Source: an optimization exercise on an open RTL-to-GDS flow (aim: small area and a short achievable clock period). Production flows keep margins and buffers that such runs may drop.
At most, simulation tests tie the RTL to the original design; equivalence was not proved.
The series may have gaps, and a smaller design here may also do less where the tests do not look.
The RTL of runs 2 to 5 was laid out without a check of its function.
Power figures rest on the tool's default switching activity, not on a simulated workload.

Fig. 1: run 1, signal wires on met4
Drawn at 1 px/um.
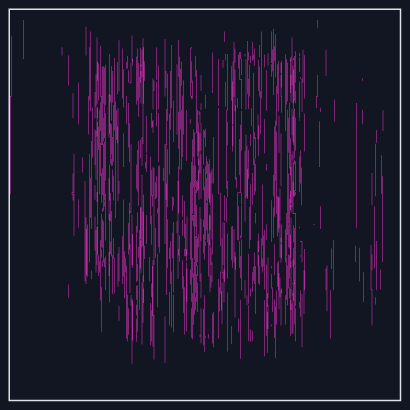
Fig. 2: run 1, layout detail
Region (280, 280) to (305, 305) um. Cells in grey, sequential cells in the stronger grey; small squares are vias.
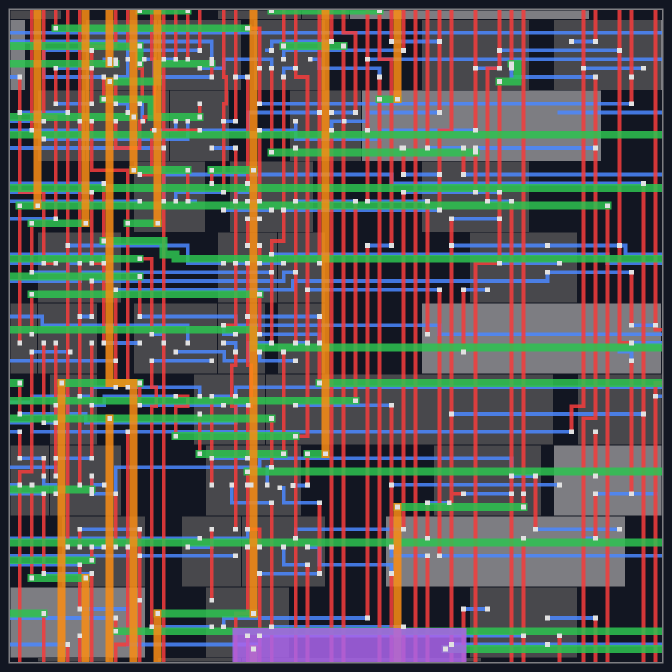
Fig. 3: run 1, IR drop over the die
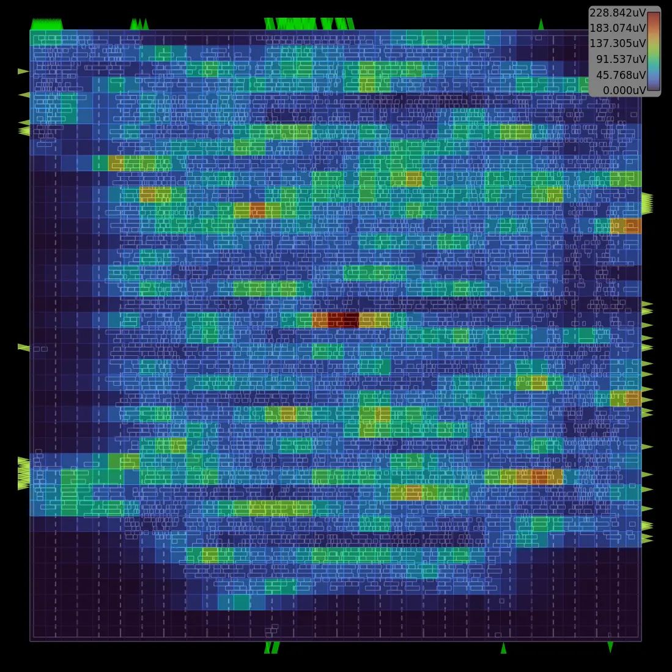
Fig. 4: run 1, the metal 2 layer
Drawn at 1 px/um.
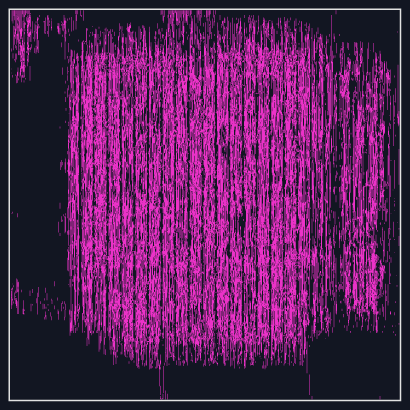
`constraint.sdc`:
```
create_clock -name core_clock -period 6.5 [get_ports {clk}]
set_input_delay 1.3000 -clock core_clock [delete_from_list [all_inputs] [get_ports {clk}]]
set_output_delay 1.3000 -clock core_clock [all_outputs]
set_load 0.01 [all_outputs]
```
`run.sh`:
```
#!/bin/bash
# synth_recipe.tcl (not shown) runs the flow's synth.tcl, then flattens the netlist and writes it again
# the make line also repeats each setting of config.mk as NAME=value (left out here)
make -C /OpenROAD-flow-scripts/flow DESIGN_CONFIG=/design/flow/config.mk WORK_HOME=/design/flow/orfs CLKGATE_MAP_FILE= SYNTH_SCRIPT=/design/flow/synth_recipe.tcl finish
```
`config.mk`:
```
export PLATFORM = sky130hd
export DESIGN_NAME = top_module
export DESIGN_NICKNAME = top_module
export VERILOG_FILES = /design/flow/design.v
export SDC_FILE = /design/flow/constraint.sdc
export NUM_CORES = 4
export LEC_CHECK = 0
export CAP_MARGIN = 20
export CORE_MARGIN = 2
export CORE_UTILIZATION = 40
export SLEW_MARGIN = 20
```
`design.v`:
```
`timescale 1ns / 1ps
module instruction_fetch_unit (
    input clk,
    input rst,
    output reg [31:0] pc
);
    always @(posedge clk or posedge rst) begin
        if (rst) begin
            pc <= 32'b0;        
        end else begin
                pc <= pc + 4;      
            end
        end
endmodule
`timescale 1ns / 1ps
module register_file_unit1(
     input clk,                    
    input rst,                    
    input [4:0] rs1,              
    input [4:0] rs2,              
    input [4:0] rd,               
    input [31:0] write_data,      
    input reg_write_enable,       
    output [31:0] data_rs1,       
    output [31:0] data_rs2        
);
    reg [31:0] registers [0:31];
    integer i;
    always @(posedge clk or posedge rst) begin
        if (rst) begin
            for (i = 0; i < 32; i = i + 1) begin
                registers[i] <= i;  
            end
        end else begin
            if (reg_write_enable && (rd != 0)) begin
                registers[rd] <= write_data;   
            end
        end
    end
    assign data_rs1 = (rs1 == 0) ? 32'b0 : registers[rs1];
    assign data_rs2 = (rs2 == 0) ? 32'b0 : registers[rs2];
endmodule
`timescale 1ns / 1ps
module control_unit1(
    input  [6:0] opcode,
    input  [2:0] funct3,
    input  [6:0] funct7,
    output reg [3:0] alu_control,
    output reg       reg_write_enable
);
    always @(*) begin
        alu_control      = 4'b0000;
        reg_write_enable = 0;
        case (opcode)
            7'b0110011: begin
                reg_write_enable = 1;
                case (funct3)
                    3'b000: begin
                        if (funct7 == 7'b0100000)
                            alu_control = 4'b0001;  
                        else
                            alu_control = 4'b0000;  
                    end
                    3'b111: alu_control = 4'b0010;  
                    3'b110: alu_control = 4'b0011;  
                    3'b100: alu_control = 4'b0100;  
                    3'b010: alu_control = 4'b0101;  
                    default: alu_control = 4'b0000;
                endcase
            end
            7'b0010011: begin
                reg_write_enable = 1;
                case (funct3)
                    3'b000: alu_control = 4'b0000;  
                    3'b111: alu_control = 4'b0010;  
                    3'b110: alu_control = 4'b0011;  
                    3'b100: alu_control = 4'b0100;  
                    3'b010: alu_control = 4'b0101;  
                    default: alu_control = 4'b0000;  
                endcase
            end
            default: begin
                alu_control      = 4'b0000;
                reg_write_enable = 0;
            end
        endcase
    end
endmodule
`timescale 1ns / 1ps
module arithmetic_logic_unit1(
    input [31:0] operand1,
    input [31:0] operand2,
    input [3:0] alu_control,     
    output reg [31:0] alu_result,
    output zero_flag
);
   always @(*) begin
    case (alu_control)
        4'b0000: alu_result = operand1 + operand2;         
        4'b0001: alu_result = operand1 - operand2;         
        4'b0010: alu_result = operand1 & operand2;         
        4'b0011: alu_result = operand1 | operand2;         
        4'b0100: alu_result = operand1 ^ operand2;         
        4'b0101: alu_result = (operand1 < operand2) ? 1 : 0;  
        default: alu_result = 32'b0;
    endcase
end
    assign zero_flag = (alu_result == 0);
endmodule
`timescale 1ns / 1ps
module top_module(
    input clk,
    input rst,
    input [31:0] ins_in,
    output [31:0] pc_out,
    output [31:0] ins_out,
    output [31:0] alu_result_out
);
    wire [31:0] pc;
    wire [31:0] ins_code;
    wire [31:0] data_rs1, data_rs2;
    wire [3:0]  alu_control;
    wire        reg_write_enable;
    wire [31:0] alu_out;
    wire        zero_flag;
    reg  [63:0] pipeline_IF_ID;    
    reg  [73:0] pipeline_ID_EX;    
    reg [37:0] pipeline_EX_MEM;   
    reg  [37:0] pipeline_MEM_WB;   
    wire [31:0] IF_ID_pc   = pipeline_IF_ID[63:32];
    wire [31:0] IF_ID_ins  = pipeline_IF_ID[31:0];
    wire [6:0]  opcode = IF_ID_ins[6:0];
    wire [4:0]  rd     = IF_ID_ins[11:7];
    wire [2:0]  funct3 = IF_ID_ins[14:12];
    wire [4:0]  rs1    = IF_ID_ins[19:15];
    wire [4:0]  rs2    = IF_ID_ins[24:20];
    wire [6:0]  funct7 = IF_ID_ins[31:25];
    wire [31:0] imm_i = {{20{IF_ID_ins[31]}}, IF_ID_ins[31:20]};
    wire [31:0] ID_EX_op1  = pipeline_ID_EX[73:42];
    wire [31:0] ID_EX_op2  = pipeline_ID_EX[41:10];
    wire [4:0]  ID_EX_rd   = pipeline_ID_EX[9:5];
    wire [3:0]  ID_EX_ctrl = pipeline_ID_EX[4:1];
    wire        ID_EX_we   = pipeline_ID_EX[0];
    wire [31:0] EX_MEM_alu_out = pipeline_EX_MEM[37:6];
    wire [4:0]  EX_MEM_rd      = pipeline_EX_MEM[5:1];
    wire        EX_MEM_we      = pipeline_EX_MEM[0];
    wire [31:0] MEM_WB_wb_data = pipeline_MEM_WB[37:6];
    wire [4:0]  MEM_WB_rd      = pipeline_MEM_WB[5:1];
    wire        MEM_WB_we      = pipeline_MEM_WB[0];
    instruction_fetch_unit ifu(
        clk,
        rst,
        pc
    );
    assign ins_code = ins_in;
    register_file_unit1 rfu(
        clk,
        rst,
        rs1,
        rs2,
        MEM_WB_rd,
        MEM_WB_wb_data,
        MEM_WB_we,
        data_rs1,
        data_rs2
    );
    control_unit1 cu( 
        opcode,
        funct3,
        funct7,
        alu_control,
        reg_write_enable
    );
    arithmetic_logic_unit1 alu (
        ID_EX_op1,
        ID_EX_op2,
        ID_EX_ctrl,
        alu_out,
        zero_flag
    );
    always @(posedge clk or posedge rst) begin
        if (rst) begin
            pipeline_IF_ID  <= 64'd0;
            pipeline_ID_EX  <= 74'd0;
            pipeline_EX_MEM <= 38'd0;
            pipeline_MEM_WB <= 38'd0;
        end else begin
            pipeline_IF_ID <= { pc, ins_code };
            pipeline_ID_EX <= { data_rs1,
                                (opcode == 7'b0010011) ? imm_i : data_rs2,
                                rd,
                                alu_control,
                                reg_write_enable };
            pipeline_EX_MEM <= { alu_out, ID_EX_rd, ID_EX_we };
            pipeline_MEM_WB <= { EX_MEM_alu_out, EX_MEM_rd, EX_MEM_we };
        end
    end
    assign pc_out         = pc;
    assign ins_out        = ins_code;
    assign alu_result_out = alu_out;
endmodule
```
==> results.sh, run 1 <==
export IMPL_status="complete, no violations"
export IMPL_drt_pass1_iter_count=9
export IMPL_crit_end="alu_result_out[26]"
export IMPL_fin_tns_setup_ns=0
export IMPL_clock_path_buffers=3
export IMPL_layout_commonest_cell="dfrtp_1"
export IMPL_r2r_start="pipeline_IF_ID[15]$_DFF_PP0_"
export IMPL_p_leak_nw=30.5
export IMPL_period_minus_slack_ns=6.10
export IMPL_drc=0
export IMPL_vias_per_cell=7.28
export IMPL_met3_usage=0.149
export IMPL_clockRootBuffer="clkbuf_16"
export IMPL_clkPwrFrac=0.478
export IMPL_worst_slack_ns=0.403
export IMPL_die_x_um=390
export IMPL_final_cells=7008
export IMPL_powerComb_mw=0.900
export IMPL_insertion_delay_ns=0.79
export IMPL_clock_net_power_mw=7.92
export IMPL_die_h_um=390
export IMPL_core_area_sq_mm=0.148
export IMPL_synthToLayoutAreaGrowth_pct=13.9
export IMPL_period_share=0.938
export IMPL_htree_num_levels=4
export IMPL_final_core_util=0.459
export IMPL_synth_ff_type="dfrtp_1"
export IMPL_yosysUniqueCellTypes=77
export IMPL_synth_area_sq_mm=0.0596
export IMPL_path_clk_slew_ns=0.06
About Fig. 1:
main direction: vertical
share of all routed wire: 7.9%
wire length on this layer: 21.7 mm
nets with wire on the layer: 231

About Fig. 2:
legend:
  blue:
    layer: met1
  orange:
    layer: met4
  red:
    layer: met2
  green:
    layer: met3
  purple:
    layer: met5
most frequent: mux2_2 (7), a22oi_1 (7), a221oi_1 (5)
sequential cells in the window: 4
cells with their middle in the window: 37
netlist names of flops here include: `rfu.registers` (4)

About Fig. 3:
Psw: 4.16 mW
Pint: 12.4 mW
Power Total: 16.6 mW

About Fig. 4:
share of all routed wire: 41%
longest straight run: 127 um
main direction: vertical
nets with wire on the layer: 4474
wire length on this layer: 112 mm

run 1: state kept, by name, indices dropped and copies added, names as in the netlist:
name             flops
pipeline_EX_MEM     38
rfu.registers      992
pipeline_ID_EX      73
pipeline_IF_ID      32
pipeline_MEM_WB     38
ifu.pc              30
run 1: cell type report:
| cell class | instances | area, sq um |
|---|---|---|
| timing repair buffer | 285 | 2730 |
| fill | 13500 | 80000 |
| tap | 1930 | 2410 |
| clock inverter | 49 | 602 |
| inverter | 103 | 390 |
| antenna | 5 | 12.5 |
| sequential | 1203 | 30200 |
| multi-input combinational | 3243 | 27600 |
| clock buffer | 190 | 3890 |
run 1: logic make-up after synthesis:
group | Yosys count | share of synthesized area
other | 1 | 0.0000630
adders and majority gates | 112 | 0.0238
buffers and inverters | 593 | 0.0400
and+or+nand+nor | 713 | 0.0602
DFF | 1203 | 0.507
muxes | 1002 | 0.189
AOI/OAI and AO/OA | 1364 | 0.172
xor gates and xnor gates | 50 | 0.00735
run 1: metal layers:
| metal | vias up | routed length [um] |
|---|---|---|
| met1 | 25700 | 100000 |
| li1 | 19200 | - |
| met2 | 4662 | 112000 |
| met4 | 20 | 21700 |
| met5 | - | 149 |
| met3 | 1432 | 41800 |
## Run 2: files that changed since run 1, shown whole
==> design.v <==
`timescale 1ns / 1ps
module instruction_fetch_unit (
    input clk,
    input rst,
    output [31:0] pc
);
    reg [29:0] pc_word;
    always @(posedge clk or posedge rst) begin
        if (rst)
            pc_word <= 30'b0;
        else
            pc_word <= pc_word + 30'd1;
    end
    assign pc = {pc_word, 2'b00};
endmodule
`timescale 1ns / 1ps
module register_file_unit1(
    input         clk,
    input         rst,
    input  [31:1] sel1,           
    input  [31:1] sel2,           
    input  [4:0]  wr_rd,          
    input  [31:0] wr_data,
    output [31:0] data1,
    output [31:0] data2
);
    wire [31:0] and1 [1:31];
    wire [31:0] and2 [1:31];
    genvar g;
    generate
        for (g = 1; g < 32; g = g + 1) begin : xr
            reg [31:0] x;
            reg        written;
            wire       we = (wr_rd == g);
            always @(posedge clk or posedge rst) begin
                if (rst)
                    written <= 1'b0;
                else if (we)
                    written <= 1'b1;
            end
            always @(posedge clk)
                if (we)
                    x <= wr_data;
            wire [4:0] rv = g;
            wire [4:0] lo = (x[4:0] & {5{written}}) | (rv & {5{~written}});
            wire       s1 = sel1[g] & written;
            wire       s2 = sel2[g] & written;
            assign and1[g] = {{27{s1}} & x[31:5], {5{sel1[g]}} & lo};
            assign and2[g] = {{27{s2}} & x[31:5], {5{sel2[g]}} & lo};
        end
    endgenerate
    reg [31:0] r1, r2;
    integer i;
    always @(*) begin
        r1 = 32'b0;
        r2 = 32'b0;
        for (i = 1; i < 32; i = i + 1) begin
            r1 = r1 | and1[i];
            r2 = r2 | and2[i];
        end
    end
    assign data1 = r1;
    assign data2 = r2;
endmodule
`timescale 1ns / 1ps
module control_unit1(
    input  [31:0] ins,
    output [5:0]  alu_sel,
    output        alu_inv,
    output        is_itype,
    output [4:0]  rd_w
);
    wire [6:0] opcode = ins[6:0];
    wire [2:0] funct3 = ins[14:12];
    wire [6:0] funct7 = ins[31:25];
    wire rtype = (opcode == 7'b0110011);
    wire itype = (opcode == 7'b0010011);
    wire alu   = rtype | itype;
    wire op_sub = rtype & (funct3 == 3'b000) & (funct7 == 7'b0100000);
    wire op_and = alu & (funct3 == 3'b111);
    wire op_or  = alu & (funct3 == 3'b110);
    wire op_xor = alu & (funct3 == 3'b100);
    wire op_slt = alu & (funct3 == 3'b010);
    wire op_add = ~(op_sub | op_and | op_or | op_xor | op_slt);
    assign alu_sel  = {op_slt, op_xor, op_or, op_and, op_sub, op_add};
    assign alu_inv  = op_sub | op_slt;
    assign is_itype = itype;
    assign rd_w     = alu ? ins[11:7] : 5'd0;
endmodule
`timescale 1ns / 1ps
module arithmetic_logic_unit1(
    input  [31:0] operand1,
    input  [31:0] operand2,
    input  [5:0]  alu_sel,
    input         alu_inv,
    output [31:0] alu_result
);
    wire [32:0] sum = {1'b0, operand1} + {1'b0, operand2 ^ {32{alu_inv}}} + {32'b0, alu_inv};
    wire ltu = ~sum[32];
    assign alu_result = ({32{alu_sel[0] | alu_sel[1]}} & sum[31:0])
                      | ({32{alu_sel[2]}} & (operand1 & operand2))
                      | ({32{alu_sel[3]}} & (operand1 | operand2))
                      | ({32{alu_sel[4]}} & (operand1 ^ operand2))
                      | {31'b0, alu_sel[5] & ltu};
endmodule
`timescale 1ns / 1ps
module top_module(
    input clk,
    input rst,
    input [31:0] ins_in,
    output [31:0] pc_out,
    output [31:0] ins_out,
    output [31:0] alu_result_out
);
    wire [31:0] pc;
    instruction_fetch_unit ifu(
        .clk(clk),
        .rst(rst),
        .pc(pc)
    );
    wire [5:0] alu_sel;
    wire       alu_inv;
    wire       is_itype;
    wire [4:0] rd_w;
    control_unit1 cu(
        .ins(ins_in),
        .alu_sel(alu_sel),
        .alu_inv(alu_inv),
        .is_itype(is_itype),
        .rd_w(rd_w)
    );
    wire [4:0] rs1 = ins_in[19:15];
    wire [4:0] rs2 = ins_in[24:20];
    wire [31:0] imm_i = {{20{ins_in[31]}}, ins_in[31:20]};
    reg [31:1] sel1, sel2;
    integer j;
    always @(*) begin
        for (j = 1; j < 32; j = j + 1) begin
            sel1[j] = (rs1 == j);
            sel2[j] = (rs2 == j) & ~is_itype;
        end
    end
    reg [31:0] ex_op1, ex_op2;
    reg [5:0]  ex_sel;
    reg        ex_inv;
    reg [4:0]  ex_rd;
    reg [31:0] m_res;           
    reg [4:0]  m_rd;
    reg [31:0] wb_res;          
    reg [4:0]  wb_rd;
    wire [31:0] data1, data2;
    register_file_unit1 rfu(
        .clk(clk),
        .rst(rst),
        .sel1(sel1),
        .sel2(sel2),
        .wr_rd(wb_rd),
        .wr_data(wb_res),
        .data1(data1),
        .data2(data2)
    );
    wire [31:0] alu_out;
    arithmetic_logic_unit1 alu(
        .operand1(ex_op1),
        .operand2(ex_op2),
        .alu_sel(ex_sel),
        .alu_inv(ex_inv),
        .alu_result(alu_out)
    );
    always @(posedge clk) begin
        ex_op1 <= data1;
        ex_op2 <= data2 | ({32{is_itype}} & imm_i);
        wb_res <= m_res;
    end
    always @(posedge clk or posedge rst) begin
        if (rst) begin
            ex_sel <= 6'b0;
            ex_inv <= 1'b0;
            ex_rd  <= 5'b0;
            m_res  <= 32'b0;
            m_rd   <= 5'b0;
            wb_rd  <= 5'b0;
        end else begin
            ex_sel <= alu_sel;
            ex_inv <= alu_inv;
            ex_rd  <= rd_w;
            m_res  <= alu_out;
            m_rd   <= ex_rd;
            wb_rd  <= m_rd;
        end
    end
    assign pc_out         = pc;
    assign ins_out        = ins_in;
    assign alu_result_out = m_res;
endmodule
==> config.mk <==
export PLATFORM = sky130hd
export DESIGN_NAME = top_module
export DESIGN_NICKNAME = top_module
export VERILOG_FILES = /design/flow/design.v
export SDC_FILE = /design/flow/constraint.sdc
export NUM_CORES = 4
export LEC_CHECK = 0
export CAP_MARGIN = 20
export CORE_MARGIN = 2
export CORE_UTILIZATION = 40
export SETUP_SLACK_MARGIN = 3.7
export SLEW_MARGIN = 20
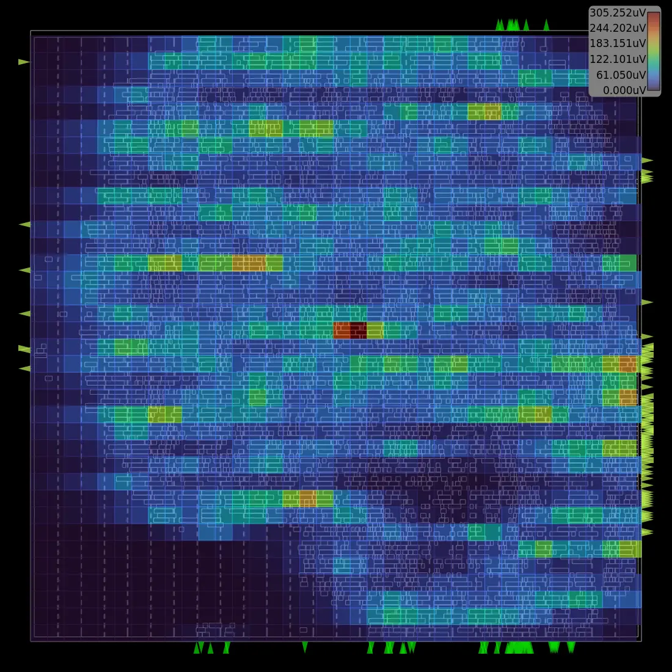
Fig. 5. IR drop over the die (run 2).
P per Cell Area: 266 mW/mm^2
Psw: 4.15 mW
Power Total: 17.7 mW

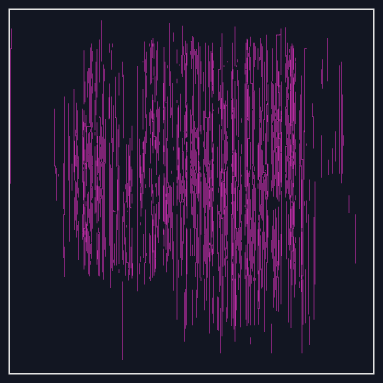
Fig. 6. Signal wires on met4 (run 2).
Drawn at 1 px/um.
main direction: vertical
longest straight run: 225 um

==> results.sh, run 2 <==
export IMPL_synth_top_family_by_area="compound AO/OA/AOI/OAI gates"
export IMPL_die_x_um=363
export IMPL_yosysUniqueCellTypes=79
export IMPL_status="complete, no violations"
export IMPL_largest_register="rfu.xr.x"
export IMPL_layout_commonest_cell="edfxtp_1"
export IMPL_clock_net_power_mw=7.94
export IMPL_r2r_start="ex_inv$_DFF_PP0_"
export IMPL_drc=0
export IMPL_period_minus_slack_ns=3.58
export IMPL_clockRootBuffer="clkbuf_16"
export IMPL_fin_tns_setup_ns=0
export IMPL_power_internal_mw=13.5
export IMPL_crit_end="m_res[0]$_DFF_PP0_"
export IMPL_peakVddDrop_mv=0.176
export IMPL_synthMuxAreaShare=0.000194
export IMPL_synth_ff_type="edfxtp_1"
export IMPL_synth_compound_area_frac=0.173
export IMPL_vias_per_cell=7.60
export IMPL_p_leak_nw=24.4
export IMPL_wl_met2_mm=106
export IMPL_die_h_um=363
export IMPL_met3_usage=0.241
export IMPL_crit_family="compound AO/OA/AOI/OAI gates"
export IMPL_synth_area_sq_mm=0.0516
export IMPL_crit_path_frequent_cell="a21oi_2"
export IMPL_synthXorXnorAreaFrac=0.0148
export IMPL_worst_slack_ns=2.92
export IMPL_synthAdderAreaFrac=0.0239
export IMPL_htree_num_levels=4
export IMPL_largest_reg_flops=992
export IMPL_grt_overflow_total=0
export IMPL_top_layer="met5"
export IMPL_synthToLayoutAreaGrowth_pct=28.8
export IMPL_synth_simple_area_share=0.0850
export IMPL_drt_pass1_iter_count=17
export IMPL_dr_wl_met3_mm=52.9
export IMPL_antenna_left=0
export IMPL_dp_slack_ns=1.43
export IMPL_insertion_delay_ns=0.81
export IMPL_core_area_sq_mm=0.128
export IMPL_powerComb_mw=0.844
export IMPL_place_gp_congestion=1.05
export IMPL_wl_met1_mm=90.5
export IMPL_period_share=0.551
export IMPL_final_core_util=0.520
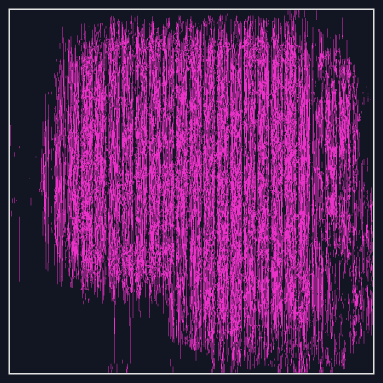
Fig. 7. The metal 2 layer (run 2).
Drawn at 1 px/um.
share of all routed wire: 38%
nets with wire on the layer: 3874
wire length on this layer: 106 mm
longest straight run: 111 um

[run 2: changes by cell type after synthesis, sizes merged, moves of 44 or more]
cell / delta
dfrtp: -1008
mux2: -996
edfxtp: +992
clkbuf: -237
a21oi: -151
dfxtp: +96
dfstp: -80
a22o: -68
a22oi: +58
nand2b: +54
nor3: -46
xor2: +44
[run 2: timing repair]
action,in CTS,in global routing
gates resized for setup,783,101
buffers inserted,309,54
pin swaps,138,82
endpoints found under the setup margin,363,123
gates cloned,30,3
endpoints found under the hold margin,0,0
[run 2: layout make-up]
| type | count | area, sq um | share of cell area |
|---|---|---|---|
| clock buffer | 163 | 3540 | 0.0533 |
| multi-input combinational | 2152 | 17700 | 0.266 |
| sequential | 1203 | 34600 | 0.521 |
| inverter | 128 | 484 | 0.00729 |
| timing repair buffer | 646 | 6960 | 0.105 |
| clock inverter | 79 | 1020 | 0.0154 |
| antenna | 22 | 55.1 | 0.000829 |
| tap | 1662 | 2080 | 0.0313 |
--- run 3 (diff from run 2) ---
--- a/config.mk
+++ b/config.mk
@@ -8,5 +8,5 @@
 export CAP_MARGIN = 20
 export CORE_MARGIN = 2
 export CORE_UTILIZATION = 40
-export SETUP_SLACK_MARGIN = 3.7
+export SETUP_SLACK_MARGIN = 3.3
 export SLEW_MARGIN = 20
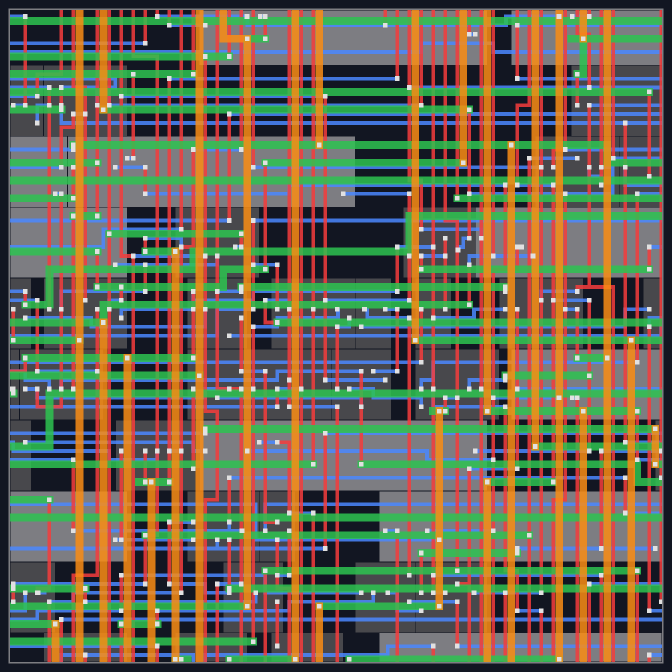
Fig. 8. Layout detail (run 3).
Region (260, 260) to (285, 285) um. Cells in grey, sequential cells in the stronger grey; small squares are vias.
legend:
  orange:
    layer: met4
  red:
    layer: met2
  blue:
    layer: met1
  green:
    layer: met3
most frequent: edfxtp_1 (7), a221oi_1 (6)
sequential cells in the window: 7
netlist names of flops here include: `rfu.xr.x` (7)
cells with their middle in the window: 30

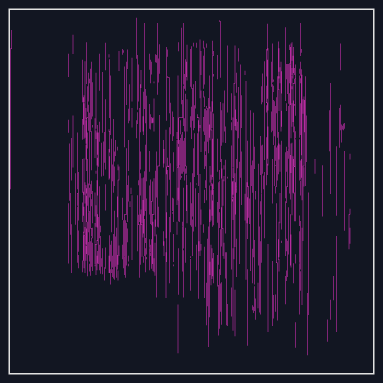
Fig. 9. Signal wires on met4 (run 3).
Drawn at 1 px/um.
final wirelength: 261 mm
number of vias after detailed routing: 43600

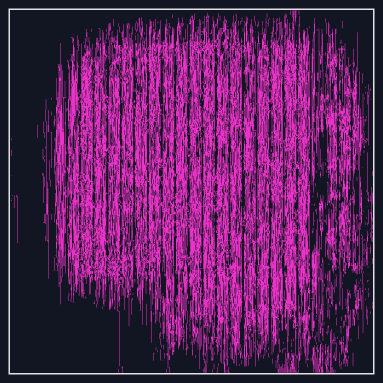
Fig. 10. The metal 2 layer (run 3).
Drawn at 1 px/um.
share of all routed wire: 40%
main direction: vertical
wire length on this layer: 103 mm
longest straight run: 129 um
nets with wire on the layer: 3662

==> results.sh, run 3 <==
export IMPL_wl_met2_mm=103
export IMPL_die_x_um=363
export IMPL_period_minus_slack_ns=3.64
export IMPL_clkPwrFrac=0.445
export IMPL_p_leak_nw=22.4
export IMPL_powerDensity_mw_per_mm2=275
export IMPL_htree_num_levels=3
export IMPL_crit_end="m_res[0]$_DFF_PP0_"
export IMPL_status="complete, no violations"
export IMPL_dr_wl_met3_mm=47.2
export IMPL_peakVddDrop_mv=0.222
export IMPL_synth_compound_area_frac=0.173
export IMPL_final_core_util=0.491
export IMPL_fin_tns_setup_ns=0
export IMPL_largest_reg_flops=992
export IMPL_final_cells=5818
export IMPL_clock_path_buffers=3
export IMPL_worst_slack_ns=2.86
export IMPL_die_h_um=363
export IMPL_synthMuxAreaShare=0.000194
export IMPL_postCtsSetupRepairBufs=96
export IMPL_synthToLayoutAreaGrowth_pct=21.8
export IMPL_grt_overflow_total=0
export IMPL_largest_register="rfu.xr.x"
export IMPL_synth_top_family_by_area="compound AO/OA/AOI/OAI gates"
export IMPL_synth_ff_type="edfxtp_1"
[run 3: layer usage]
| metal | GRT usage | vias up |
|---|---|---|
| met3 | 0.191 | 1371 |
| met4 | 0.239 | 14 |
| met2 | 0.526 | 5161 |
| met5 | 0.0196 | - |
| met1 | 0.474 | 21300 |
| li1 | - | 15800 |
[run 3: critical path, cell delays in order, from the launching register on]
cell,delay (ns)
dfrtp_4,0.50
buf_6,0.13
buf_12,0.13
buf_12,0.13
xor2_1,0.15
ha_1,0.35
a211oi_2,0.27
o21bai_2,0.12
a31oi_2,0.19
a21oi_2,0.10
a2111oi_4,0.41
a21oi_2,0.12
a221o_2,0.44
or3b_1,0.38
nand3_2,0.10
[run 3: layout make-up]
class	instances	area (sq um)	area share
multi-input cells	2140	16800	0.267
inverters	128	484	0.00771
diodes	18	45.0	0.000717
well taps	1662	2080	0.0331
repair buffers	439	4460	0.0710
clock inverters	74	1050	0.0167
clock buffers	154	3320	0.0528
flip-flops and latches	1203	34600	0.551
--- run 4 (diff from run 3) ---
--- a/design.v
+++ b/design.v
@@ -95,8 +95,9 @@
     input         alu_inv,
     output [31:0] alu_result
 );
-    wire [32:0] sum = {1'b0, operand1} + {1'b0, operand2 ^ {32{alu_inv}}} + {32'b0, alu_inv};
-    wire ltu = ~sum[32];
+    wire [33:0] sum_c = {1'b0, operand1, 1'b1} + {1'b0, operand2, alu_inv};
+    wire [31:0] sum = sum_c[32:1];
+    wire ltu = ~sum_c[33];
     assign alu_result = ({32{alu_sel[0] | alu_sel[1]}} & sum[31:0])
                       | ({32{alu_sel[2]}} & (operand1 & operand2))
                       | ({32{alu_sel[3]}} & (operand1 | operand2))
@@ -169,7 +170,7 @@
     );
     always @(posedge clk) begin
         ex_op1 <= data1;
-        ex_op2 <= data2 | ({32{is_itype}} & imm_i);
+        ex_op2 <= (data2 | ({32{is_itype}} & imm_i)) ^ {32{alu_inv}};
         wb_res <= m_res;
     end
     always @(posedge clk or posedge rst) begin
--- a/config.mk
+++ b/config.mk
@@ -8,5 +8,5 @@
 export CAP_MARGIN = 20
 export CORE_MARGIN = 2
 export CORE_UTILIZATION = 40
-export SETUP_SLACK_MARGIN = 3.3
+export SETUP_SLACK_MARGIN = 3.7
 export SLEW_MARGIN = 20
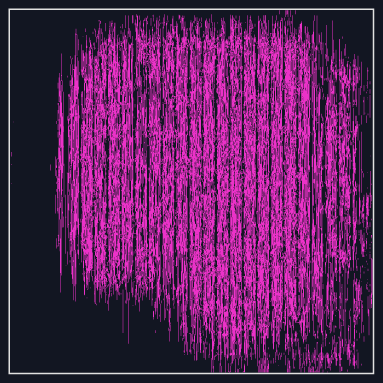
Fig. 11. The metal 2 layer (run 4).
Drawn at 1 px/um.
wire length on this layer: 103 mm
share of all routed wire: 38%
main direction: vertical

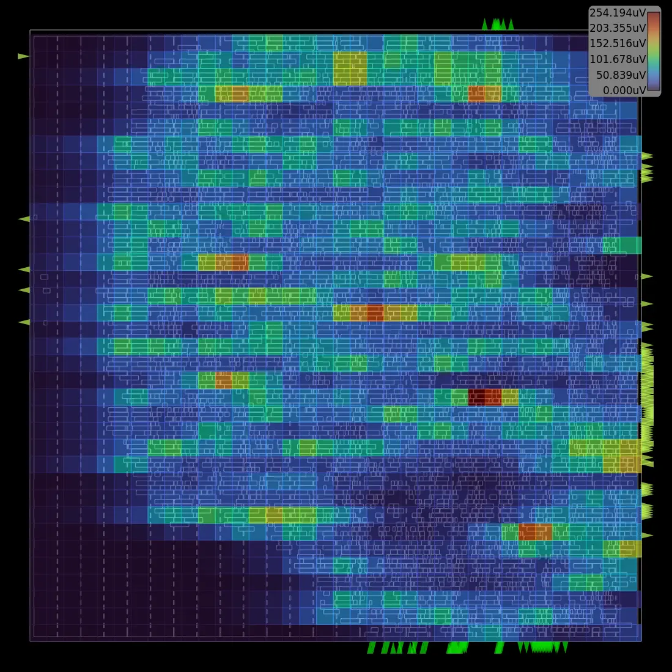
Fig. 12. IR drop over the die (run 4).
Pint: 13.0 mW
Power Total: 17.0 mW

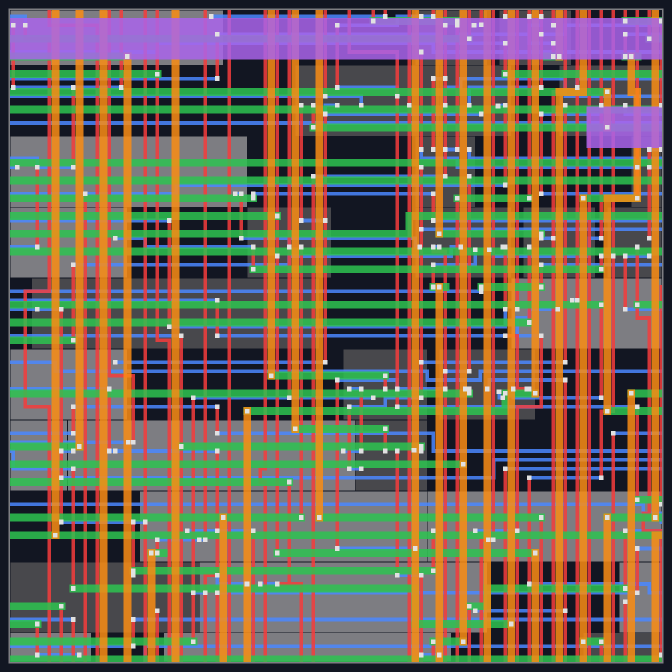
Fig. 13. Layout detail (run 4).
Region (260, 260) to (285, 285) um. Cells in grey, sequential cells in the stronger grey; small squares are vias.
legend:
  red:
    layer: met2
  orange:
    layer: met4
  green:
    layer: met3
  purple:
    layer: met5
  blue:
    layer: met1
sequential cells in the window: 7
most frequent: edfxtp_1 (7), a22oi_1 (5)
netlist names of flops here include: `rfu.xr.x` (7)
cells with their middle in the window: 23

==> results.sh, run 4 <==
export IMPL_status="complete, no violations"
export IMPL_wirelength_mm=270
export IMPL_synth_ff_type="edfxtp_1"
export IMPL_wl_met1_mm=87.5
export IMPL_layout_nonclk_buf_frac=0.0941
export IMPL_multi_input_area_share=0.271
export IMPL_synthAdderAreaFrac=0.0164
export IMPL_drc=0
export IMPL_synth_top_family_by_area="compound AO/OA/AOI/OAI gates"
export IMPL_final_cells=5938
export IMPL_clk_share=0.0641
export IMPL_power_switching_mw=4.00
export IMPL_insertion_delay_ns=0.78
export IMPL_dr_wl_met3_mm=51.7
export IMPL_path_clk_slew_ns=0.06
export IMPL_path_cells="buf_8 > nand4bb_4 > nor3_4 > buf_6 > buf_8 > buf_12 > nor2_4 > and3_4 > buf_4 > buf_12 > a222oi_1 > nand4_1 > nor3_1 > nand3_1 > xnor2_1"
export IMPL_clkPwrFrac=0.433
export IMPL_fill_cells=10600
export IMPL_clock_net_power_mw=7.36
export IMPL_grt_overflow_total=0
export IMPL_htree_num_levels=3
export IMPL_multi_input_area_sq_mm=0.0176
export IMPL_worst_slack_ns=3.26
export IMPL_clock_path_buffers=3
export IMPL_cpPeakStageDelay_ns=0.30
export IMPL_period_minus_slack_ns=3.24
export IMPL_powerDensity_mw_per_mm2=261
export IMPL_top_layer="met5"
export IMPL_vias_per_cell=7.68
export IMPL_antenna_left=0
export IMPL_place_gp_congestion=1.02
export IMPL_synth_simple_area_share=0.0875
export IMPL_seq_share=0.533
export IMPL_final_core_util=0.510
export IMPL_fin_tns_setup_ns=0
export IMPL_yosysUniqueCellTypes=84
==> run 4: cell types whose count changed after synthesis, sizes merged, moves of 19 or more <==
| cell | change |
|---|---|
| inv | -33 |
| xor2 | -38 |
| nand2 | -34 |
| nor3 | +19 |
| ha | -31 |
| clkbuf | +24 |
==> run 4: final timing paths <==
check / slack [ns] / start / depth (start not counted) / to
hold / removal: 0.34 / ex_rd[4]$_DFF_PP0_ / 0 / m_rd[4]$_DFF_PP0_
min in group asynchronous: 1.13 / rst / 3 / ifu.pc_word[24]$_DFF_PP0_
max in group asynchronous: 4.81 / rst / 3 / rfu.xr[19].written$_DFFE_PP0N_
setup / recovery: 3.26 / ins_in[2] / 15 / ex_op2[29]$_DFF_P_
hold reg to reg: 0.34 / ex_rd[4]$_DFF_PP0_ / 0 / m_rd[4]$_DFF_PP0_
setup reg to reg: 3.50 / rfu.xr[3].written$_DFFE_PP0N_ / 8 / ex_op2[1]$_DFF_P_
==> run 4: timing repair <==
action                                  4_1_cts  5_1_grt
hold buffers                                  0        0
setup buffers                               193       99
gates resized for setup                     725      145
pin swaps                                   114      120
cloned                                       21       13
endpoints found under the setup margin      195      113
--- run 5 (diff from run 4) ---
--- a/config.mk
+++ b/config.mk
@@ -10,3 +10,4 @@
 export CORE_UTILIZATION = 40
 export SETUP_SLACK_MARGIN = 3.7
 export SLEW_MARGIN = 20
+export TNS_END_PERCENT = 10
==> results.sh, run 5 <==
export IMPL_worst_path_buf_inv=3
export IMPL_tap_cell_count=1662
export IMPL_clock_net_power_mw=7.81
export IMPL_final_core_util=0.501
export IMPL_path_clk_slew_ns=0.06
export IMPL_inverters_excl_clock=96
export IMPL_seq_share=0.543
export IMPL_fill_cells=10700
export IMPL_multi_input_area_sq_mm=0.0170
export IMPL_period_share=0.501
export IMPL_die_x_um=363
export IMPL_nClkBuffers=176
export IMPL_r2r_start="rfu.xr[27].written$_DFFE_PP0N_"
export IMPL_whs_path_depth=0
export IMPL_antenna_left=0
export IMPL_worstHoldEndpoint="wb_rd[4]$_DFF_PP0_"
export IMPL_synthXorXnorAreaFrac=0.0111
export IMPL_synth_top_family_by_area="compound AO/OA/AOI/OAI gates"
export IMPL_synthToLayoutAreaGrowth_pct=24.1
export IMPL_regArea_sq_mm=0.0347
export IMPL_vias_per_cell=7.67
export IMPL_core_area_sq_mm=0.128
export IMPL_critPathSlowestCell="dfrtp_1"
export IMPL_power_switching_mw=4.01
export IMPL_drc=0
export IMPL_postCtsHoldBufs=0
export IMPL_multi_input_area_share=0.265
export IMPL_largest_reg_flops=992
export IMPL_diodes=20
export IMPL_n_sequential_cell=1203
export IMPL_synth_compound_area_frac=0.181
export IMPL_crit_cells=7
export IMPL_peakVddDrop_mv=0.270
export IMPL_final_cells=5890
export IMPL_finalPower_mw=17.4
export IMPL_layout_nonclk_buf_frac=0.0832
export IMPL_reg2reg_depth=7
export IMPL_r2r_end="ex_op1[27]$_DFF_P_"
export IMPL_path_cells="inv_1 > nor3_2 > buf_4 > buf_4 > a222oi_1 > nand4_1 > or3_1"
export IMPL_crit_family="buffers and inverters"
export IMPL_clkPwrFrac=0.449
export IMPL_fin_tns_setup_ns=0
export IMPL_worst_slack_ns=3.24
export IMPL_layout_commonest_cell="edfxtp_1"
export IMPL_largest_register="rfu.xr.x"
export IMPL_power_internal_mw=13.4
export IMPL_clk_share=0.0696
export IMPL_cpPeakStageDelay_ns=0.89
export IMPL_htree_num_levels=4
export IMPL_ff2ff_setup_slack_ns=3.24
export IMPL_status="complete, no violations"
export IMPL_clock_path_buffers=3
export IMPL_die_h_um=363
export IMPL_synthMuxAreaShare=0.000778
export IMPL_synthAdderAreaFrac=0.0164
export IMPL_insertion_delay_ns=0.80
[run 5: worst max-delay path by stage]
| stage | slack [ns] | startpoint | endpoint |
|---|---|---|---|
| after floorplan | 3.19 | ins_in[2] | ex_op2[21]$_DFF_P_ |
| after global placement | 1.30 | ins_in[21] | ex_op2[27]$_DFF_P_ |
| after detailed placement | 1.28 | ins_in[21] | ex_op2[27]$_DFF_P_ |
| after CTS | 3.42 | ins_in[13] | ins_out[13] |
| after global routing | 3.33 | ins_in[19] | ex_op1[25]$_DFF_P_ |
| final | 3.24 | rfu.xr[27].written$_DFFE_PP0N_ | ex_op1[27]$_DFF_P_ |
[run 5: routing by layer]
layer / part of all wire / GRT usage / vias to the layer above / wire length, um
met5: 0.0031 / 0.0211 / - / 844
met4: 0.095 / 0.278 / 34 / 25900
met3: 0.19 / 0.230 / 1690 / 51600
met2: 0.38 / 0.529 / 5512 / 104000
met1: 0.33 / 0.474 / 21900 / 88800
li1: - / - / 16100 / -
[run 5: repair_timing]
action | 4_1_cts | 5_1_grt
endpoints found under the setup margin | 258 | 238
gates resized for setup | 476 | 184
buffers inserted | 143 | 62
cloned | 23 | 7
pin swaps | 101 | 82
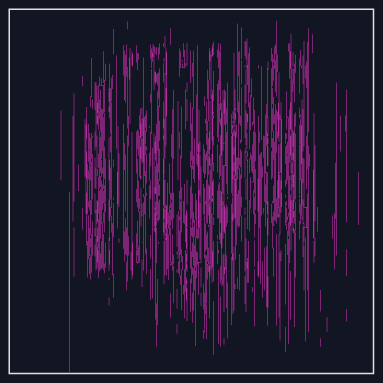
Fig. 14. Signal wires on met4 (run 5).
Drawn at 1 px/um.
nets with wire on the layer: 379
longest straight run: 186 um
wire length on this layer: 25.9 mm

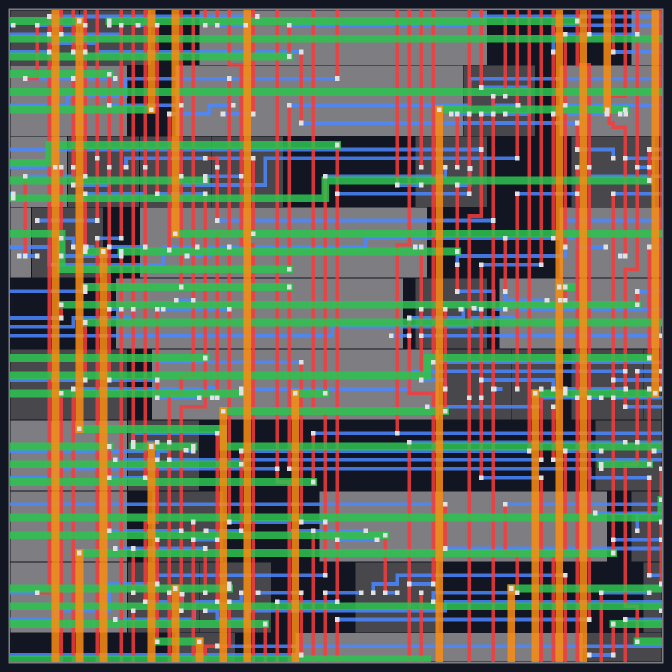
Fig. 15. Layout detail (run 5).
Region (260, 260) to (285, 285) um. Cells in grey, sequential cells in the stronger grey; small squares are vias.
legend:
  red:
    layer: met2
  blue:
    layer: met1
  orange:
    layer: met4
  green:
    layer: met3
cells with their middle in the window: 26
netlist names of flops here include: `rfu.xr.x` (7)
most frequent: a22oi_1 (13), edfxtp_1 (7), buf_4 (3)
sequential cells in the window: 7

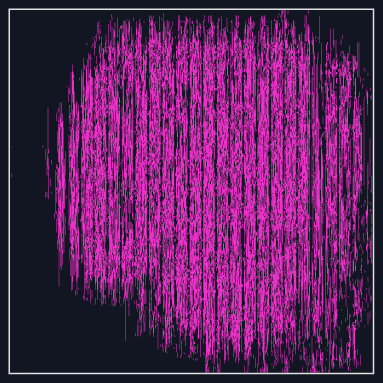
Fig. 16. The metal 2 layer (run 5).
Drawn at 1 px/um.
final wirelength: 271 mm
number of vias after detailed routing: 45200
met2 Track Usage GR: 0.529

--- run 6 (diff from run 5) ---
--- a/design.v
+++ b/design.v
@@ -29,24 +29,24 @@
     genvar g;
     generate
         for (g = 1; g < 32; g = g + 1) begin : xr
-            reg [31:0] x;
+            reg [4:0]  lo;
+            reg [31:5] hi;
             reg        written;
             wire       we = (wr_rd == g);
             always @(posedge clk or posedge rst) begin
-                if (rst)
+                if (rst) begin
+                    lo      <= g;
                     written <= 1'b0;
-                else if (we)
+                end else if (we) begin
+                    lo      <= wr_data[4:0];
                     written <= 1'b1;
+                end
             end
             always @(posedge clk)
                 if (we)
-                    x <= wr_data;
-            wire [4:0] rv = g;
-            wire [4:0] lo = (x[4:0] & {5{written}}) | (rv & {5{~written}});
-            wire       s1 = sel1[g] & written;
-            wire       s2 = sel2[g] & written;
-            assign and1[g] = {{27{s1}} & x[31:5], {5{sel1[g]}} & lo};
-            assign and2[g] = {{27{s2}} & x[31:5], {5{sel2[g]}} & lo};
+                    hi <= wr_data[31:5];
+            assign and1[g] = {{27{sel1[g] & written}} & hi, {5{sel1[g]}} & lo};
+            assign and2[g] = {{27{sel2[g] & written}} & hi, {5{sel2[g]}} & lo};
         end
     endgenerate
     reg [31:0] r1, r2;
@@ -95,9 +95,8 @@
     input         alu_inv,
     output [31:0] alu_result
 );
-    wire [33:0] sum_c = {1'b0, operand1, 1'b1} + {1'b0, operand2, alu_inv};
-    wire [31:0] sum = sum_c[32:1];
-    wire ltu = ~sum_c[33];
+    wire [32:0] sum = {1'b0, operand1} + {1'b0, operand2 ^ {32{alu_inv}}} + {32'b0, alu_inv};
+    wire ltu = ~sum[32];
     assign alu_result = ({32{alu_sel[0] | alu_sel[1]}} & sum[31:0])
                       | ({32{alu_sel[2]}} & (operand1 & operand2))
                       | ({32{alu_sel[3]}} & (operand1 | operand2))
@@ -170,7 +169,7 @@
     );
     always @(posedge clk) begin
         ex_op1 <= data1;
-        ex_op2 <= (data2 | ({32{is_itype}} & imm_i)) ^ {32{alu_inv}};
+        ex_op2 <= data2 | ({32{is_itype}} & imm_i);
         wb_res <= m_res;
     end
     always @(posedge clk or posedge rst) begin
--- a/config.mk
+++ b/config.mk
@@ -8,6 +8,4 @@
 export CAP_MARGIN = 20
 export CORE_MARGIN = 2
 export CORE_UTILIZATION = 40
-export SETUP_SLACK_MARGIN = 3.7
 export SLEW_MARGIN = 20
-export TNS_END_PERCENT = 10
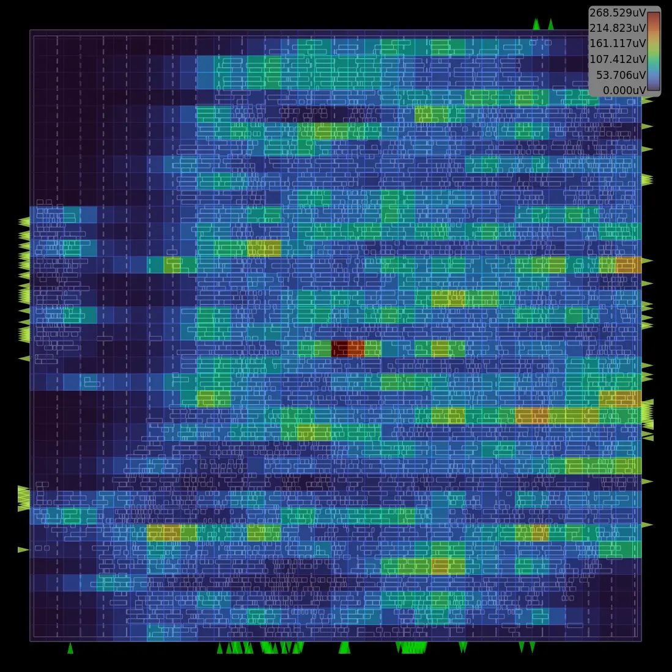
Fig. 17. IR drop over the die (run 6).
P per Cell Area: 274 mW/mm^2
Pint: 12.9 mW
Psw: 3.68 mW
Power Total: 16.5 mW

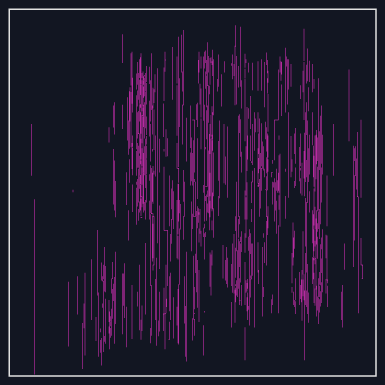
Fig. 18. Signal wires on met4 (run 6).
Drawn at 1 px/um.
final wirelength: 242 mm
number of vias after detailed routing: 42400

==> results.sh, run 6 <==
export IMPL_largest_register="rfu.xr.hi"
export IMPL_crit_path_frequent_cell="clkdlybuf4s50_1"
export IMPL_synth_ff_type="edfxtp_1"
export IMPL_cts_resized=0
export IMPL_ff2ff_setup_slack_ns=2.04
export IMPL_worstHoldEndpoint="m_rd[4]$_DFF_PP0_"
export IMPL_place_gp_congestion=1.00
export IMPL_fin_tns_setup_ns=0
export IMPL_path_cells="clkdlybuf4s50_1 > buf_4 > clkdlybuf4s50_1"
export IMPL_htree_num_levels=4
export IMPL_clock_net_power_mw=7.73
export IMPL_yosysUniqueCellTypes=75
export IMPL_regArea_sq_mm=0.0339
export IMPL_clockRootBuffer="clkbuf_16"
export IMPL_worst_slack_ns=1.91
export IMPL_r2r_start="ex_inv$_DFF_PP0_"
export IMPL_synthMuxAreaShare=0.0344
export IMPL_reg_top3="rfu.xr.hi x837, rfu.xr.lo x155"
export IMPL_synth_area_sq_mm=0.0522
export IMPL_synth_top_family_by_area="compound AO/OA/AOI/OAI gates"
export IMPL_fill_cells=11400
export IMPL_grt_overflow_total=0
export IMPL_status="complete, no violations"
export IMPL_synth_simple_area_share=0.0723
export IMPL_cpPeakStageDelay_ns=0.97
export IMPL_crit_end="ins_out[24]"
export IMPL_peakVddDrop_mv=0.236
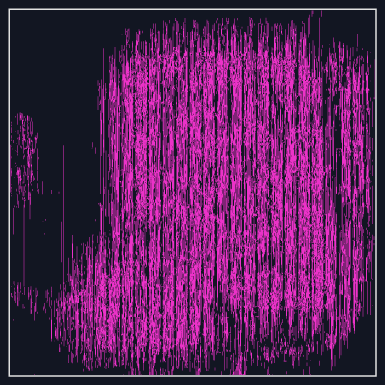
Fig. 19. The metal 2 layer (run 6).
Drawn at 1 px/um.
main direction: vertical
wire length on this layer: 97.8 mm
nets with wire on the layer: 3496
longest straight run: 163 um
share of all routed wire: 40%

==> run 6: changes by cell type in the layout (fill, tap and decap cells not counted), moves of 62 or more <==
cell / delta
dfstp_2: +80
nand2_1: +66
buf_12: -62
dfrtp_1: +95
edfxtp_1: -155
mux2_2: +141
clkdlybuf4s50_1: +80
buf_4: -101
==> run 6: worst max-delay path, delay by kind of cell <==
| kind | cells | cell delay, ns |
|---|---|---|
| buf+inv | 3 | 1.99 |
==> run 6: per-layer routing <==
metal	wire length, um	share of wire	GRT usage
met1	85300	0.35	0.453
met2	97800	0.40	0.502
met3	40600	0.17	0.161
met4	18100	0.075	0.204
met5	64	0.00026	0
==> run 6: layout make-up <==
cell class | instances | area share
Clock buffer | 182 | 0.0622
Multi-Input combinational cell | 2188 | 0.278
Antenna cell | 9 | 0.000373
Sequential cell | 1203 | 0.563
Inverter | 123 | 0.00782
Timing Repair Buffer | 286 | 0.0421
Tap cell | 1742 | 0.0361
Clock inverter | 62 | 0.0108
==> run 6: stage by stage <==
stage                     hold WS [ns]  total power, mW
final                            0.346             16.5
after detailed placement         0.335             8.93
after floorplan                  0.331             8.70
after global placement           0.335             8.93
after global routing             0.354             16.9
after CTS                        0.347             16.5
Fig. 20: run 6, layout detail
Region (261, 261) to (286, 286) um. Cells in grey, sequential cells in the stronger grey; small squares are vias.
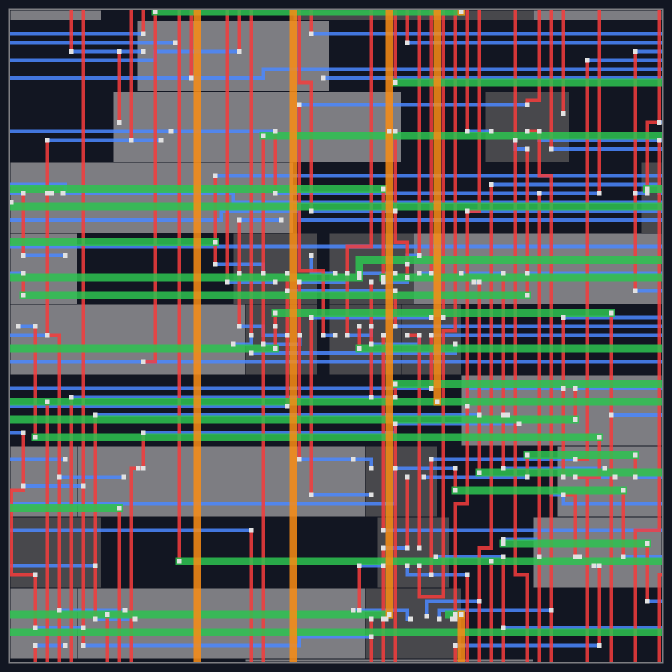

--- run 7 (diff from run 6) ---
--- a/design.v
+++ b/design.v
@@ -17,6 +17,8 @@
 module register_file_unit1(
     input         clk,
     input         rst,
+    input  [4:0]  rs1,            
+    input  [4:0]  rs2,            
     input  [31:1] sel1,           
     input  [31:1] sel2,           
     input  [4:0]  wr_rd,          
@@ -26,34 +28,32 @@
 );
     wire [31:0] and1 [1:31];
     wire [31:0] and2 [1:31];
+    reg  [31:1] written;
     genvar g;
     generate
         for (g = 1; g < 32; g = g + 1) begin : xr
-            reg [4:0]  lo;
-            reg [31:5] hi;
-            reg        written;
+            reg [31:0] x;
             wire       we = (wr_rd == g);
             always @(posedge clk or posedge rst) begin
-                if (rst) begin
-                    lo      <= g;
-                    written <= 1'b0;
-                end else if (we) begin
-                    lo      <= wr_data[4:0];
-                    written <= 1'b1;
-                end
+                if (rst)
+                    written[g] <= 1'b0;
+                else
+                    written[g] <= written[g] | we;
             end
             always @(posedge clk)
                 if (we)
-                    hi <= wr_data[31:5];
-            assign and1[g] = {{27{sel1[g] & written}} & hi, {5{sel1[g]}} & lo};
-            assign and2[g] = {{27{sel2[g] & written}} & hi, {5{sel2[g]}} & lo};
+                    x <= wr_data;
+            assign and1[g] = {32{sel1[g] & written[g]}} & x;
+            assign and2[g] = {32{sel2[g] & written[g]}} & x;
         end
     endgenerate
+    wire unw1 = |(sel1 & ~written);
+    wire unw2 = |(sel2 & ~written);
     reg [31:0] r1, r2;
     integer i;
     always @(*) begin
-        r1 = 32'b0;
-        r2 = 32'b0;
+        r1 = {27'b0, {5{unw1}} & rs1};
+        r2 = {27'b0, {5{unw2}} & rs2};
         for (i = 1; i < 32; i = i + 1) begin
             r1 = r1 | and1[i];
             r2 = r2 | and2[i];
@@ -95,8 +95,9 @@
     input         alu_inv,
     output [31:0] alu_result
 );
-    wire [32:0] sum = {1'b0, operand1} + {1'b0, operand2 ^ {32{alu_inv}}} + {32'b0, alu_inv};
-    wire ltu = ~sum[32];
+    wire [33:0] sum_c = {1'b0, operand1, 1'b1} + {1'b0, operand2, alu_inv};
+    wire [31:0] sum = sum_c[32:1];
+    wire ltu = ~sum_c[33];
     assign alu_result = ({32{alu_sel[0] | alu_sel[1]}} & sum[31:0])
                       | ({32{alu_sel[2]}} & (operand1 & operand2))
                       | ({32{alu_sel[3]}} & (operand1 | operand2))
@@ -137,9 +138,12 @@
     always @(*) begin
         for (j = 1; j < 32; j = j + 1) begin
             sel1[j] = (rs1 == j);
-            sel2[j] = (rs2 == j) & ~is_itype;
-        end
-    end
+            sel2[j] = (rs2 == j);
+        end
+    end
+    wire [31:0] op2_fix = imm_i ^ {32{alu_inv}};
+    wire [31:0] op2_rd0 = is_itype ? op2_fix : {32{alu_inv}};
+    wire [31:0] op2_rd1 = is_itype ? op2_fix : {32{~alu_inv}};
     reg [31:0] ex_op1, ex_op2;
     reg [5:0]  ex_sel;
     reg        ex_inv;
@@ -152,6 +156,8 @@
     register_file_unit1 rfu(
         .clk(clk),
         .rst(rst),
+        .rs1(rs1),
+        .rs2(rs2),
         .sel1(sel1),
         .sel2(sel2),
         .wr_rd(wb_rd),
@@ -169,7 +175,7 @@
     );
     always @(posedge clk) begin
         ex_op1 <= data1;
-        ex_op2 <= data2 | ({32{is_itype}} & imm_i);
+        ex_op2 <= op2_rd1 & data2 | op2_rd0 & ~data2;
         wb_res <= m_res;
     end
     always @(posedge clk or posedge rst) begin
--- a/config.mk
+++ b/config.mk
@@ -8,4 +8,9 @@
 export CAP_MARGIN = 20
 export CORE_MARGIN = 2
 export CORE_UTILIZATION = 40
+export CTS_BUF_LIST = sky130_fd_sc_hd__clkbuf_8 sky130_fd_sc_hd__clkbuf_16
+export CTS_CLUSTER_DIAMETER = 80
+export CTS_CLUSTER_SIZE = 24
+export SETUP_SLACK_MARGIN = 3.6
 export SLEW_MARGIN = 20
+export TNS_END_PERCENT = 10
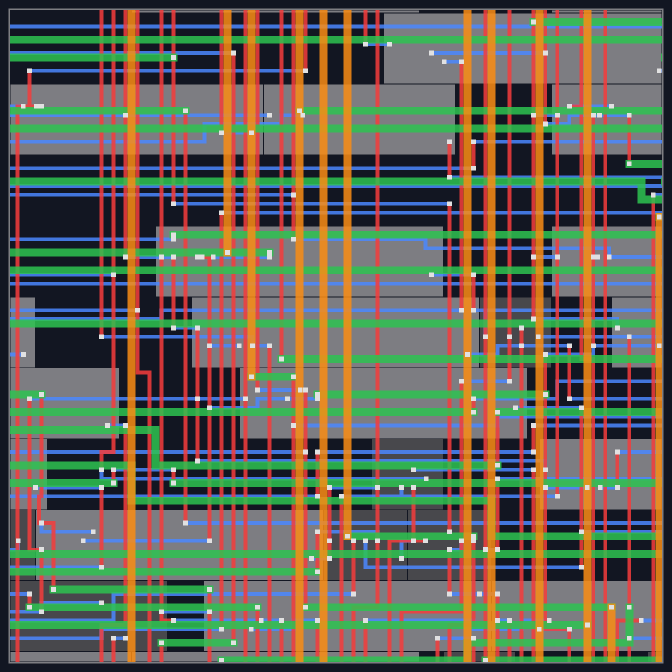
Fig. 21. Layout detail (run 7).
Region (258, 258) to (283, 283) um. Cells in grey, sequential cells in the stronger grey; small squares are vias.
legend:
  red:
    layer: met2
  green:
    layer: met3
  orange:
    layer: met4
  blue:
    layer: met1
cells with their middle in the window: 14
most frequent: edfxtp_1 (8), a22oi_1 (2)
netlist names of flops here include: `rfu.xr.x` (8), `ex_op2` (1)
sequential cells in the window: 9

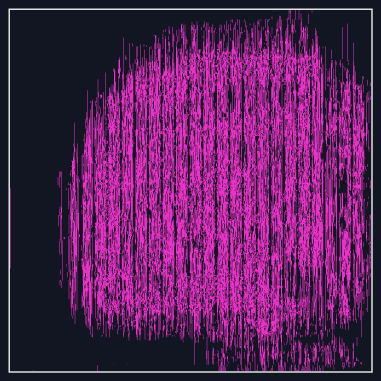
Fig. 22. The metal 2 layer (run 7).
Drawn at 1 px/um.
wire length on this layer: 99.3 mm
share of all routed wire: 39%
main direction: vertical
nets with wire on the layer: 3449

==> results.sh, run 7 <==
export IMPL_wirelength_mm=256
export IMPL_seq_share=0.581
export IMPL_crit_path_frequent_cell="buf_4"
export IMPL_synth_ff_type="edfxtp_1"
export IMPL_largest_class="sequential cells"
export IMPL_crit_end="ex_op1[21]$_DFF_P_"
export IMPL_largest_reg_flops=992
export IMPL_ff2ff_setup_slack_ns=3.39
export IMPL_htree_num_levels=2
export IMPL_whs_path_depth=0
export IMPL_path_clk_slew_ns=0.09
export IMPL_reg2reg_depth=3
export IMPL_status="complete, no violations"
export IMPL_r2r_start="wb_rd[2]$_DFF_PP0_"
export IMPL_crit_cells=9
export IMPL_clockRootBuffer="clkbuf_16"
export IMPL_dp_slack_ns=1.45
export IMPL_diodes=36
export IMPL_tap_cell_count=1662
export IMPL_peakVddDrop_mv=0.224
export IMPL_regArea_sq_mm=0.0346
export IMPL_fin_tns_setup_ns=0
export IMPL_multi_input_area_sq_mm=0.0160
export IMPL_multi_input_comb_cells=2003
export IMPL_die_h_um=361
export IMPL_vias_per_cell=7.86
export IMPL_path_cells="buf_4 > inv_2 > nor2_2 > and3_4 > buf_4 > buf_4 > a22oi_1 > nand4_1 > or4_1"
export IMPL_clkPwrFrac=0.320
export IMPL_p_leak_nw=20.9
export IMPL_yosysUniqueCellTypes=78
export IMPL_finalPower_mw=13.6
export IMPL_period_minus_slack_ns=3.20
export IMPL_critPathSlowestCell="and3_4"
export IMPL_hp_start="ex_rd[3]$_DFF_PP0_"
export IMPL_period_share=0.493
export IMPL_inverters_excl_clock=123
export IMPL_multi_input_area_share=0.268
export IMPL_num_vias=43900
export IMPL_clock_net_power_mw=4.35
export IMPL_largest_register="rfu.xr.x"
export IMPL_worstHoldEndpoint="m_rd[3]$_DFF_PP0_"
export IMPL_grt_overflow_total=0
export IMPL_layout_nonclk_buf_frac=0.0759
export IMPL_drt_pass1_iter_count=15
export IMPL_hold_slack_ns=0.353
export IMPL_postCtsHoldBufs=0
export IMPL_powerComb_mw=0.523
export IMPL_synth_area_sq_mm=0.0511
export IMPL_final_cells=5587
export IMPL_clk_share=0.0303
export IMPL_nNonClkBuffers=449
export IMPL_layout_commonest_cell="edfxtp_1"
export IMPL_fill_cells=10900
export IMPL_crit_family="simple AND/OR/NAND/NOR gates"
export IMPL_worst_path_buf_inv=4
export IMPL_clock_path_buffers=3
export IMPL_die_x_um=361
export IMPL_drc=0
export IMPL_synthToLayoutAreaGrowth_pct=16.7
export IMPL_core_area_sq_mm=0.127
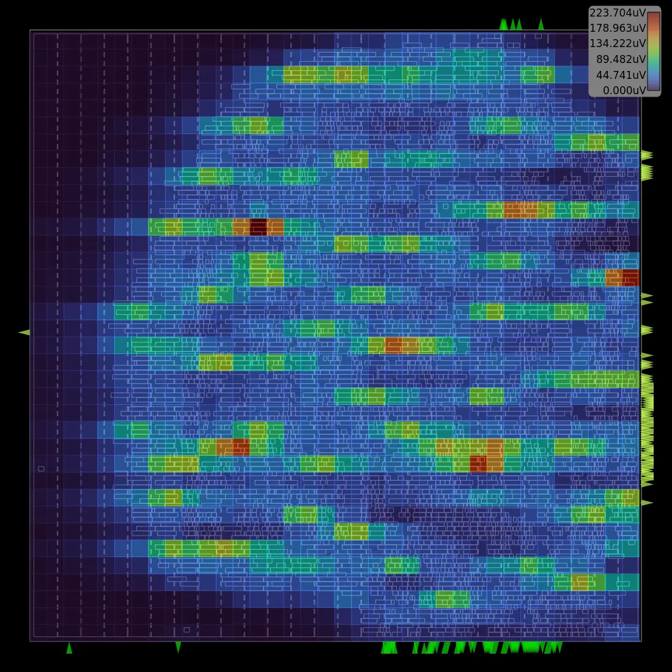
Fig. 23. IR drop over the die (run 7).
Pint: 10.5 mW
P per Cell Area: 228 mW/mm^2
Psw: 3.13 mW

-- run 7: cell types whose count changed in the layout (fill, tap and decap cells not counted), moves of 80 or more --
cell,delta
edfxtp_1,+155
mux2_2,-138
dfrtp_1,-90
buf_4,+88
dfstp_2,-80
nand2_1,-80
-- run 7: cells by family after synthesis --
logic type,share of synthesized area
other,0.0000734
DFF,0.677
xor gates and xnor gates,0.00889
AOI/OAI and AO/OA,0.182
and+or+nand+nor,0.0706
muxes,0.00747
adders and majority gates,0.0165
buffers and inverters,0.0368
-- run 7: repair_timing --
action                                  CTS  global route
endpoints found under the setup margin  213           213
gates cloned                             13             6
setup buffers                            67            96
pin swaps                                33            66
resized for setup                       382           171
endpoints found under the hold margin     0             0
-- run 7: routing by layer --
| layer | global-route usage | vias up | part of all wire |
|---|---|---|---|
| met3 | 0.210 | 1815 | 0.19 |
| met1 | 0.438 | 21000 | 0.32 |
| li1 | - | 15400 | - |
| met2 | 0.509 | 5715 | 0.39 |
| met5 | 0.0226 | - | 0.0021 |
| met4 | 0.263 | 18 | 0.10 |
-- run 7: worst register-to-register path, stage by stage (launching register included) --
cell and delay [ns]:
dfrtp_1 0.39, nand2_1 0.48, nor2_4 1.20, buf_4 0.68
--- run 8 (diff from run 7) ---
==> config.mk (replaced) <==
export PLATFORM = sky130hd
export DESIGN_NAME = top_module
export DESIGN_NICKNAME = top_module
export VERILOG_FILES = /design/flow/design.v
export SDC_FILE = /design/flow/constraint.sdc
export NUM_CORES = 4
export LEC_CHECK = 0
export CAP_MARGIN = 20
export CORE_MARGIN = 2
export CORE_UTILIZATION = 40
export CTS_BUF_LIST = sky130_fd_sc_hd__clkbuf_8
export SETUP_SLACK_MARGIN = 3.7
export SLEW_MARGIN = 20
export TNS_END_PERCENT = 10
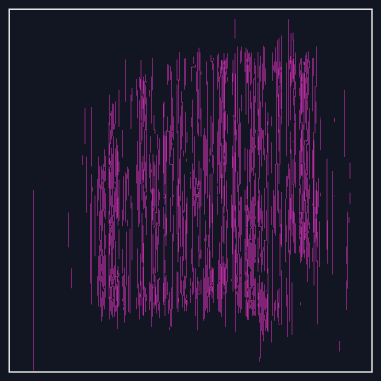
Fig. 24. Signal wires on met4 (run 8).
Drawn at 1 px/um.
final wirelength: 252 mm
number of vias after detailed routing: 43700

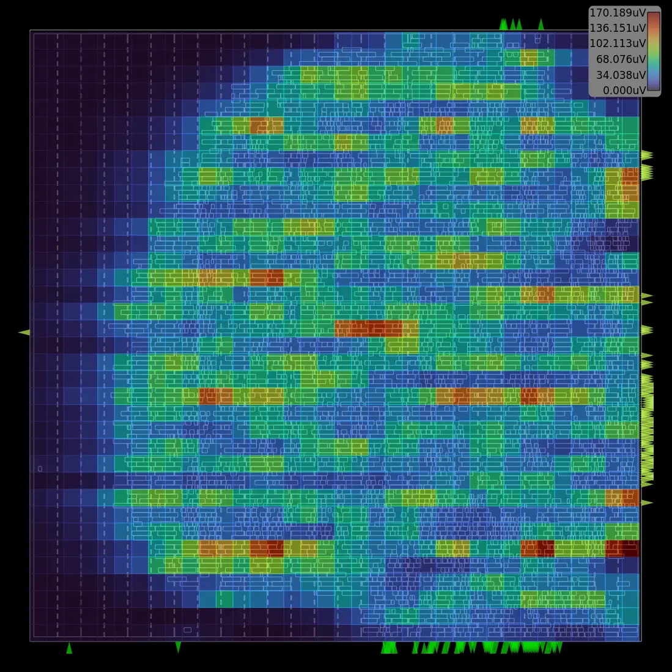
Fig. 25. IR drop over the die (run 8).
P per Cell Area: 265 mW/mm^2
Pint: 12.3 mW

==> results.sh, run 8 <==
export IMPL_status="complete, no violations"
export IMPL_synth_area_sq_mm=0.0511
export IMPL_layout_commonest_cell="edfxtp_1"
export IMPL_cts_resized=456
export IMPL_htree_num_levels=4
export IMPL_place_gp_congestion=0.997
export IMPL_drt_pass1_iter_count=22
export IMPL_vias_per_cell=7.58
export IMPL_crit_cells=3
export IMPL_synth_ff_type="edfxtp_1"
export IMPL_hp_start="ex_rd[1]$_DFF_PP0_"
export IMPL_postCtsSetupRepairBufs=76
export IMPL_dp_slack_ns=1.45
export IMPL_worstHoldEndpoint="m_rd[1]$_DFF_PP0_"
export IMPL_postCtsHoldBufs=0
export IMPL_clockRootBuffer="clkbuf_8"
export IMPL_yosysUniqueCellTypes=78
export IMPL_whs_path_depth=0
export IMPL_critPathSlowestCell="nor2_4"
export IMPL_fin_tns_setup_ns=0
export IMPL_antenna_left=0
export IMPL_largest_register="rfu.xr.x"
export IMPL_peakVddDrop_mv=0.232
export IMPL_r2r_start="wb_rd[2]$_DFF_PP0_"
export IMPL_core_area_sq_mm=0.127
export IMPL_multi_input_area_sq_mm=0.0157
export IMPL_startpoint="wb_rd[2]$_DFF_PP0_"
export IMPL_hold_slack_ns=0.339
export IMPL_synthToLayoutAreaGrowth_pct=18.9
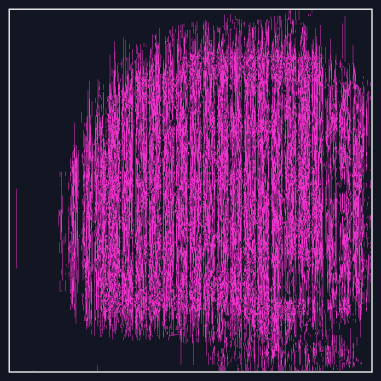
Fig. 26. The metal 2 layer (run 8).
Drawn at 1 px/um.
share of all routed wire: 39%
wire length on this layer: 98.6 mm
nets with wire on the layer: 3532

run 8: power breakdown:
group / switching, mW / internal [mW]
sequential: 0.223 / 8.51
clock: 3.26 / 3.62
combinational: 0.298 / 0.201
run 8: metal layers:
| metal | part of all wire | vias up | global-route usage |
|---|---|---|---|
| met4 | 0.094 | 28 | 0.245 |
| met1 | 0.32 | 21000 | 0.435 |
| li1 | - | 15600 | - |
| met5 | 0.0026 | - | 0.0104 |
| met3 | 0.19 | 1769 | 0.213 |
| met2 | 0.39 | 5377 | 0.510 |
run 8: cells by family (layout without fill, tap and decap cells):
kind of cell,Yosys count,count (layout),synth area share
other,1,24,0.0000734
AND/OR/NAND/NOR,672,677,0.0706
adder cells (fa/ha/maj),67,67,0.0165
AO/OA/AOI/OAI,1165,1165,0.182
flip-flops,1203,1203,0.677
buffers and inverters,447,886,0.0368
XOR/XNOR,51,51,0.00889
multiplexers,34,34,0.00747
run 8: area by class of cell:
cell class / count / share of cell area
Tap cell: 1662 / 0.0342
Clock inverter: 151 / 0.0177
Multi-Input combinational cell: 1996 / 0.258
Antenna cell: 22 / 0.000906
Inverter: 123 / 0.00770
Sequential cell: 1203 / 0.570
Clock buffer: 214 / 0.0485
Timing Repair Buffer: 398 / 0.0629
Fig. 27: run 8, layout detail
Region (258, 258) to (283, 283) um. Cells in grey, sequential cells in the stronger grey; small squares are vias.
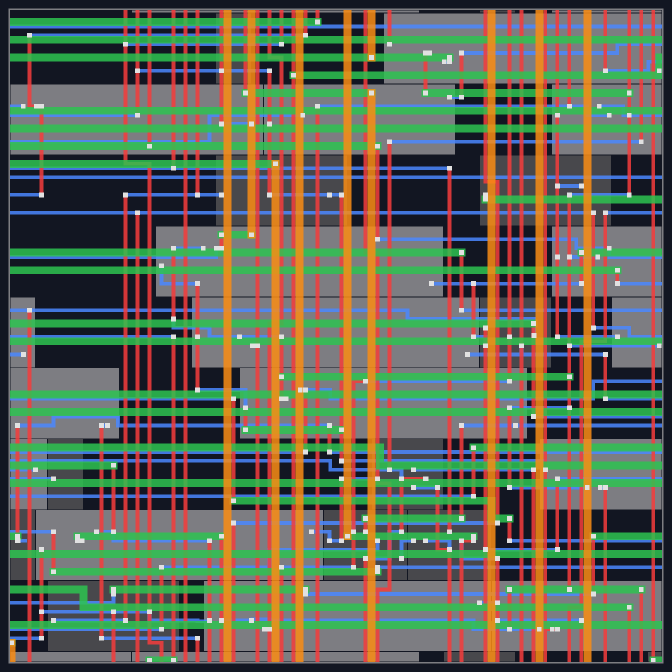

--- run 9 (diff from run 8) ---
--- a/design.v
+++ b/design.v
@@ -92,13 +92,12 @@
     input  [31:0] operand1,
     input  [31:0] operand2,
     input  [5:0]  alu_sel,
-    input         alu_inv,
     output [31:0] alu_result
 );
-    wire [33:0] sum_c = {1'b0, operand1, 1'b1} + {1'b0, operand2, alu_inv};
-    wire [31:0] sum = sum_c[32:1];
-    wire ltu = ~sum_c[33];
-    assign alu_result = ({32{alu_sel[0] | alu_sel[1]}} & sum[31:0])
+    wire [32:0] s = {1'b0, operand1} + {1'b0, operand2};
+    wire ltu = s[32];
+    assign alu_result = ({32{alu_sel[0]}} & s[31:0])
+                      | ({32{alu_sel[1]}} & ~s[31:0])
                       | ({32{alu_sel[2]}} & (operand1 & operand2))
                       | ({32{alu_sel[3]}} & (operand1 | operand2))
                       | ({32{alu_sel[4]}} & (operand1 ^ operand2))
@@ -141,12 +140,12 @@
             sel2[j] = (rs2 == j);
         end
     end
-    wire [31:0] op2_fix = imm_i ^ {32{alu_inv}};
-    wire [31:0] op2_rd0 = is_itype ? op2_fix : {32{alu_inv}};
-    wire [31:0] op2_rd1 = is_itype ? op2_fix : {32{~alu_inv}};
+    wire [31:0] op1_rd0 = {32{alu_inv}};
+    wire [31:0] op1_rd1 = {32{~alu_inv}};
+    wire [31:0] op2_rd0 = is_itype ? imm_i : 32'b0;
+    wire [31:0] op2_rd1 = is_itype ? imm_i : 32'hffffffff;
     reg [31:0] ex_op1, ex_op2;
     reg [5:0]  ex_sel;
-    reg        ex_inv;
     reg [4:0]  ex_rd;
     reg [31:0] m_res;           
     reg [4:0]  m_rd;
@@ -170,25 +169,22 @@
         .operand1(ex_op1),
         .operand2(ex_op2),
         .alu_sel(ex_sel),
-        .alu_inv(ex_inv),
         .alu_result(alu_out)
     );
     always @(posedge clk) begin
-        ex_op1 <= data1;
+        ex_op1 <= op1_rd1 & data1 | op1_rd0 & ~data1;
         ex_op2 <= op2_rd1 & data2 | op2_rd0 & ~data2;
         wb_res <= m_res;
     end
     always @(posedge clk or posedge rst) begin
         if (rst) begin
             ex_sel <= 6'b0;
-            ex_inv <= 1'b0;
             ex_rd  <= 5'b0;
             m_res  <= 32'b0;
             m_rd   <= 5'b0;
             wb_rd  <= 5'b0;
         end else begin
             ex_sel <= alu_sel;
-            ex_inv <= alu_inv;
             ex_rd  <= rd_w;
             m_res  <= alu_out;
             m_rd   <= ex_rd;
==> flow/run.sh (new file) <==
#!/bin/bash
# Layout flow: the standard layout (standard.sh: ORFS synthesis through finish,
# unchanged), except that the port buffers that buffer_ports inserts on every input
# and output are sky130_fd_sc_hd__buf_2 instead of the default delay-buffer cell.
# The make output goes to flow_make.log in this folder; ORFS keeps each step's own
# log under orfs/logs/.
set -euo pipefail
cd "$(dirname "$0")/.."
bash standard.sh "BUFFER_PORTS_ARGS=-buffer_cell sky130_fd_sc_hd__buf_2" finish > flow_make.log 2>&1
==> standard.sh (new file) <==
#!/bin/bash
# synth_recipe.tcl (not shown) runs the flow's synth.tcl, then flattens the netlist and writes it again
# the make line also repeats each setting of config.mk as NAME=value (left out here)
make -C /OpenROAD-flow-scripts/flow DESIGN_CONFIG=/design/flow/config.mk WORK_HOME=/design/flow/orfs CLKGATE_MAP_FILE= SYNTH_SCRIPT=/design/flow/synth_recipe.tcl "${@:-finish}"
--- a/config.mk
+++ b/config.mk
@@ -8,7 +8,9 @@
 export CAP_MARGIN = 20
 export CORE_MARGIN = 2
 export CORE_UTILIZATION = 40
-export CTS_BUF_LIST = sky130_fd_sc_hd__clkbuf_8
-export SETUP_SLACK_MARGIN = 3.7
+export CTS_BUF_LIST = sky130_fd_sc_hd__clkbuf_8 sky130_fd_sc_hd__clkbuf_16
+export CTS_CLUSTER_DIAMETER = 80
+export CTS_CLUSTER_SIZE = 24
+export SETUP_SLACK_MARGIN = 3.6
 export SLEW_MARGIN = 20
 export TNS_END_PERCENT = 10
removed: run.sh
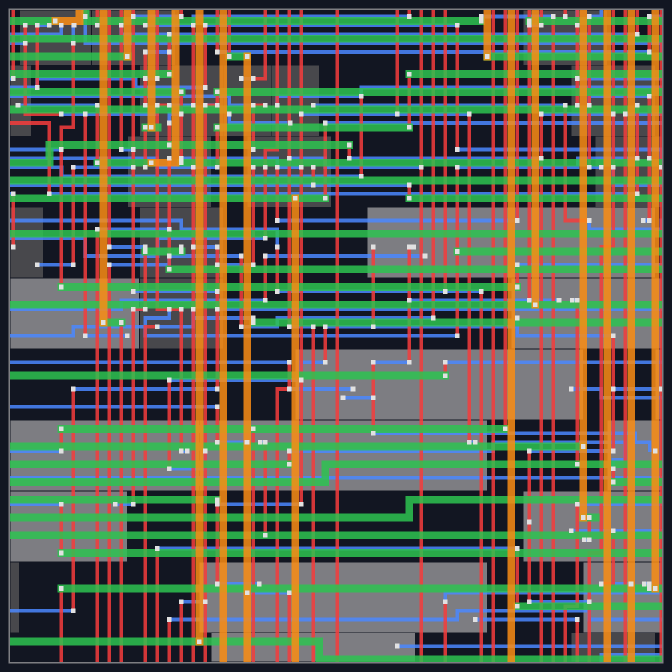
Fig. 28. Layout detail (run 9).
Region (260, 260) to (285, 285) um. Cells in grey, sequential cells in the stronger grey; small squares are vias.
legend:
  orange:
    layer: met4
  green:
    layer: met3
  red:
    layer: met2
  blue:
    layer: met1
netlist names of flops here include: `rfu.xr.x` (6)
most frequent: edfxtp_1 (6), a221oi_1 (5), a22o_1 (4)
cells with their middle in the window: 18
sequential cells in the window: 6

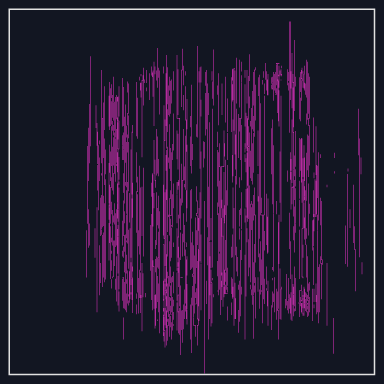
Fig. 29. Signal wires on met4 (run 9).
Drawn at 1 px/um.
wire length on this layer: 24.6 mm
share of all routed wire: 9.9%
longest straight run: 172 um
main direction: vertical

==> results.sh, run 9 <==
export IMPL_die_x_um=364
export IMPL_synth_ff_type="edfxtp_1"
export IMPL_synth_compound_area_frac=0.194
export IMPL_period_share=0.478
export IMPL_clock_net_power_mw=4.64
export IMPL_met3_usage=0.183
export IMPL_clock_path_buffers=3
export IMPL_met1_usage=0.425
export IMPL_seq_power_mw=8.78
export IMPL_powerDensity_mw_per_mm2=236
export IMPL_synthMuxAreaShare=0.00774
export IMPL_powerComb_mw=0.415
export IMPL_reg2reg_depth=3
export IMPL_antenna_left=0
export IMPL_ff2ff_setup_slack_ns=3.47
export IMPL_hold_slack_ns=0.339
export IMPL_clockRootBuffer="clkbuf_16"
export IMPL_r2r_end="rfu.xr[25].x[29]$_DFFE_PP_"
export IMPL_worstHoldEndpoint="m_rd[4]$_DFF_PP0_"
export IMPL_wl_met1_mm=79.4
export IMPL_num_vias=42900
export IMPL_crit_path_frequent_cell="nor3_1"
export IMPL_critPathSlowestCell="and3_4"
export IMPL_status="complete, no violations"
export IMPL_die_h_um=364
export IMPL_top_power_group="registers"
export IMPL_met2_usage=0.511
export IMPL_power_frac_seq=0.635
export IMPL_synth_area_sq_mm=0.0517
export IMPL_synth_top_family_by_area="compound AO/OA/AOI/OAI gates"
export IMPL_crit_cells=9
export IMPL_largest_register="rfu.xr.x"
export IMPL_peakVddDrop_mv=0.235
export IMPL_drt_pass1_iter_count=17
export IMPL_synthAdderAreaFrac=0.0161
export IMPL_synth_simple_area_share=0.0692
export IMPL_dr_wl_met3_mm=45.2
export IMPL_fin_tns_setup_ns=0
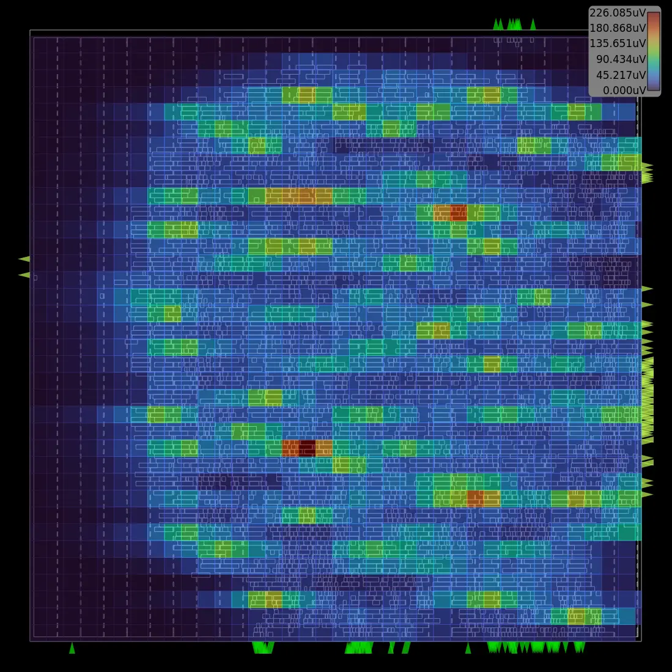
Fig. 30. IR drop over the die (run 9).
Power Total: 13.8 mW
Psw: 3.18 mW
Pint: 10.6 mW

-- run 9: cell types whose count changed in the layout (fill, tap and decap cells not counted), sizes merged, moves of 57 or more --
cell	before	now
clkbuf	215	65
a22oi	426	327
a22o	216	302
a221oi	228	305
dlygate4sd2	70	0
clkinv	65	5
a222oi	94	37
inv	190	133
-- run 9: final cells by class --
cell class	instances	area [sq um]
flip-flops and latches	1202	34600
clock inverters	51	390
diodes	13	32.5
clock buffers	65	1620
repair buffers	359	2920
fillers	11200	69300
inverters	94	359
well taps	1729	2160
multi-input cells	2105	16600
-- run 9: timing repair --
item	in CTS	in global routing
hold buffers	0	0
gates cloned	2	5
pin swaps	22	51
endpoints found under the setup margin	114	150
setup buffers	44	45
gates resized for setup	145	122
-- run 9: metrics by stage --
stage,util,instance area (sq um),total power [mW],setup slack (ns),std cells
after floorplan,-,51700,9.02,3.38,3730
after global placement,0.427,54600,9.27,2.02,5391
after detailed placement,0.427,54700,9.27,2.01,5393
after CTS,0.450,57700,13.7,3.50,5555
after global routing,0.458,58700,14.1,3.47,5605
final,0.459,58700,13.8,3.39,5618
--- run 10 (diff from run 9) ---
--- a/config.mk
+++ b/config.mk
@@ -11,6 +11,6 @@
 export CTS_BUF_LIST = sky130_fd_sc_hd__clkbuf_8 sky130_fd_sc_hd__clkbuf_16
 export CTS_CLUSTER_DIAMETER = 80
 export CTS_CLUSTER_SIZE = 24
-export SETUP_SLACK_MARGIN = 3.6
+export SETUP_SLACK_MARGIN = 3.75
 export SLEW_MARGIN = 20
 export TNS_END_PERCENT = 10
==> results.sh, run 10 <==
export IMPL_die_x_um=364
export IMPL_clkPwrFrac=0.335
export IMPL_r2r_start="wb_rd[0]$_DFF_PP0_"
export IMPL_clock_net_power_mw=4.65
export IMPL_busiest_layer="met2"
export IMPL_die_h_um=364
export IMPL_fin_tns_setup_ns=0
export IMPL_wl_met1_mm=78.6
export IMPL_power_internal_mw=10.7
export IMPL_crit_family="simple AND/OR/NAND/NOR gates"
export IMPL_yosysUniqueCellTypes=79
export IMPL_clock_path_buffers=3
export IMPL_p_leak_nw=21.0
export IMPL_crit_cells=3
export IMPL_period_minus_slack_ns=3.00
export IMPL_powerComb_mw=0.450
export IMPL_ff2ff_setup_slack_ns=3.50
export IMPL_top_layer="met5"
export IMPL_combPwrFrac=0.032
export IMPL_layout_commonest_cell="edfxtp_1"
export IMPL_place_gp_congestion=0.988
export IMPL_num_vias=43700
export IMPL_power_frac_seq=0.633
export IMPL_wirelength_mm=252
export IMPL_crit_end="rfu.xr[18].x[19]$_DFFE_PP_"
export IMPL_status="complete, no violations"
run 10: cell counts after synthesis:
No cell type changed its count.
run 10: cell families after synthesis:
| group | count (synthesis) | share of synthesized area |
|---|---|---|
| and+or+nand+nor | 685 | 0.0692 |
| other | 1 | 0.0000725 |
| xor gates and xnor gates | 62 | 0.0105 |
| muxes | 35 | 0.00774 |
| AOI/OAI and AO/OA | 1248 | 0.194 |
| DFF | 1202 | 0.668 |
| adders and majority gates | 66 | 0.0161 |
| buffers and inverters | 430 | 0.0347 |
run 10: area by class of cell:
type	instances	area [sq um]
diodes	15	37.5
clock inverters	51	390
well taps	1729	2160
clock buffers	65	1620
multi-input cells	2106	16900
fillers	11100	68300
inverters	94	363
flip-flops and latches	1202	34700
repair buffers	419	3630
run 10: what timing repair did:
item | CTS | global route
buffers inserted | 72 | 74
cloned | 2 | 8
gates resized for setup | 213 | 168
pin swaps | 41 | 52
endpoints found under the setup margin | 243 | 322
run 10: through the flow:
step | cell area, sq um | worst slack [ns] | cells
floorplan | 51700 | 3.38 | 3730
global placement | 54600 | 2.02 | 5391
detailed placement | 54700 | 2.01 | 5393
CTS | 58200 | 3.60 | 5583
global route | 59700 | 3.53 | 5667
finish | 59700 | 3.50 | 5681
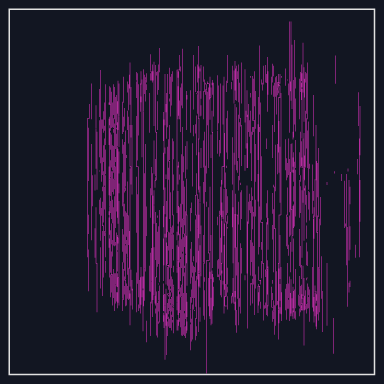
Fig. 31. Signal wires on met4 (run 10).
Drawn at 1 px/um.
longest straight run: 195 um
nets with wire on the layer: 375
wire length on this layer: 26.0 mm
main direction: vertical

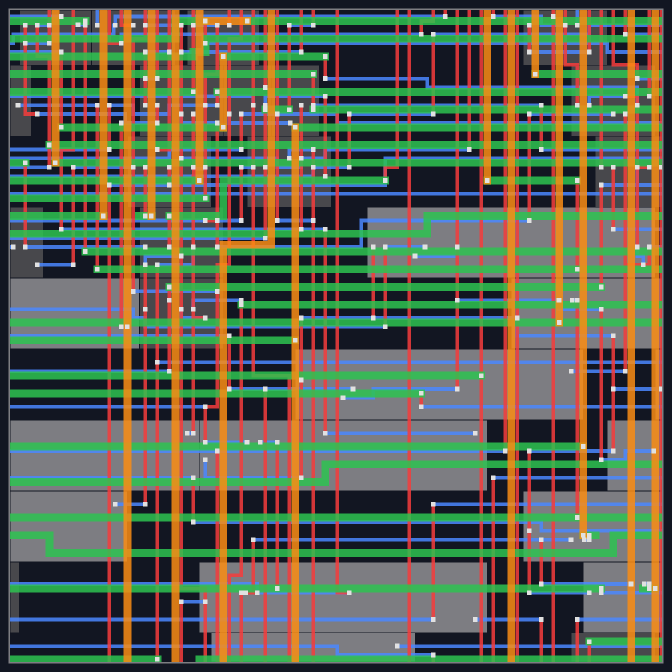
Fig. 32. Layout detail (run 10).
Region (260, 260) to (285, 285) um. Cells in grey, sequential cells in the stronger grey; small squares are vias.

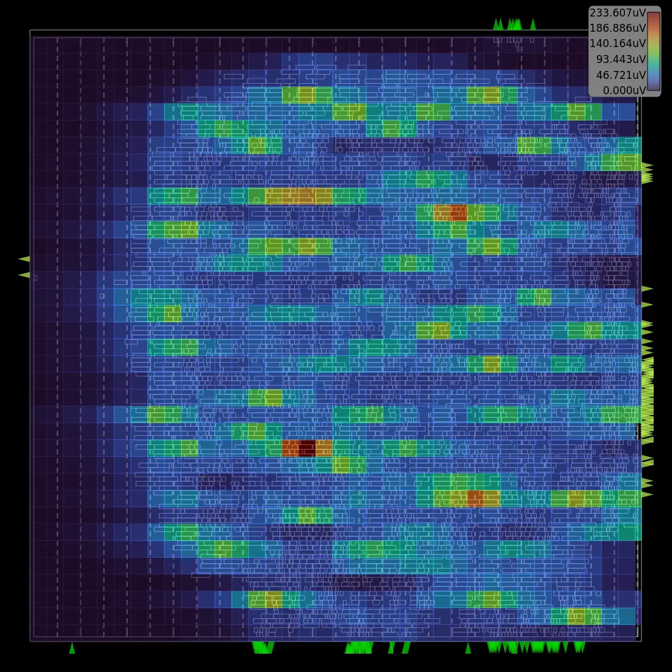
Fig. 33. IR drop over the die (run 10).
P per Cell Area: 232 mW/mm^2
Psw: 3.21 mW
Power Total: 13.9 mW

Fig. 34: run 10, the metal 2 layer
Drawn at 1 px/um.
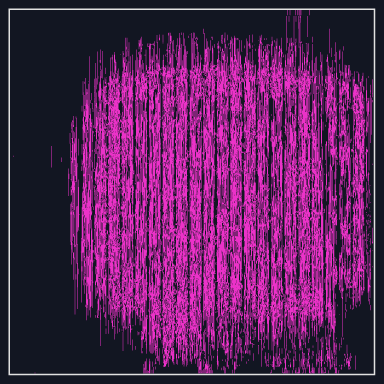

--- run 11 (diff from run 10) ---
--- a/config.mk
+++ b/config.mk
@@ -13,4 +13,4 @@
 export CTS_CLUSTER_SIZE = 24
 export SETUP_SLACK_MARGIN = 3.75
 export SLEW_MARGIN = 20
-export TNS_END_PERCENT = 10
+export TNS_END_PERCENT = 0
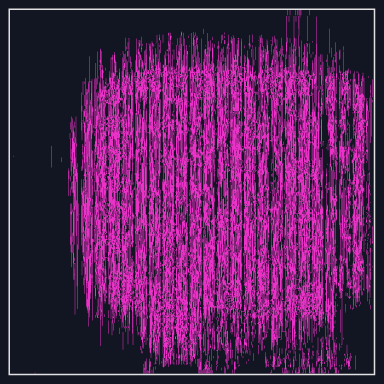
Fig. 35. The metal 2 layer (run 11).
Drawn at 1 px/um.
share of all routed wire: 40%
longest straight run: 130 um
main direction: vertical
nets with wire on the layer: 3368
wire length on this layer: 97.8 mm

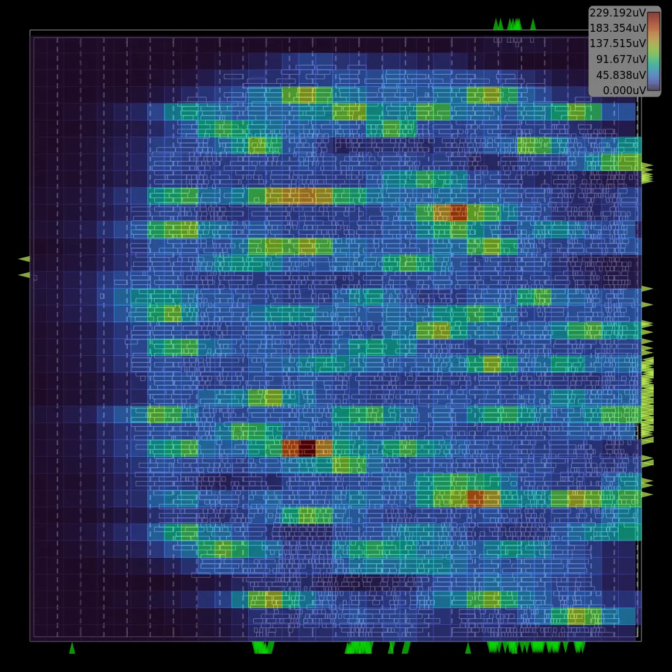
Fig. 36. IR drop over the die (run 11).
Power Total: 13.8 mW
Psw: 3.17 mW

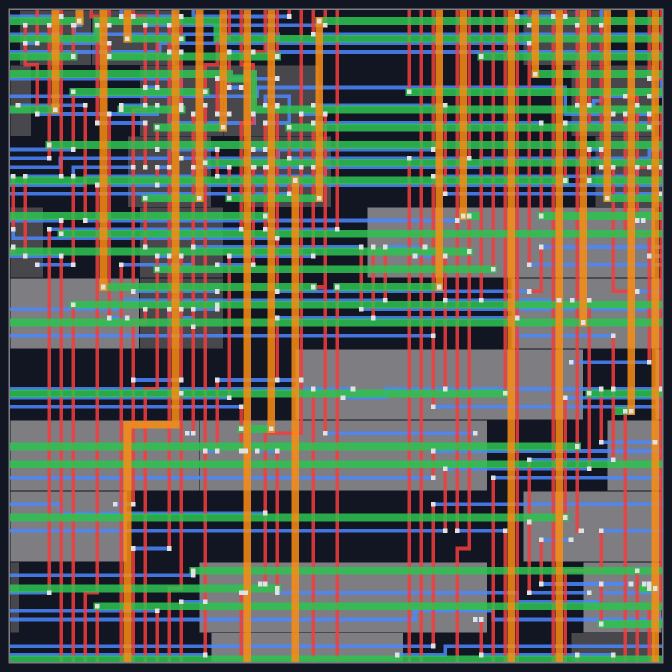
Fig. 37. Layout detail (run 11).
Region (260, 260) to (285, 285) um. Cells in grey, sequential cells in the stronger grey; small squares are vias.
legend:
  blue:
    layer: met1
  orange:
    layer: met4
  green:
    layer: met3
  red:
    layer: met2
netlist names of flops here include: `rfu.xr.x` (6)
most frequent: edfxtp_1 (6), a221oi_1 (5), a22o_1 (4)
sequential cells in the window: 6
cells with their middle in the window: 18

==> results.sh, run 11 <==
export IMPL_reg2reg_depth=3
export IMPL_r2r_start="wb_rd[4]$_DFF_PP0_"
export IMPL_vias_per_cell=7.60
export IMPL_hp_start="m_rd[0]$_DFF_PP0_"
export IMPL_layout_nonclk_buf_frac=0.0449
export IMPL_final_cells=5586
export IMPL_met2_usage=0.509
export IMPL_tap_cell_count=1729
export IMPL_ff2ff_setup_slack_ns=3.52
export IMPL_combPwrFrac=0.029
export IMPL_core_area_sq_mm=0.128
export IMPL_status="complete, no violations"
export IMPL_startpoint="ins_in[24]"
export IMPL_yosysUniqueCellTypes=79
export IMPL_dp_cells=5393
export IMPL_multi_input_comb_cells=2104
export IMPL_crit_cells=9
export IMPL_path_cells="buf_8 > nand2_1 > nor2_2 > and3_2 > buf_4 > a22o_1 > a221oi_1 > nand3_1 > o32a_1"
export IMPL_design_area_sq_mm=0.0582
export IMPL_largest_class="sequential cells"
export IMPL_worst_slack_ns=3.33
export IMPL_clock_path_buffers=3
export IMPL_htree_num_levels=2
export IMPL_cpPeakStageDelay_ns=0.58
export IMPL_met3_usage=0.172
export IMPL_postCtsSetupRepairBufs=31
export IMPL_synthToLayoutAreaGrowth_pct=12.4
export IMPL_period_minus_slack_ns=3.17
export IMPL_path_clk_slew_ns=0.10
export IMPL_die_x_um=364
export IMPL_top_layer="met5"
export IMPL_wl_met2_mm=97.8
export IMPL_clockRootBuffer="clkbuf_16"
export IMPL_regArea_sq_mm=0.0346
export IMPL_n_sequential_cell=1202
export IMPL_busiest_layer="met2"
export IMPL_num_vias=42400
export IMPL_wirelength_mm=245
export IMPL_die_h_um=364
export IMPL_p_leak_nw=20.3
export IMPL_period_share=0.488
export IMPL_largest_register="rfu.xr.x"
export IMPL_synth_ff_type="edfxtp_1"
export IMPL_final_core_util=0.454
export IMPL_drt_pass1_iter_count=17
export IMPL_place_area_sq_mm=0.0547
export IMPL_whs_path_depth=0
-- run 11: worst paths after layout --
| kind | end |
|---|---|
| max | ex_op2[7]$_DFF_P_ |
| min | wb_rd[0]$_DFF_PP0_ |
| max reg2reg | rfu.xr[12].x[23]$_DFFE_PP_ |
| min reg2reg | wb_rd[0]$_DFF_PP0_ |
| max in group asynchronous | m_res[24]$_DFF_PP0_ |
| min in group asynchronous | ifu.pc_word[20]$_DFF_PP0_ |
-- run 11: logic make-up after synthesis --
kind of cell,Yosys count,share of synthesized area
compound gates,1248,0.194
flops,1202,0.668
simple gates,685,0.0692
buf+inv,430,0.0347
fa+ha+maj,66,0.0161
xor+xnor,62,0.0105
mux,35,0.00774
other cells,1,0.0000725
-- run 11: power by group through the flow --
stage	Sequential, mW	Clock (mW)	Combinational (mW)
3_5_place_dp	8.92	0	0.359
3_3_place_gp	8.92	0	0.355
2_1_floorplan	8.79	0	0.234
4_1_cts	8.74	4.59	0.383
6_report	8.78	4.64	0.403
5_1_grt	8.78	4.86	0.434
--- run 12 (diff from run 11) ---
--- a/config.mk
+++ b/config.mk
@@ -11,6 +11,6 @@
 export CTS_BUF_LIST = sky130_fd_sc_hd__clkbuf_8 sky130_fd_sc_hd__clkbuf_16
 export CTS_CLUSTER_DIAMETER = 80
 export CTS_CLUSTER_SIZE = 24
-export SETUP_SLACK_MARGIN = 3.75
+export SETUP_SLACK_MARGIN = 3.6
 export SLEW_MARGIN = 20
-export TNS_END_PERCENT = 0
+export TNS_END_PERCENT = 30
==> results.sh, run 12 <==
export IMPL_largest_reg_flops=992
export IMPL_status="complete, no violations"
export IMPL_design_area_sq_mm=0.0587
export IMPL_p_sw_frac=0.230
export IMPL_wl_met1_mm=78.9
export IMPL_regArea_sq_mm=0.0346
export IMPL_core_area_sq_mm=0.128
export IMPL_busiest_layer="met2"
export IMPL_met3_usage=0.180
export IMPL_drc=0
export IMPL_vias_per_cell=7.69
export IMPL_clockRootBuffer="clkbuf_16"
export IMPL_final_cells=5621
export IMPL_layout_commonest_cell="edfxtp_1"
export IMPL_place_gp_congestion=0.988
export IMPL_place_area_sq_mm=0.0547
export IMPL_antenna_left=0
export IMPL_crit_path_frequent_cell="buf_4"
export IMPL_met1_usage=0.426
export IMPL_wirelength_mm=249
export IMPL_combPwrFrac=0.030
export IMPL_finalPower_mw=13.8
export IMPL_cts_resized=153
export IMPL_top_layer="met5"
export IMPL_postCtsSetupRepairBufs=54
export IMPL_critPathSlowestCell="and3_4"
export IMPL_clock_net_power_mw=4.64
-- run 12: layout make-up --
cell class              count  share of cell area
repair buffers            358              0.0489
flip-flops and latches   1202               0.591
diodes                     18            0.000768
clock inverters            51             0.00665
clock buffers              65              0.0275
inverters                  94             0.00608
multi-input cells        2104               0.283
well taps                1729              0.0369
-- run 12: worst paths after layout --
path	start	end	cells after the start
worst max-delay path	ins_in[22]	ex_op2[11]$_DFF_P_	9
worst min-delay path	m_rd[0]$_DFF_PP0_	wb_rd[0]$_DFF_PP0_	0
worst max register to register	wb_rd[4]$_DFF_PP0_	rfu.xr[12].x[29]$_DFFE_PP_	3
worst min register to register	m_rd[0]$_DFF_PP0_	wb_rd[0]$_DFF_PP0_	0
max in group asynchronous	rst	m_res[24]$_DFF_PP0_	3
min in group asynchronous	rst	ifu.pc_word[20]$_DFF_PP0_	2
-- run 12: logic make-up after synthesis --
group / share of synthesized area
buffers and inverters: 0.0347
adder cells (fa/ha/maj): 0.0161
XOR/XNOR: 0.0105
other: 0.0000725
AO/OA/AOI/OAI: 0.194
multiplexers: 0.00774
flip-flops: 0.668
AND/OR/NAND/NOR: 0.0692
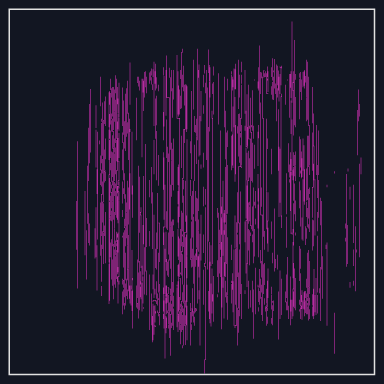
Fig. 38. Signal wires on met4 (run 12).
Drawn at 1 px/um.
nets with wire on the layer: 348
longest straight run: 182 um

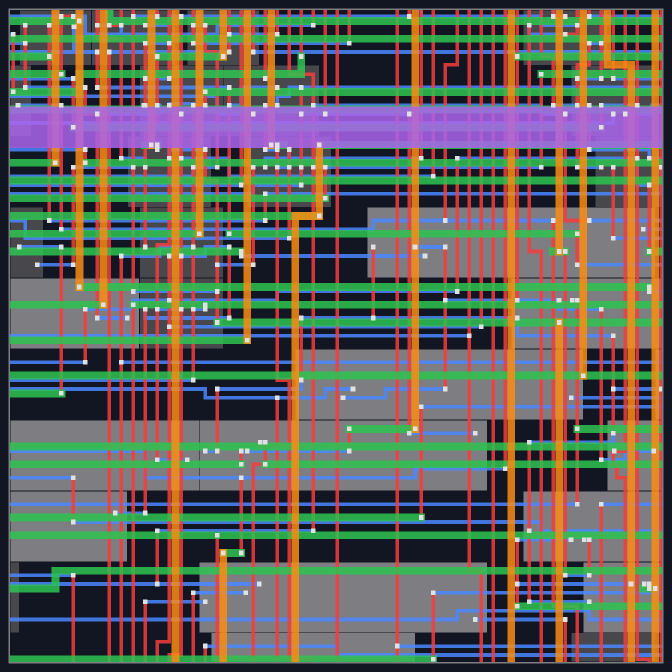
Fig. 39. Layout detail (run 12).
Region (260, 260) to (285, 285) um. Cells in grey, sequential cells in the stronger grey; small squares are vias.
legend:
  blue:
    layer: met1
  purple:
    layer: met5
  green:
    layer: met3
  red:
    layer: met2
  orange:
    layer: met4
cells with their middle in the window: 19
most frequent: edfxtp_1 (6), a221oi_1 (5), a22o_1 (4)
netlist names of flops here include: `rfu.xr.x` (6)
sequential cells in the window: 6

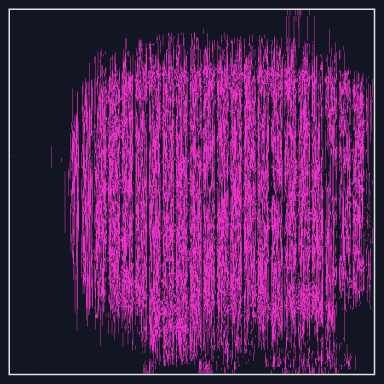
Fig. 40. The metal 2 layer (run 12).
Drawn at 1 px/um.
longest straight run: 167 um
wire length on this layer: 99.3 mm
main direction: vertical
share of all routed wire: 40%

Fig. 41: run 12, IR drop over the die
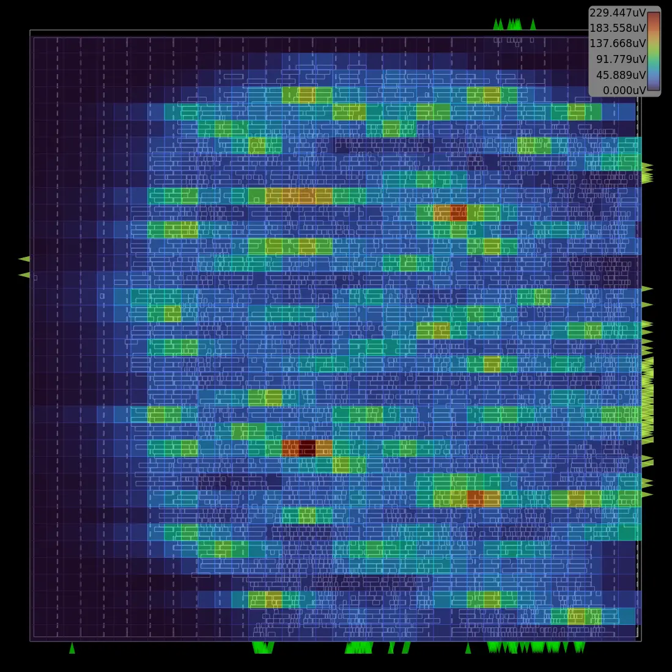

--- run 13 (diff from run 12) ---
==> flow/run.sh (replaced) <==
#!/bin/bash
# Layout flow: the standard layout (standard.sh: ORFS synthesis through finish,
# unchanged), with two changes to how cells are chosen:
#  - the port buffers that buffer_ports inserts on every input and output are
#    sky130_fd_sc_hd__buf_2 instead of the default delay-buffer cell;
#  - clock tree synthesis runs without dummy load cells (the clock buffers, cluster
#    size and diameter are the ones in config.mk).
# The make output goes to flow_make.log in this folder; ORFS keeps each step's own
# log under orfs/logs/.
set -euo pipefail
cd "$(dirname "$0")/.."
CTS="-sink_clustering_enable -repair_clock_nets -dont_use_dummy_load"
CTS="$CTS -buf_list {sky130_fd_sc_hd__clkbuf_8 sky130_fd_sc_hd__clkbuf_16}"
CTS="$CTS -sink_clustering_size 24 -sink_clustering_max_diameter 80"
bash standard.sh "BUFFER_PORTS_ARGS=-buffer_cell sky130_fd_sc_hd__buf_2" \
  "CTS_ARGS=$CTS" finish > flow_make.log 2>&1
--- a/config.mk
+++ b/config.mk
@@ -13,4 +13,4 @@
 export CTS_CLUSTER_SIZE = 24
 export SETUP_SLACK_MARGIN = 3.6
 export SLEW_MARGIN = 20
-export TNS_END_PERCENT = 30
+export TNS_END_PERCENT = 10
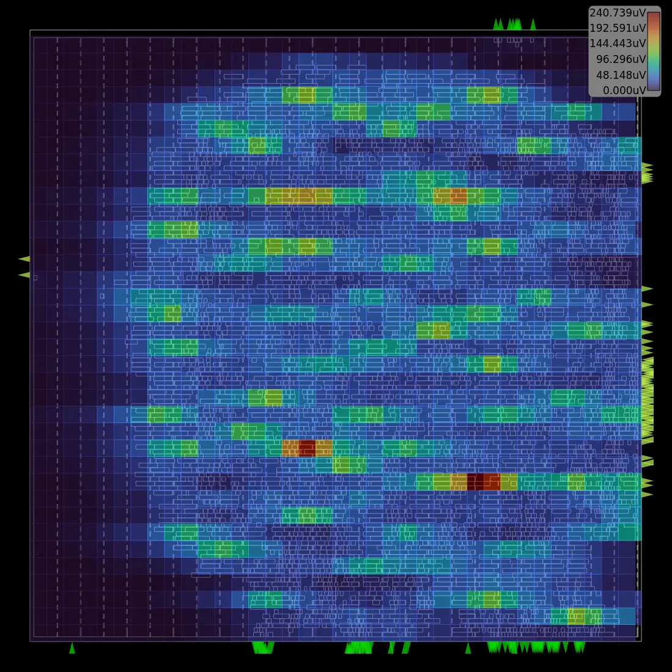
Fig. 42. IR drop over the die (run 13).
Power Total: 13.3 mW
Psw: 2.99 mW
Pint: 10.3 mW

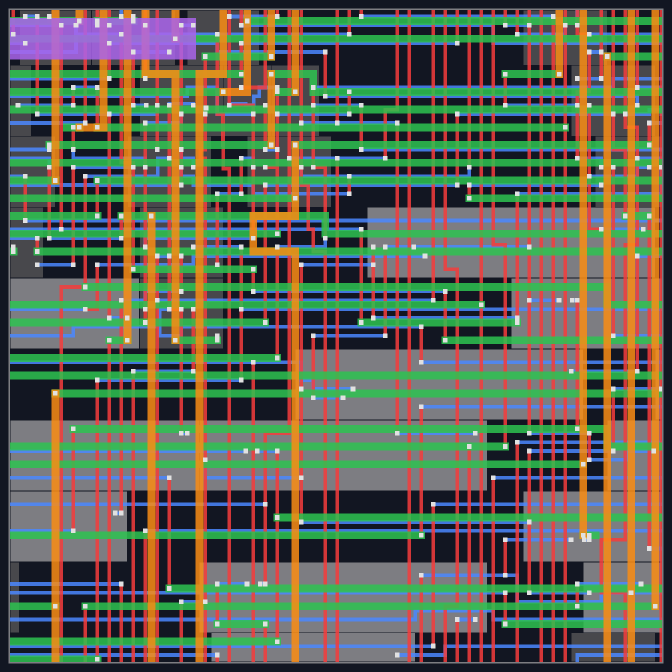
Fig. 43. Layout detail (run 13).
Region (260, 260) to (285, 285) um. Cells in grey, sequential cells in the stronger grey; small squares are vias.
legend:
  orange:
    layer: met4
  green:
    layer: met3
  purple:
    layer: met5
  blue:
    layer: met1
  red:
    layer: met2
most frequent: edfxtp_1 (6), a221oi_1 (5), a22o_1 (4)
netlist names of flops here include: `rfu.xr.x` (6)
sequential cells in the window: 6
cells with their middle in the window: 20

==> results.sh, run 13 <==
export IMPL_path_clk_slew_ns=0.10
export IMPL_synthMuxAreaShare=0.00774
export IMPL_r2r_end="rfu.xr[11].x[2]$_DFFE_PP_"
export IMPL_combPwrFrac=0.032
export IMPL_power_frac_seq=0.660
export IMPL_r2r_start="wb_rd[2]$_DFF_PP0_"
export IMPL_cpPeakStageDelay_ns=0.69
export IMPL_regArea_sq_mm=0.0346
export IMPL_synth_top_family_by_area="compound AO/OA/AOI/OAI gates"
export IMPL_period_share=0.505
export IMPL_drt_pass1_iter_count=13
export IMPL_startpoint="ins_in[21]"
export IMPL_p_sw_frac=0.224
export IMPL_powerComb_mw=0.422
export IMPL_drc=0
export IMPL_crit_end="ex_op2[11]$_DFF_P_"
export IMPL_core_area_sq_mm=0.128
export IMPL_die_x_um=364
export IMPL_vias_per_cell=7.71
export IMPL_multi_input_area_sq_mm=0.0166
export IMPL_fill_cells=11200
export IMPL_path_cells="buf_4 > nor3_1 > and3_4 > buf_4 > a22o_1 > a221oi_1 > nand3_1 > nor3_1 > nor2_1"
export IMPL_largest_reg_flops=992
export IMPL_worstHoldEndpoint="m_rd[4]$_DFF_PP0_"
export IMPL_antenna_left=0
export IMPL_synth_ff_type="edfxtp_1"
export IMPL_synthXorXnorAreaFrac=0.0105
export IMPL_crit_family="simple AND/OR/NAND/NOR gates"
export IMPL_whs_path_depth=0
export IMPL_status="complete, no violations"
export IMPL_reg2reg_depth=3
export IMPL_period_minus_slack_ns=3.28
export IMPL_top_power_group="registers"
export IMPL_peakVddDrop_mv=0.234
export IMPL_p_leak_nw=20.3
export IMPL_htree_num_levels=2
export IMPL_design_area_sq_mm=0.0584
export IMPL_clock_path_buffers=3
export IMPL_synthAdderAreaFrac=0.0161
export IMPL_place_area_sq_mm=0.0547
export IMPL_die_h_um=364
export IMPL_hp_start="ex_rd[4]$_DFF_PP0_"
export IMPL_ff2ff_setup_slack_ns=3.49
export IMPL_seq_power_mw=8.78
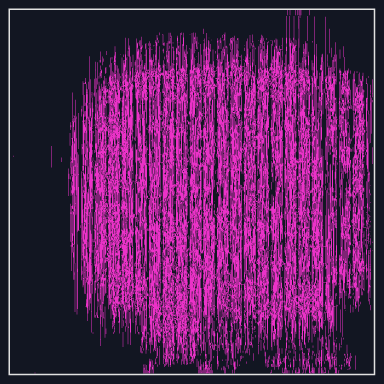
Fig. 44. The metal 2 layer (run 13).
Drawn at 1 px/um.
met2 Track Usage GR: 0.514
final wirelength: 250 mm
number of vias after detailed routing: 43100

[run 13: cell types whose count changed in the layout (fill, tap and decap cells not counted), sizes merged, moves of 4 or more]
cell    previous run  this run
buf              358       371
clkbuf            65        61
diode             18        25
inv              133        93
clkinv             5         0
bufinv             4         0
[run 13: cell type report]
cell class,instances,share of cell area
timing repair buffer,371,0.0511
tap,1729,0.0371
antenna,25,0.00107
multi-input combinational,2106,0.285
clock buffer,61,0.0262
sequential,1202,0.594
inverter,94,0.00615
[run 13: metal layers]
metal  GRT usage  part of all wire  vias to the layer above
met3       0.182              0.19                     1754
li1            -                 -                    15500
met1       0.426              0.31                    20600
met2       0.514              0.40                     5273
met5     0.00581            0.0031                        -
met4       0.235             0.099                       43
[run 13: what timing repair did]
action / CTS / global route
endpoints found under the setup margin: 110 / 146
pin swaps: 26 / 42
gates cloned: 2 / 6
hold endpoints to repair: 0 / 0
buffers inserted: 57 / 44
gates resized for setup: 152 / 118
[run 13: metrics by stage]
step                      setup WS (ns)  std cells  utilization
after floorplan                    3.38       3730            -
after global placement             2.02       5391        0.427
after detailed placement           2.01       5393        0.427
after CTS                          3.49       5513        0.448
after global routing               3.41       5567        0.455
final                              3.22       5588        0.456

==> gallery <==
Signal wires on met4.
Drawn at 1 px/um.
(a)
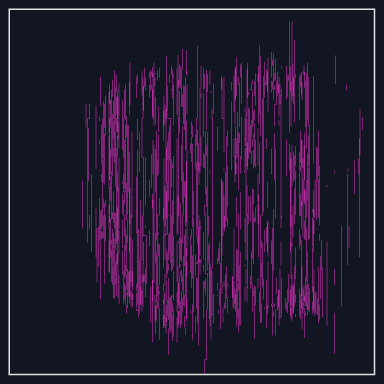
(b)
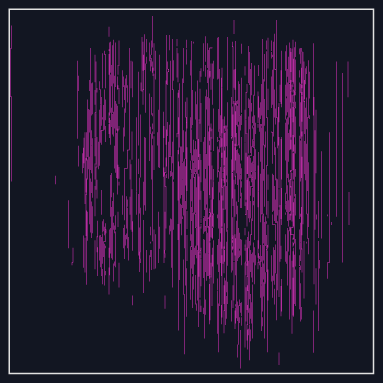
(c)
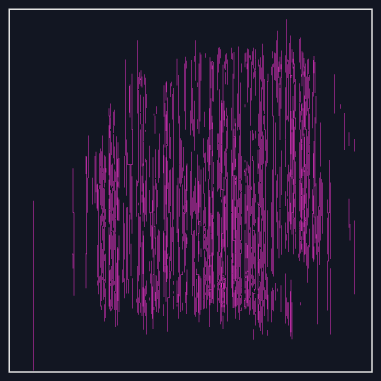
run 4 -> (b)
run 7 -> (c)
run 11 -> (a)

Key to (b):
nets with wire on the layer: 373
main direction: vertical
share of all routed wire: 10%

afterwards: timing with drivers on the ports:
The flow's constraints put no driver on any port. The routed layouts listed below were extracted and timed again, unchanged, in two steps. Step 1: set_driving_cell puts a clkbuf_16 on clk and a buf_2 on each other input, an assumption about the parent block. Step 2 adds t to the input delays and takes it off the output delays; t is the mean of the earliest and latest rising clock arrival at the registers after step 1. Input paths then give back, and output paths get back, about the clock's delay inside the block. Three values: ideal ports, drivers, drivers and shift; two values: the first two.
| run | t, ns | setup slack, ns | worst setup path after step 2 |
|---|---|---|---|
| run 1 | 0.841 | 0.403 / 0.328 / 1.169 | register to output |
| run 2 | 0.865 | 2.921 / 2.921 / 2.509 | input to register |
| run 3 | 0.856 | 2.862 / 2.862 / 2.400 | input to register |
| run 4 | 0.832 | 3.256 / 3.288 / 2.456 | input to register |
| run 5 | 0.862 | 3.244 / 3.244 / 2.447 | input to register |
| run 6 | 0.850 | 1.910 / 1.888 / 1.117 | input to register |
| run 7 | 0.803 | 3.297 / 3.280 / 2.535 | input to register |
| run 8 | 1.015 | 3.385 / 3.381 / 2.426 | input to register |
| run 9 | 0.792 | 3.394 / 3.374 / 2.639 | input to register |
| run 10 | 0.799 | 3.501 / 3.440 / 2.785 | input to register |
| run 11 | 0.795 | 3.326 / 3.343 / 2.548 | input to register |
| run 12 | 0.793 | 3.353 / 3.399 / 2.605 | input to register |
| run 13 | 0.770 | 3.216 / 3.265 / 2.494 | input to register |
After both steps setup and hold are still met in every run listed. The setup slack of run 8, which loses most, moves by -0.004 ns with the drivers and by -0.959 ns with both steps.
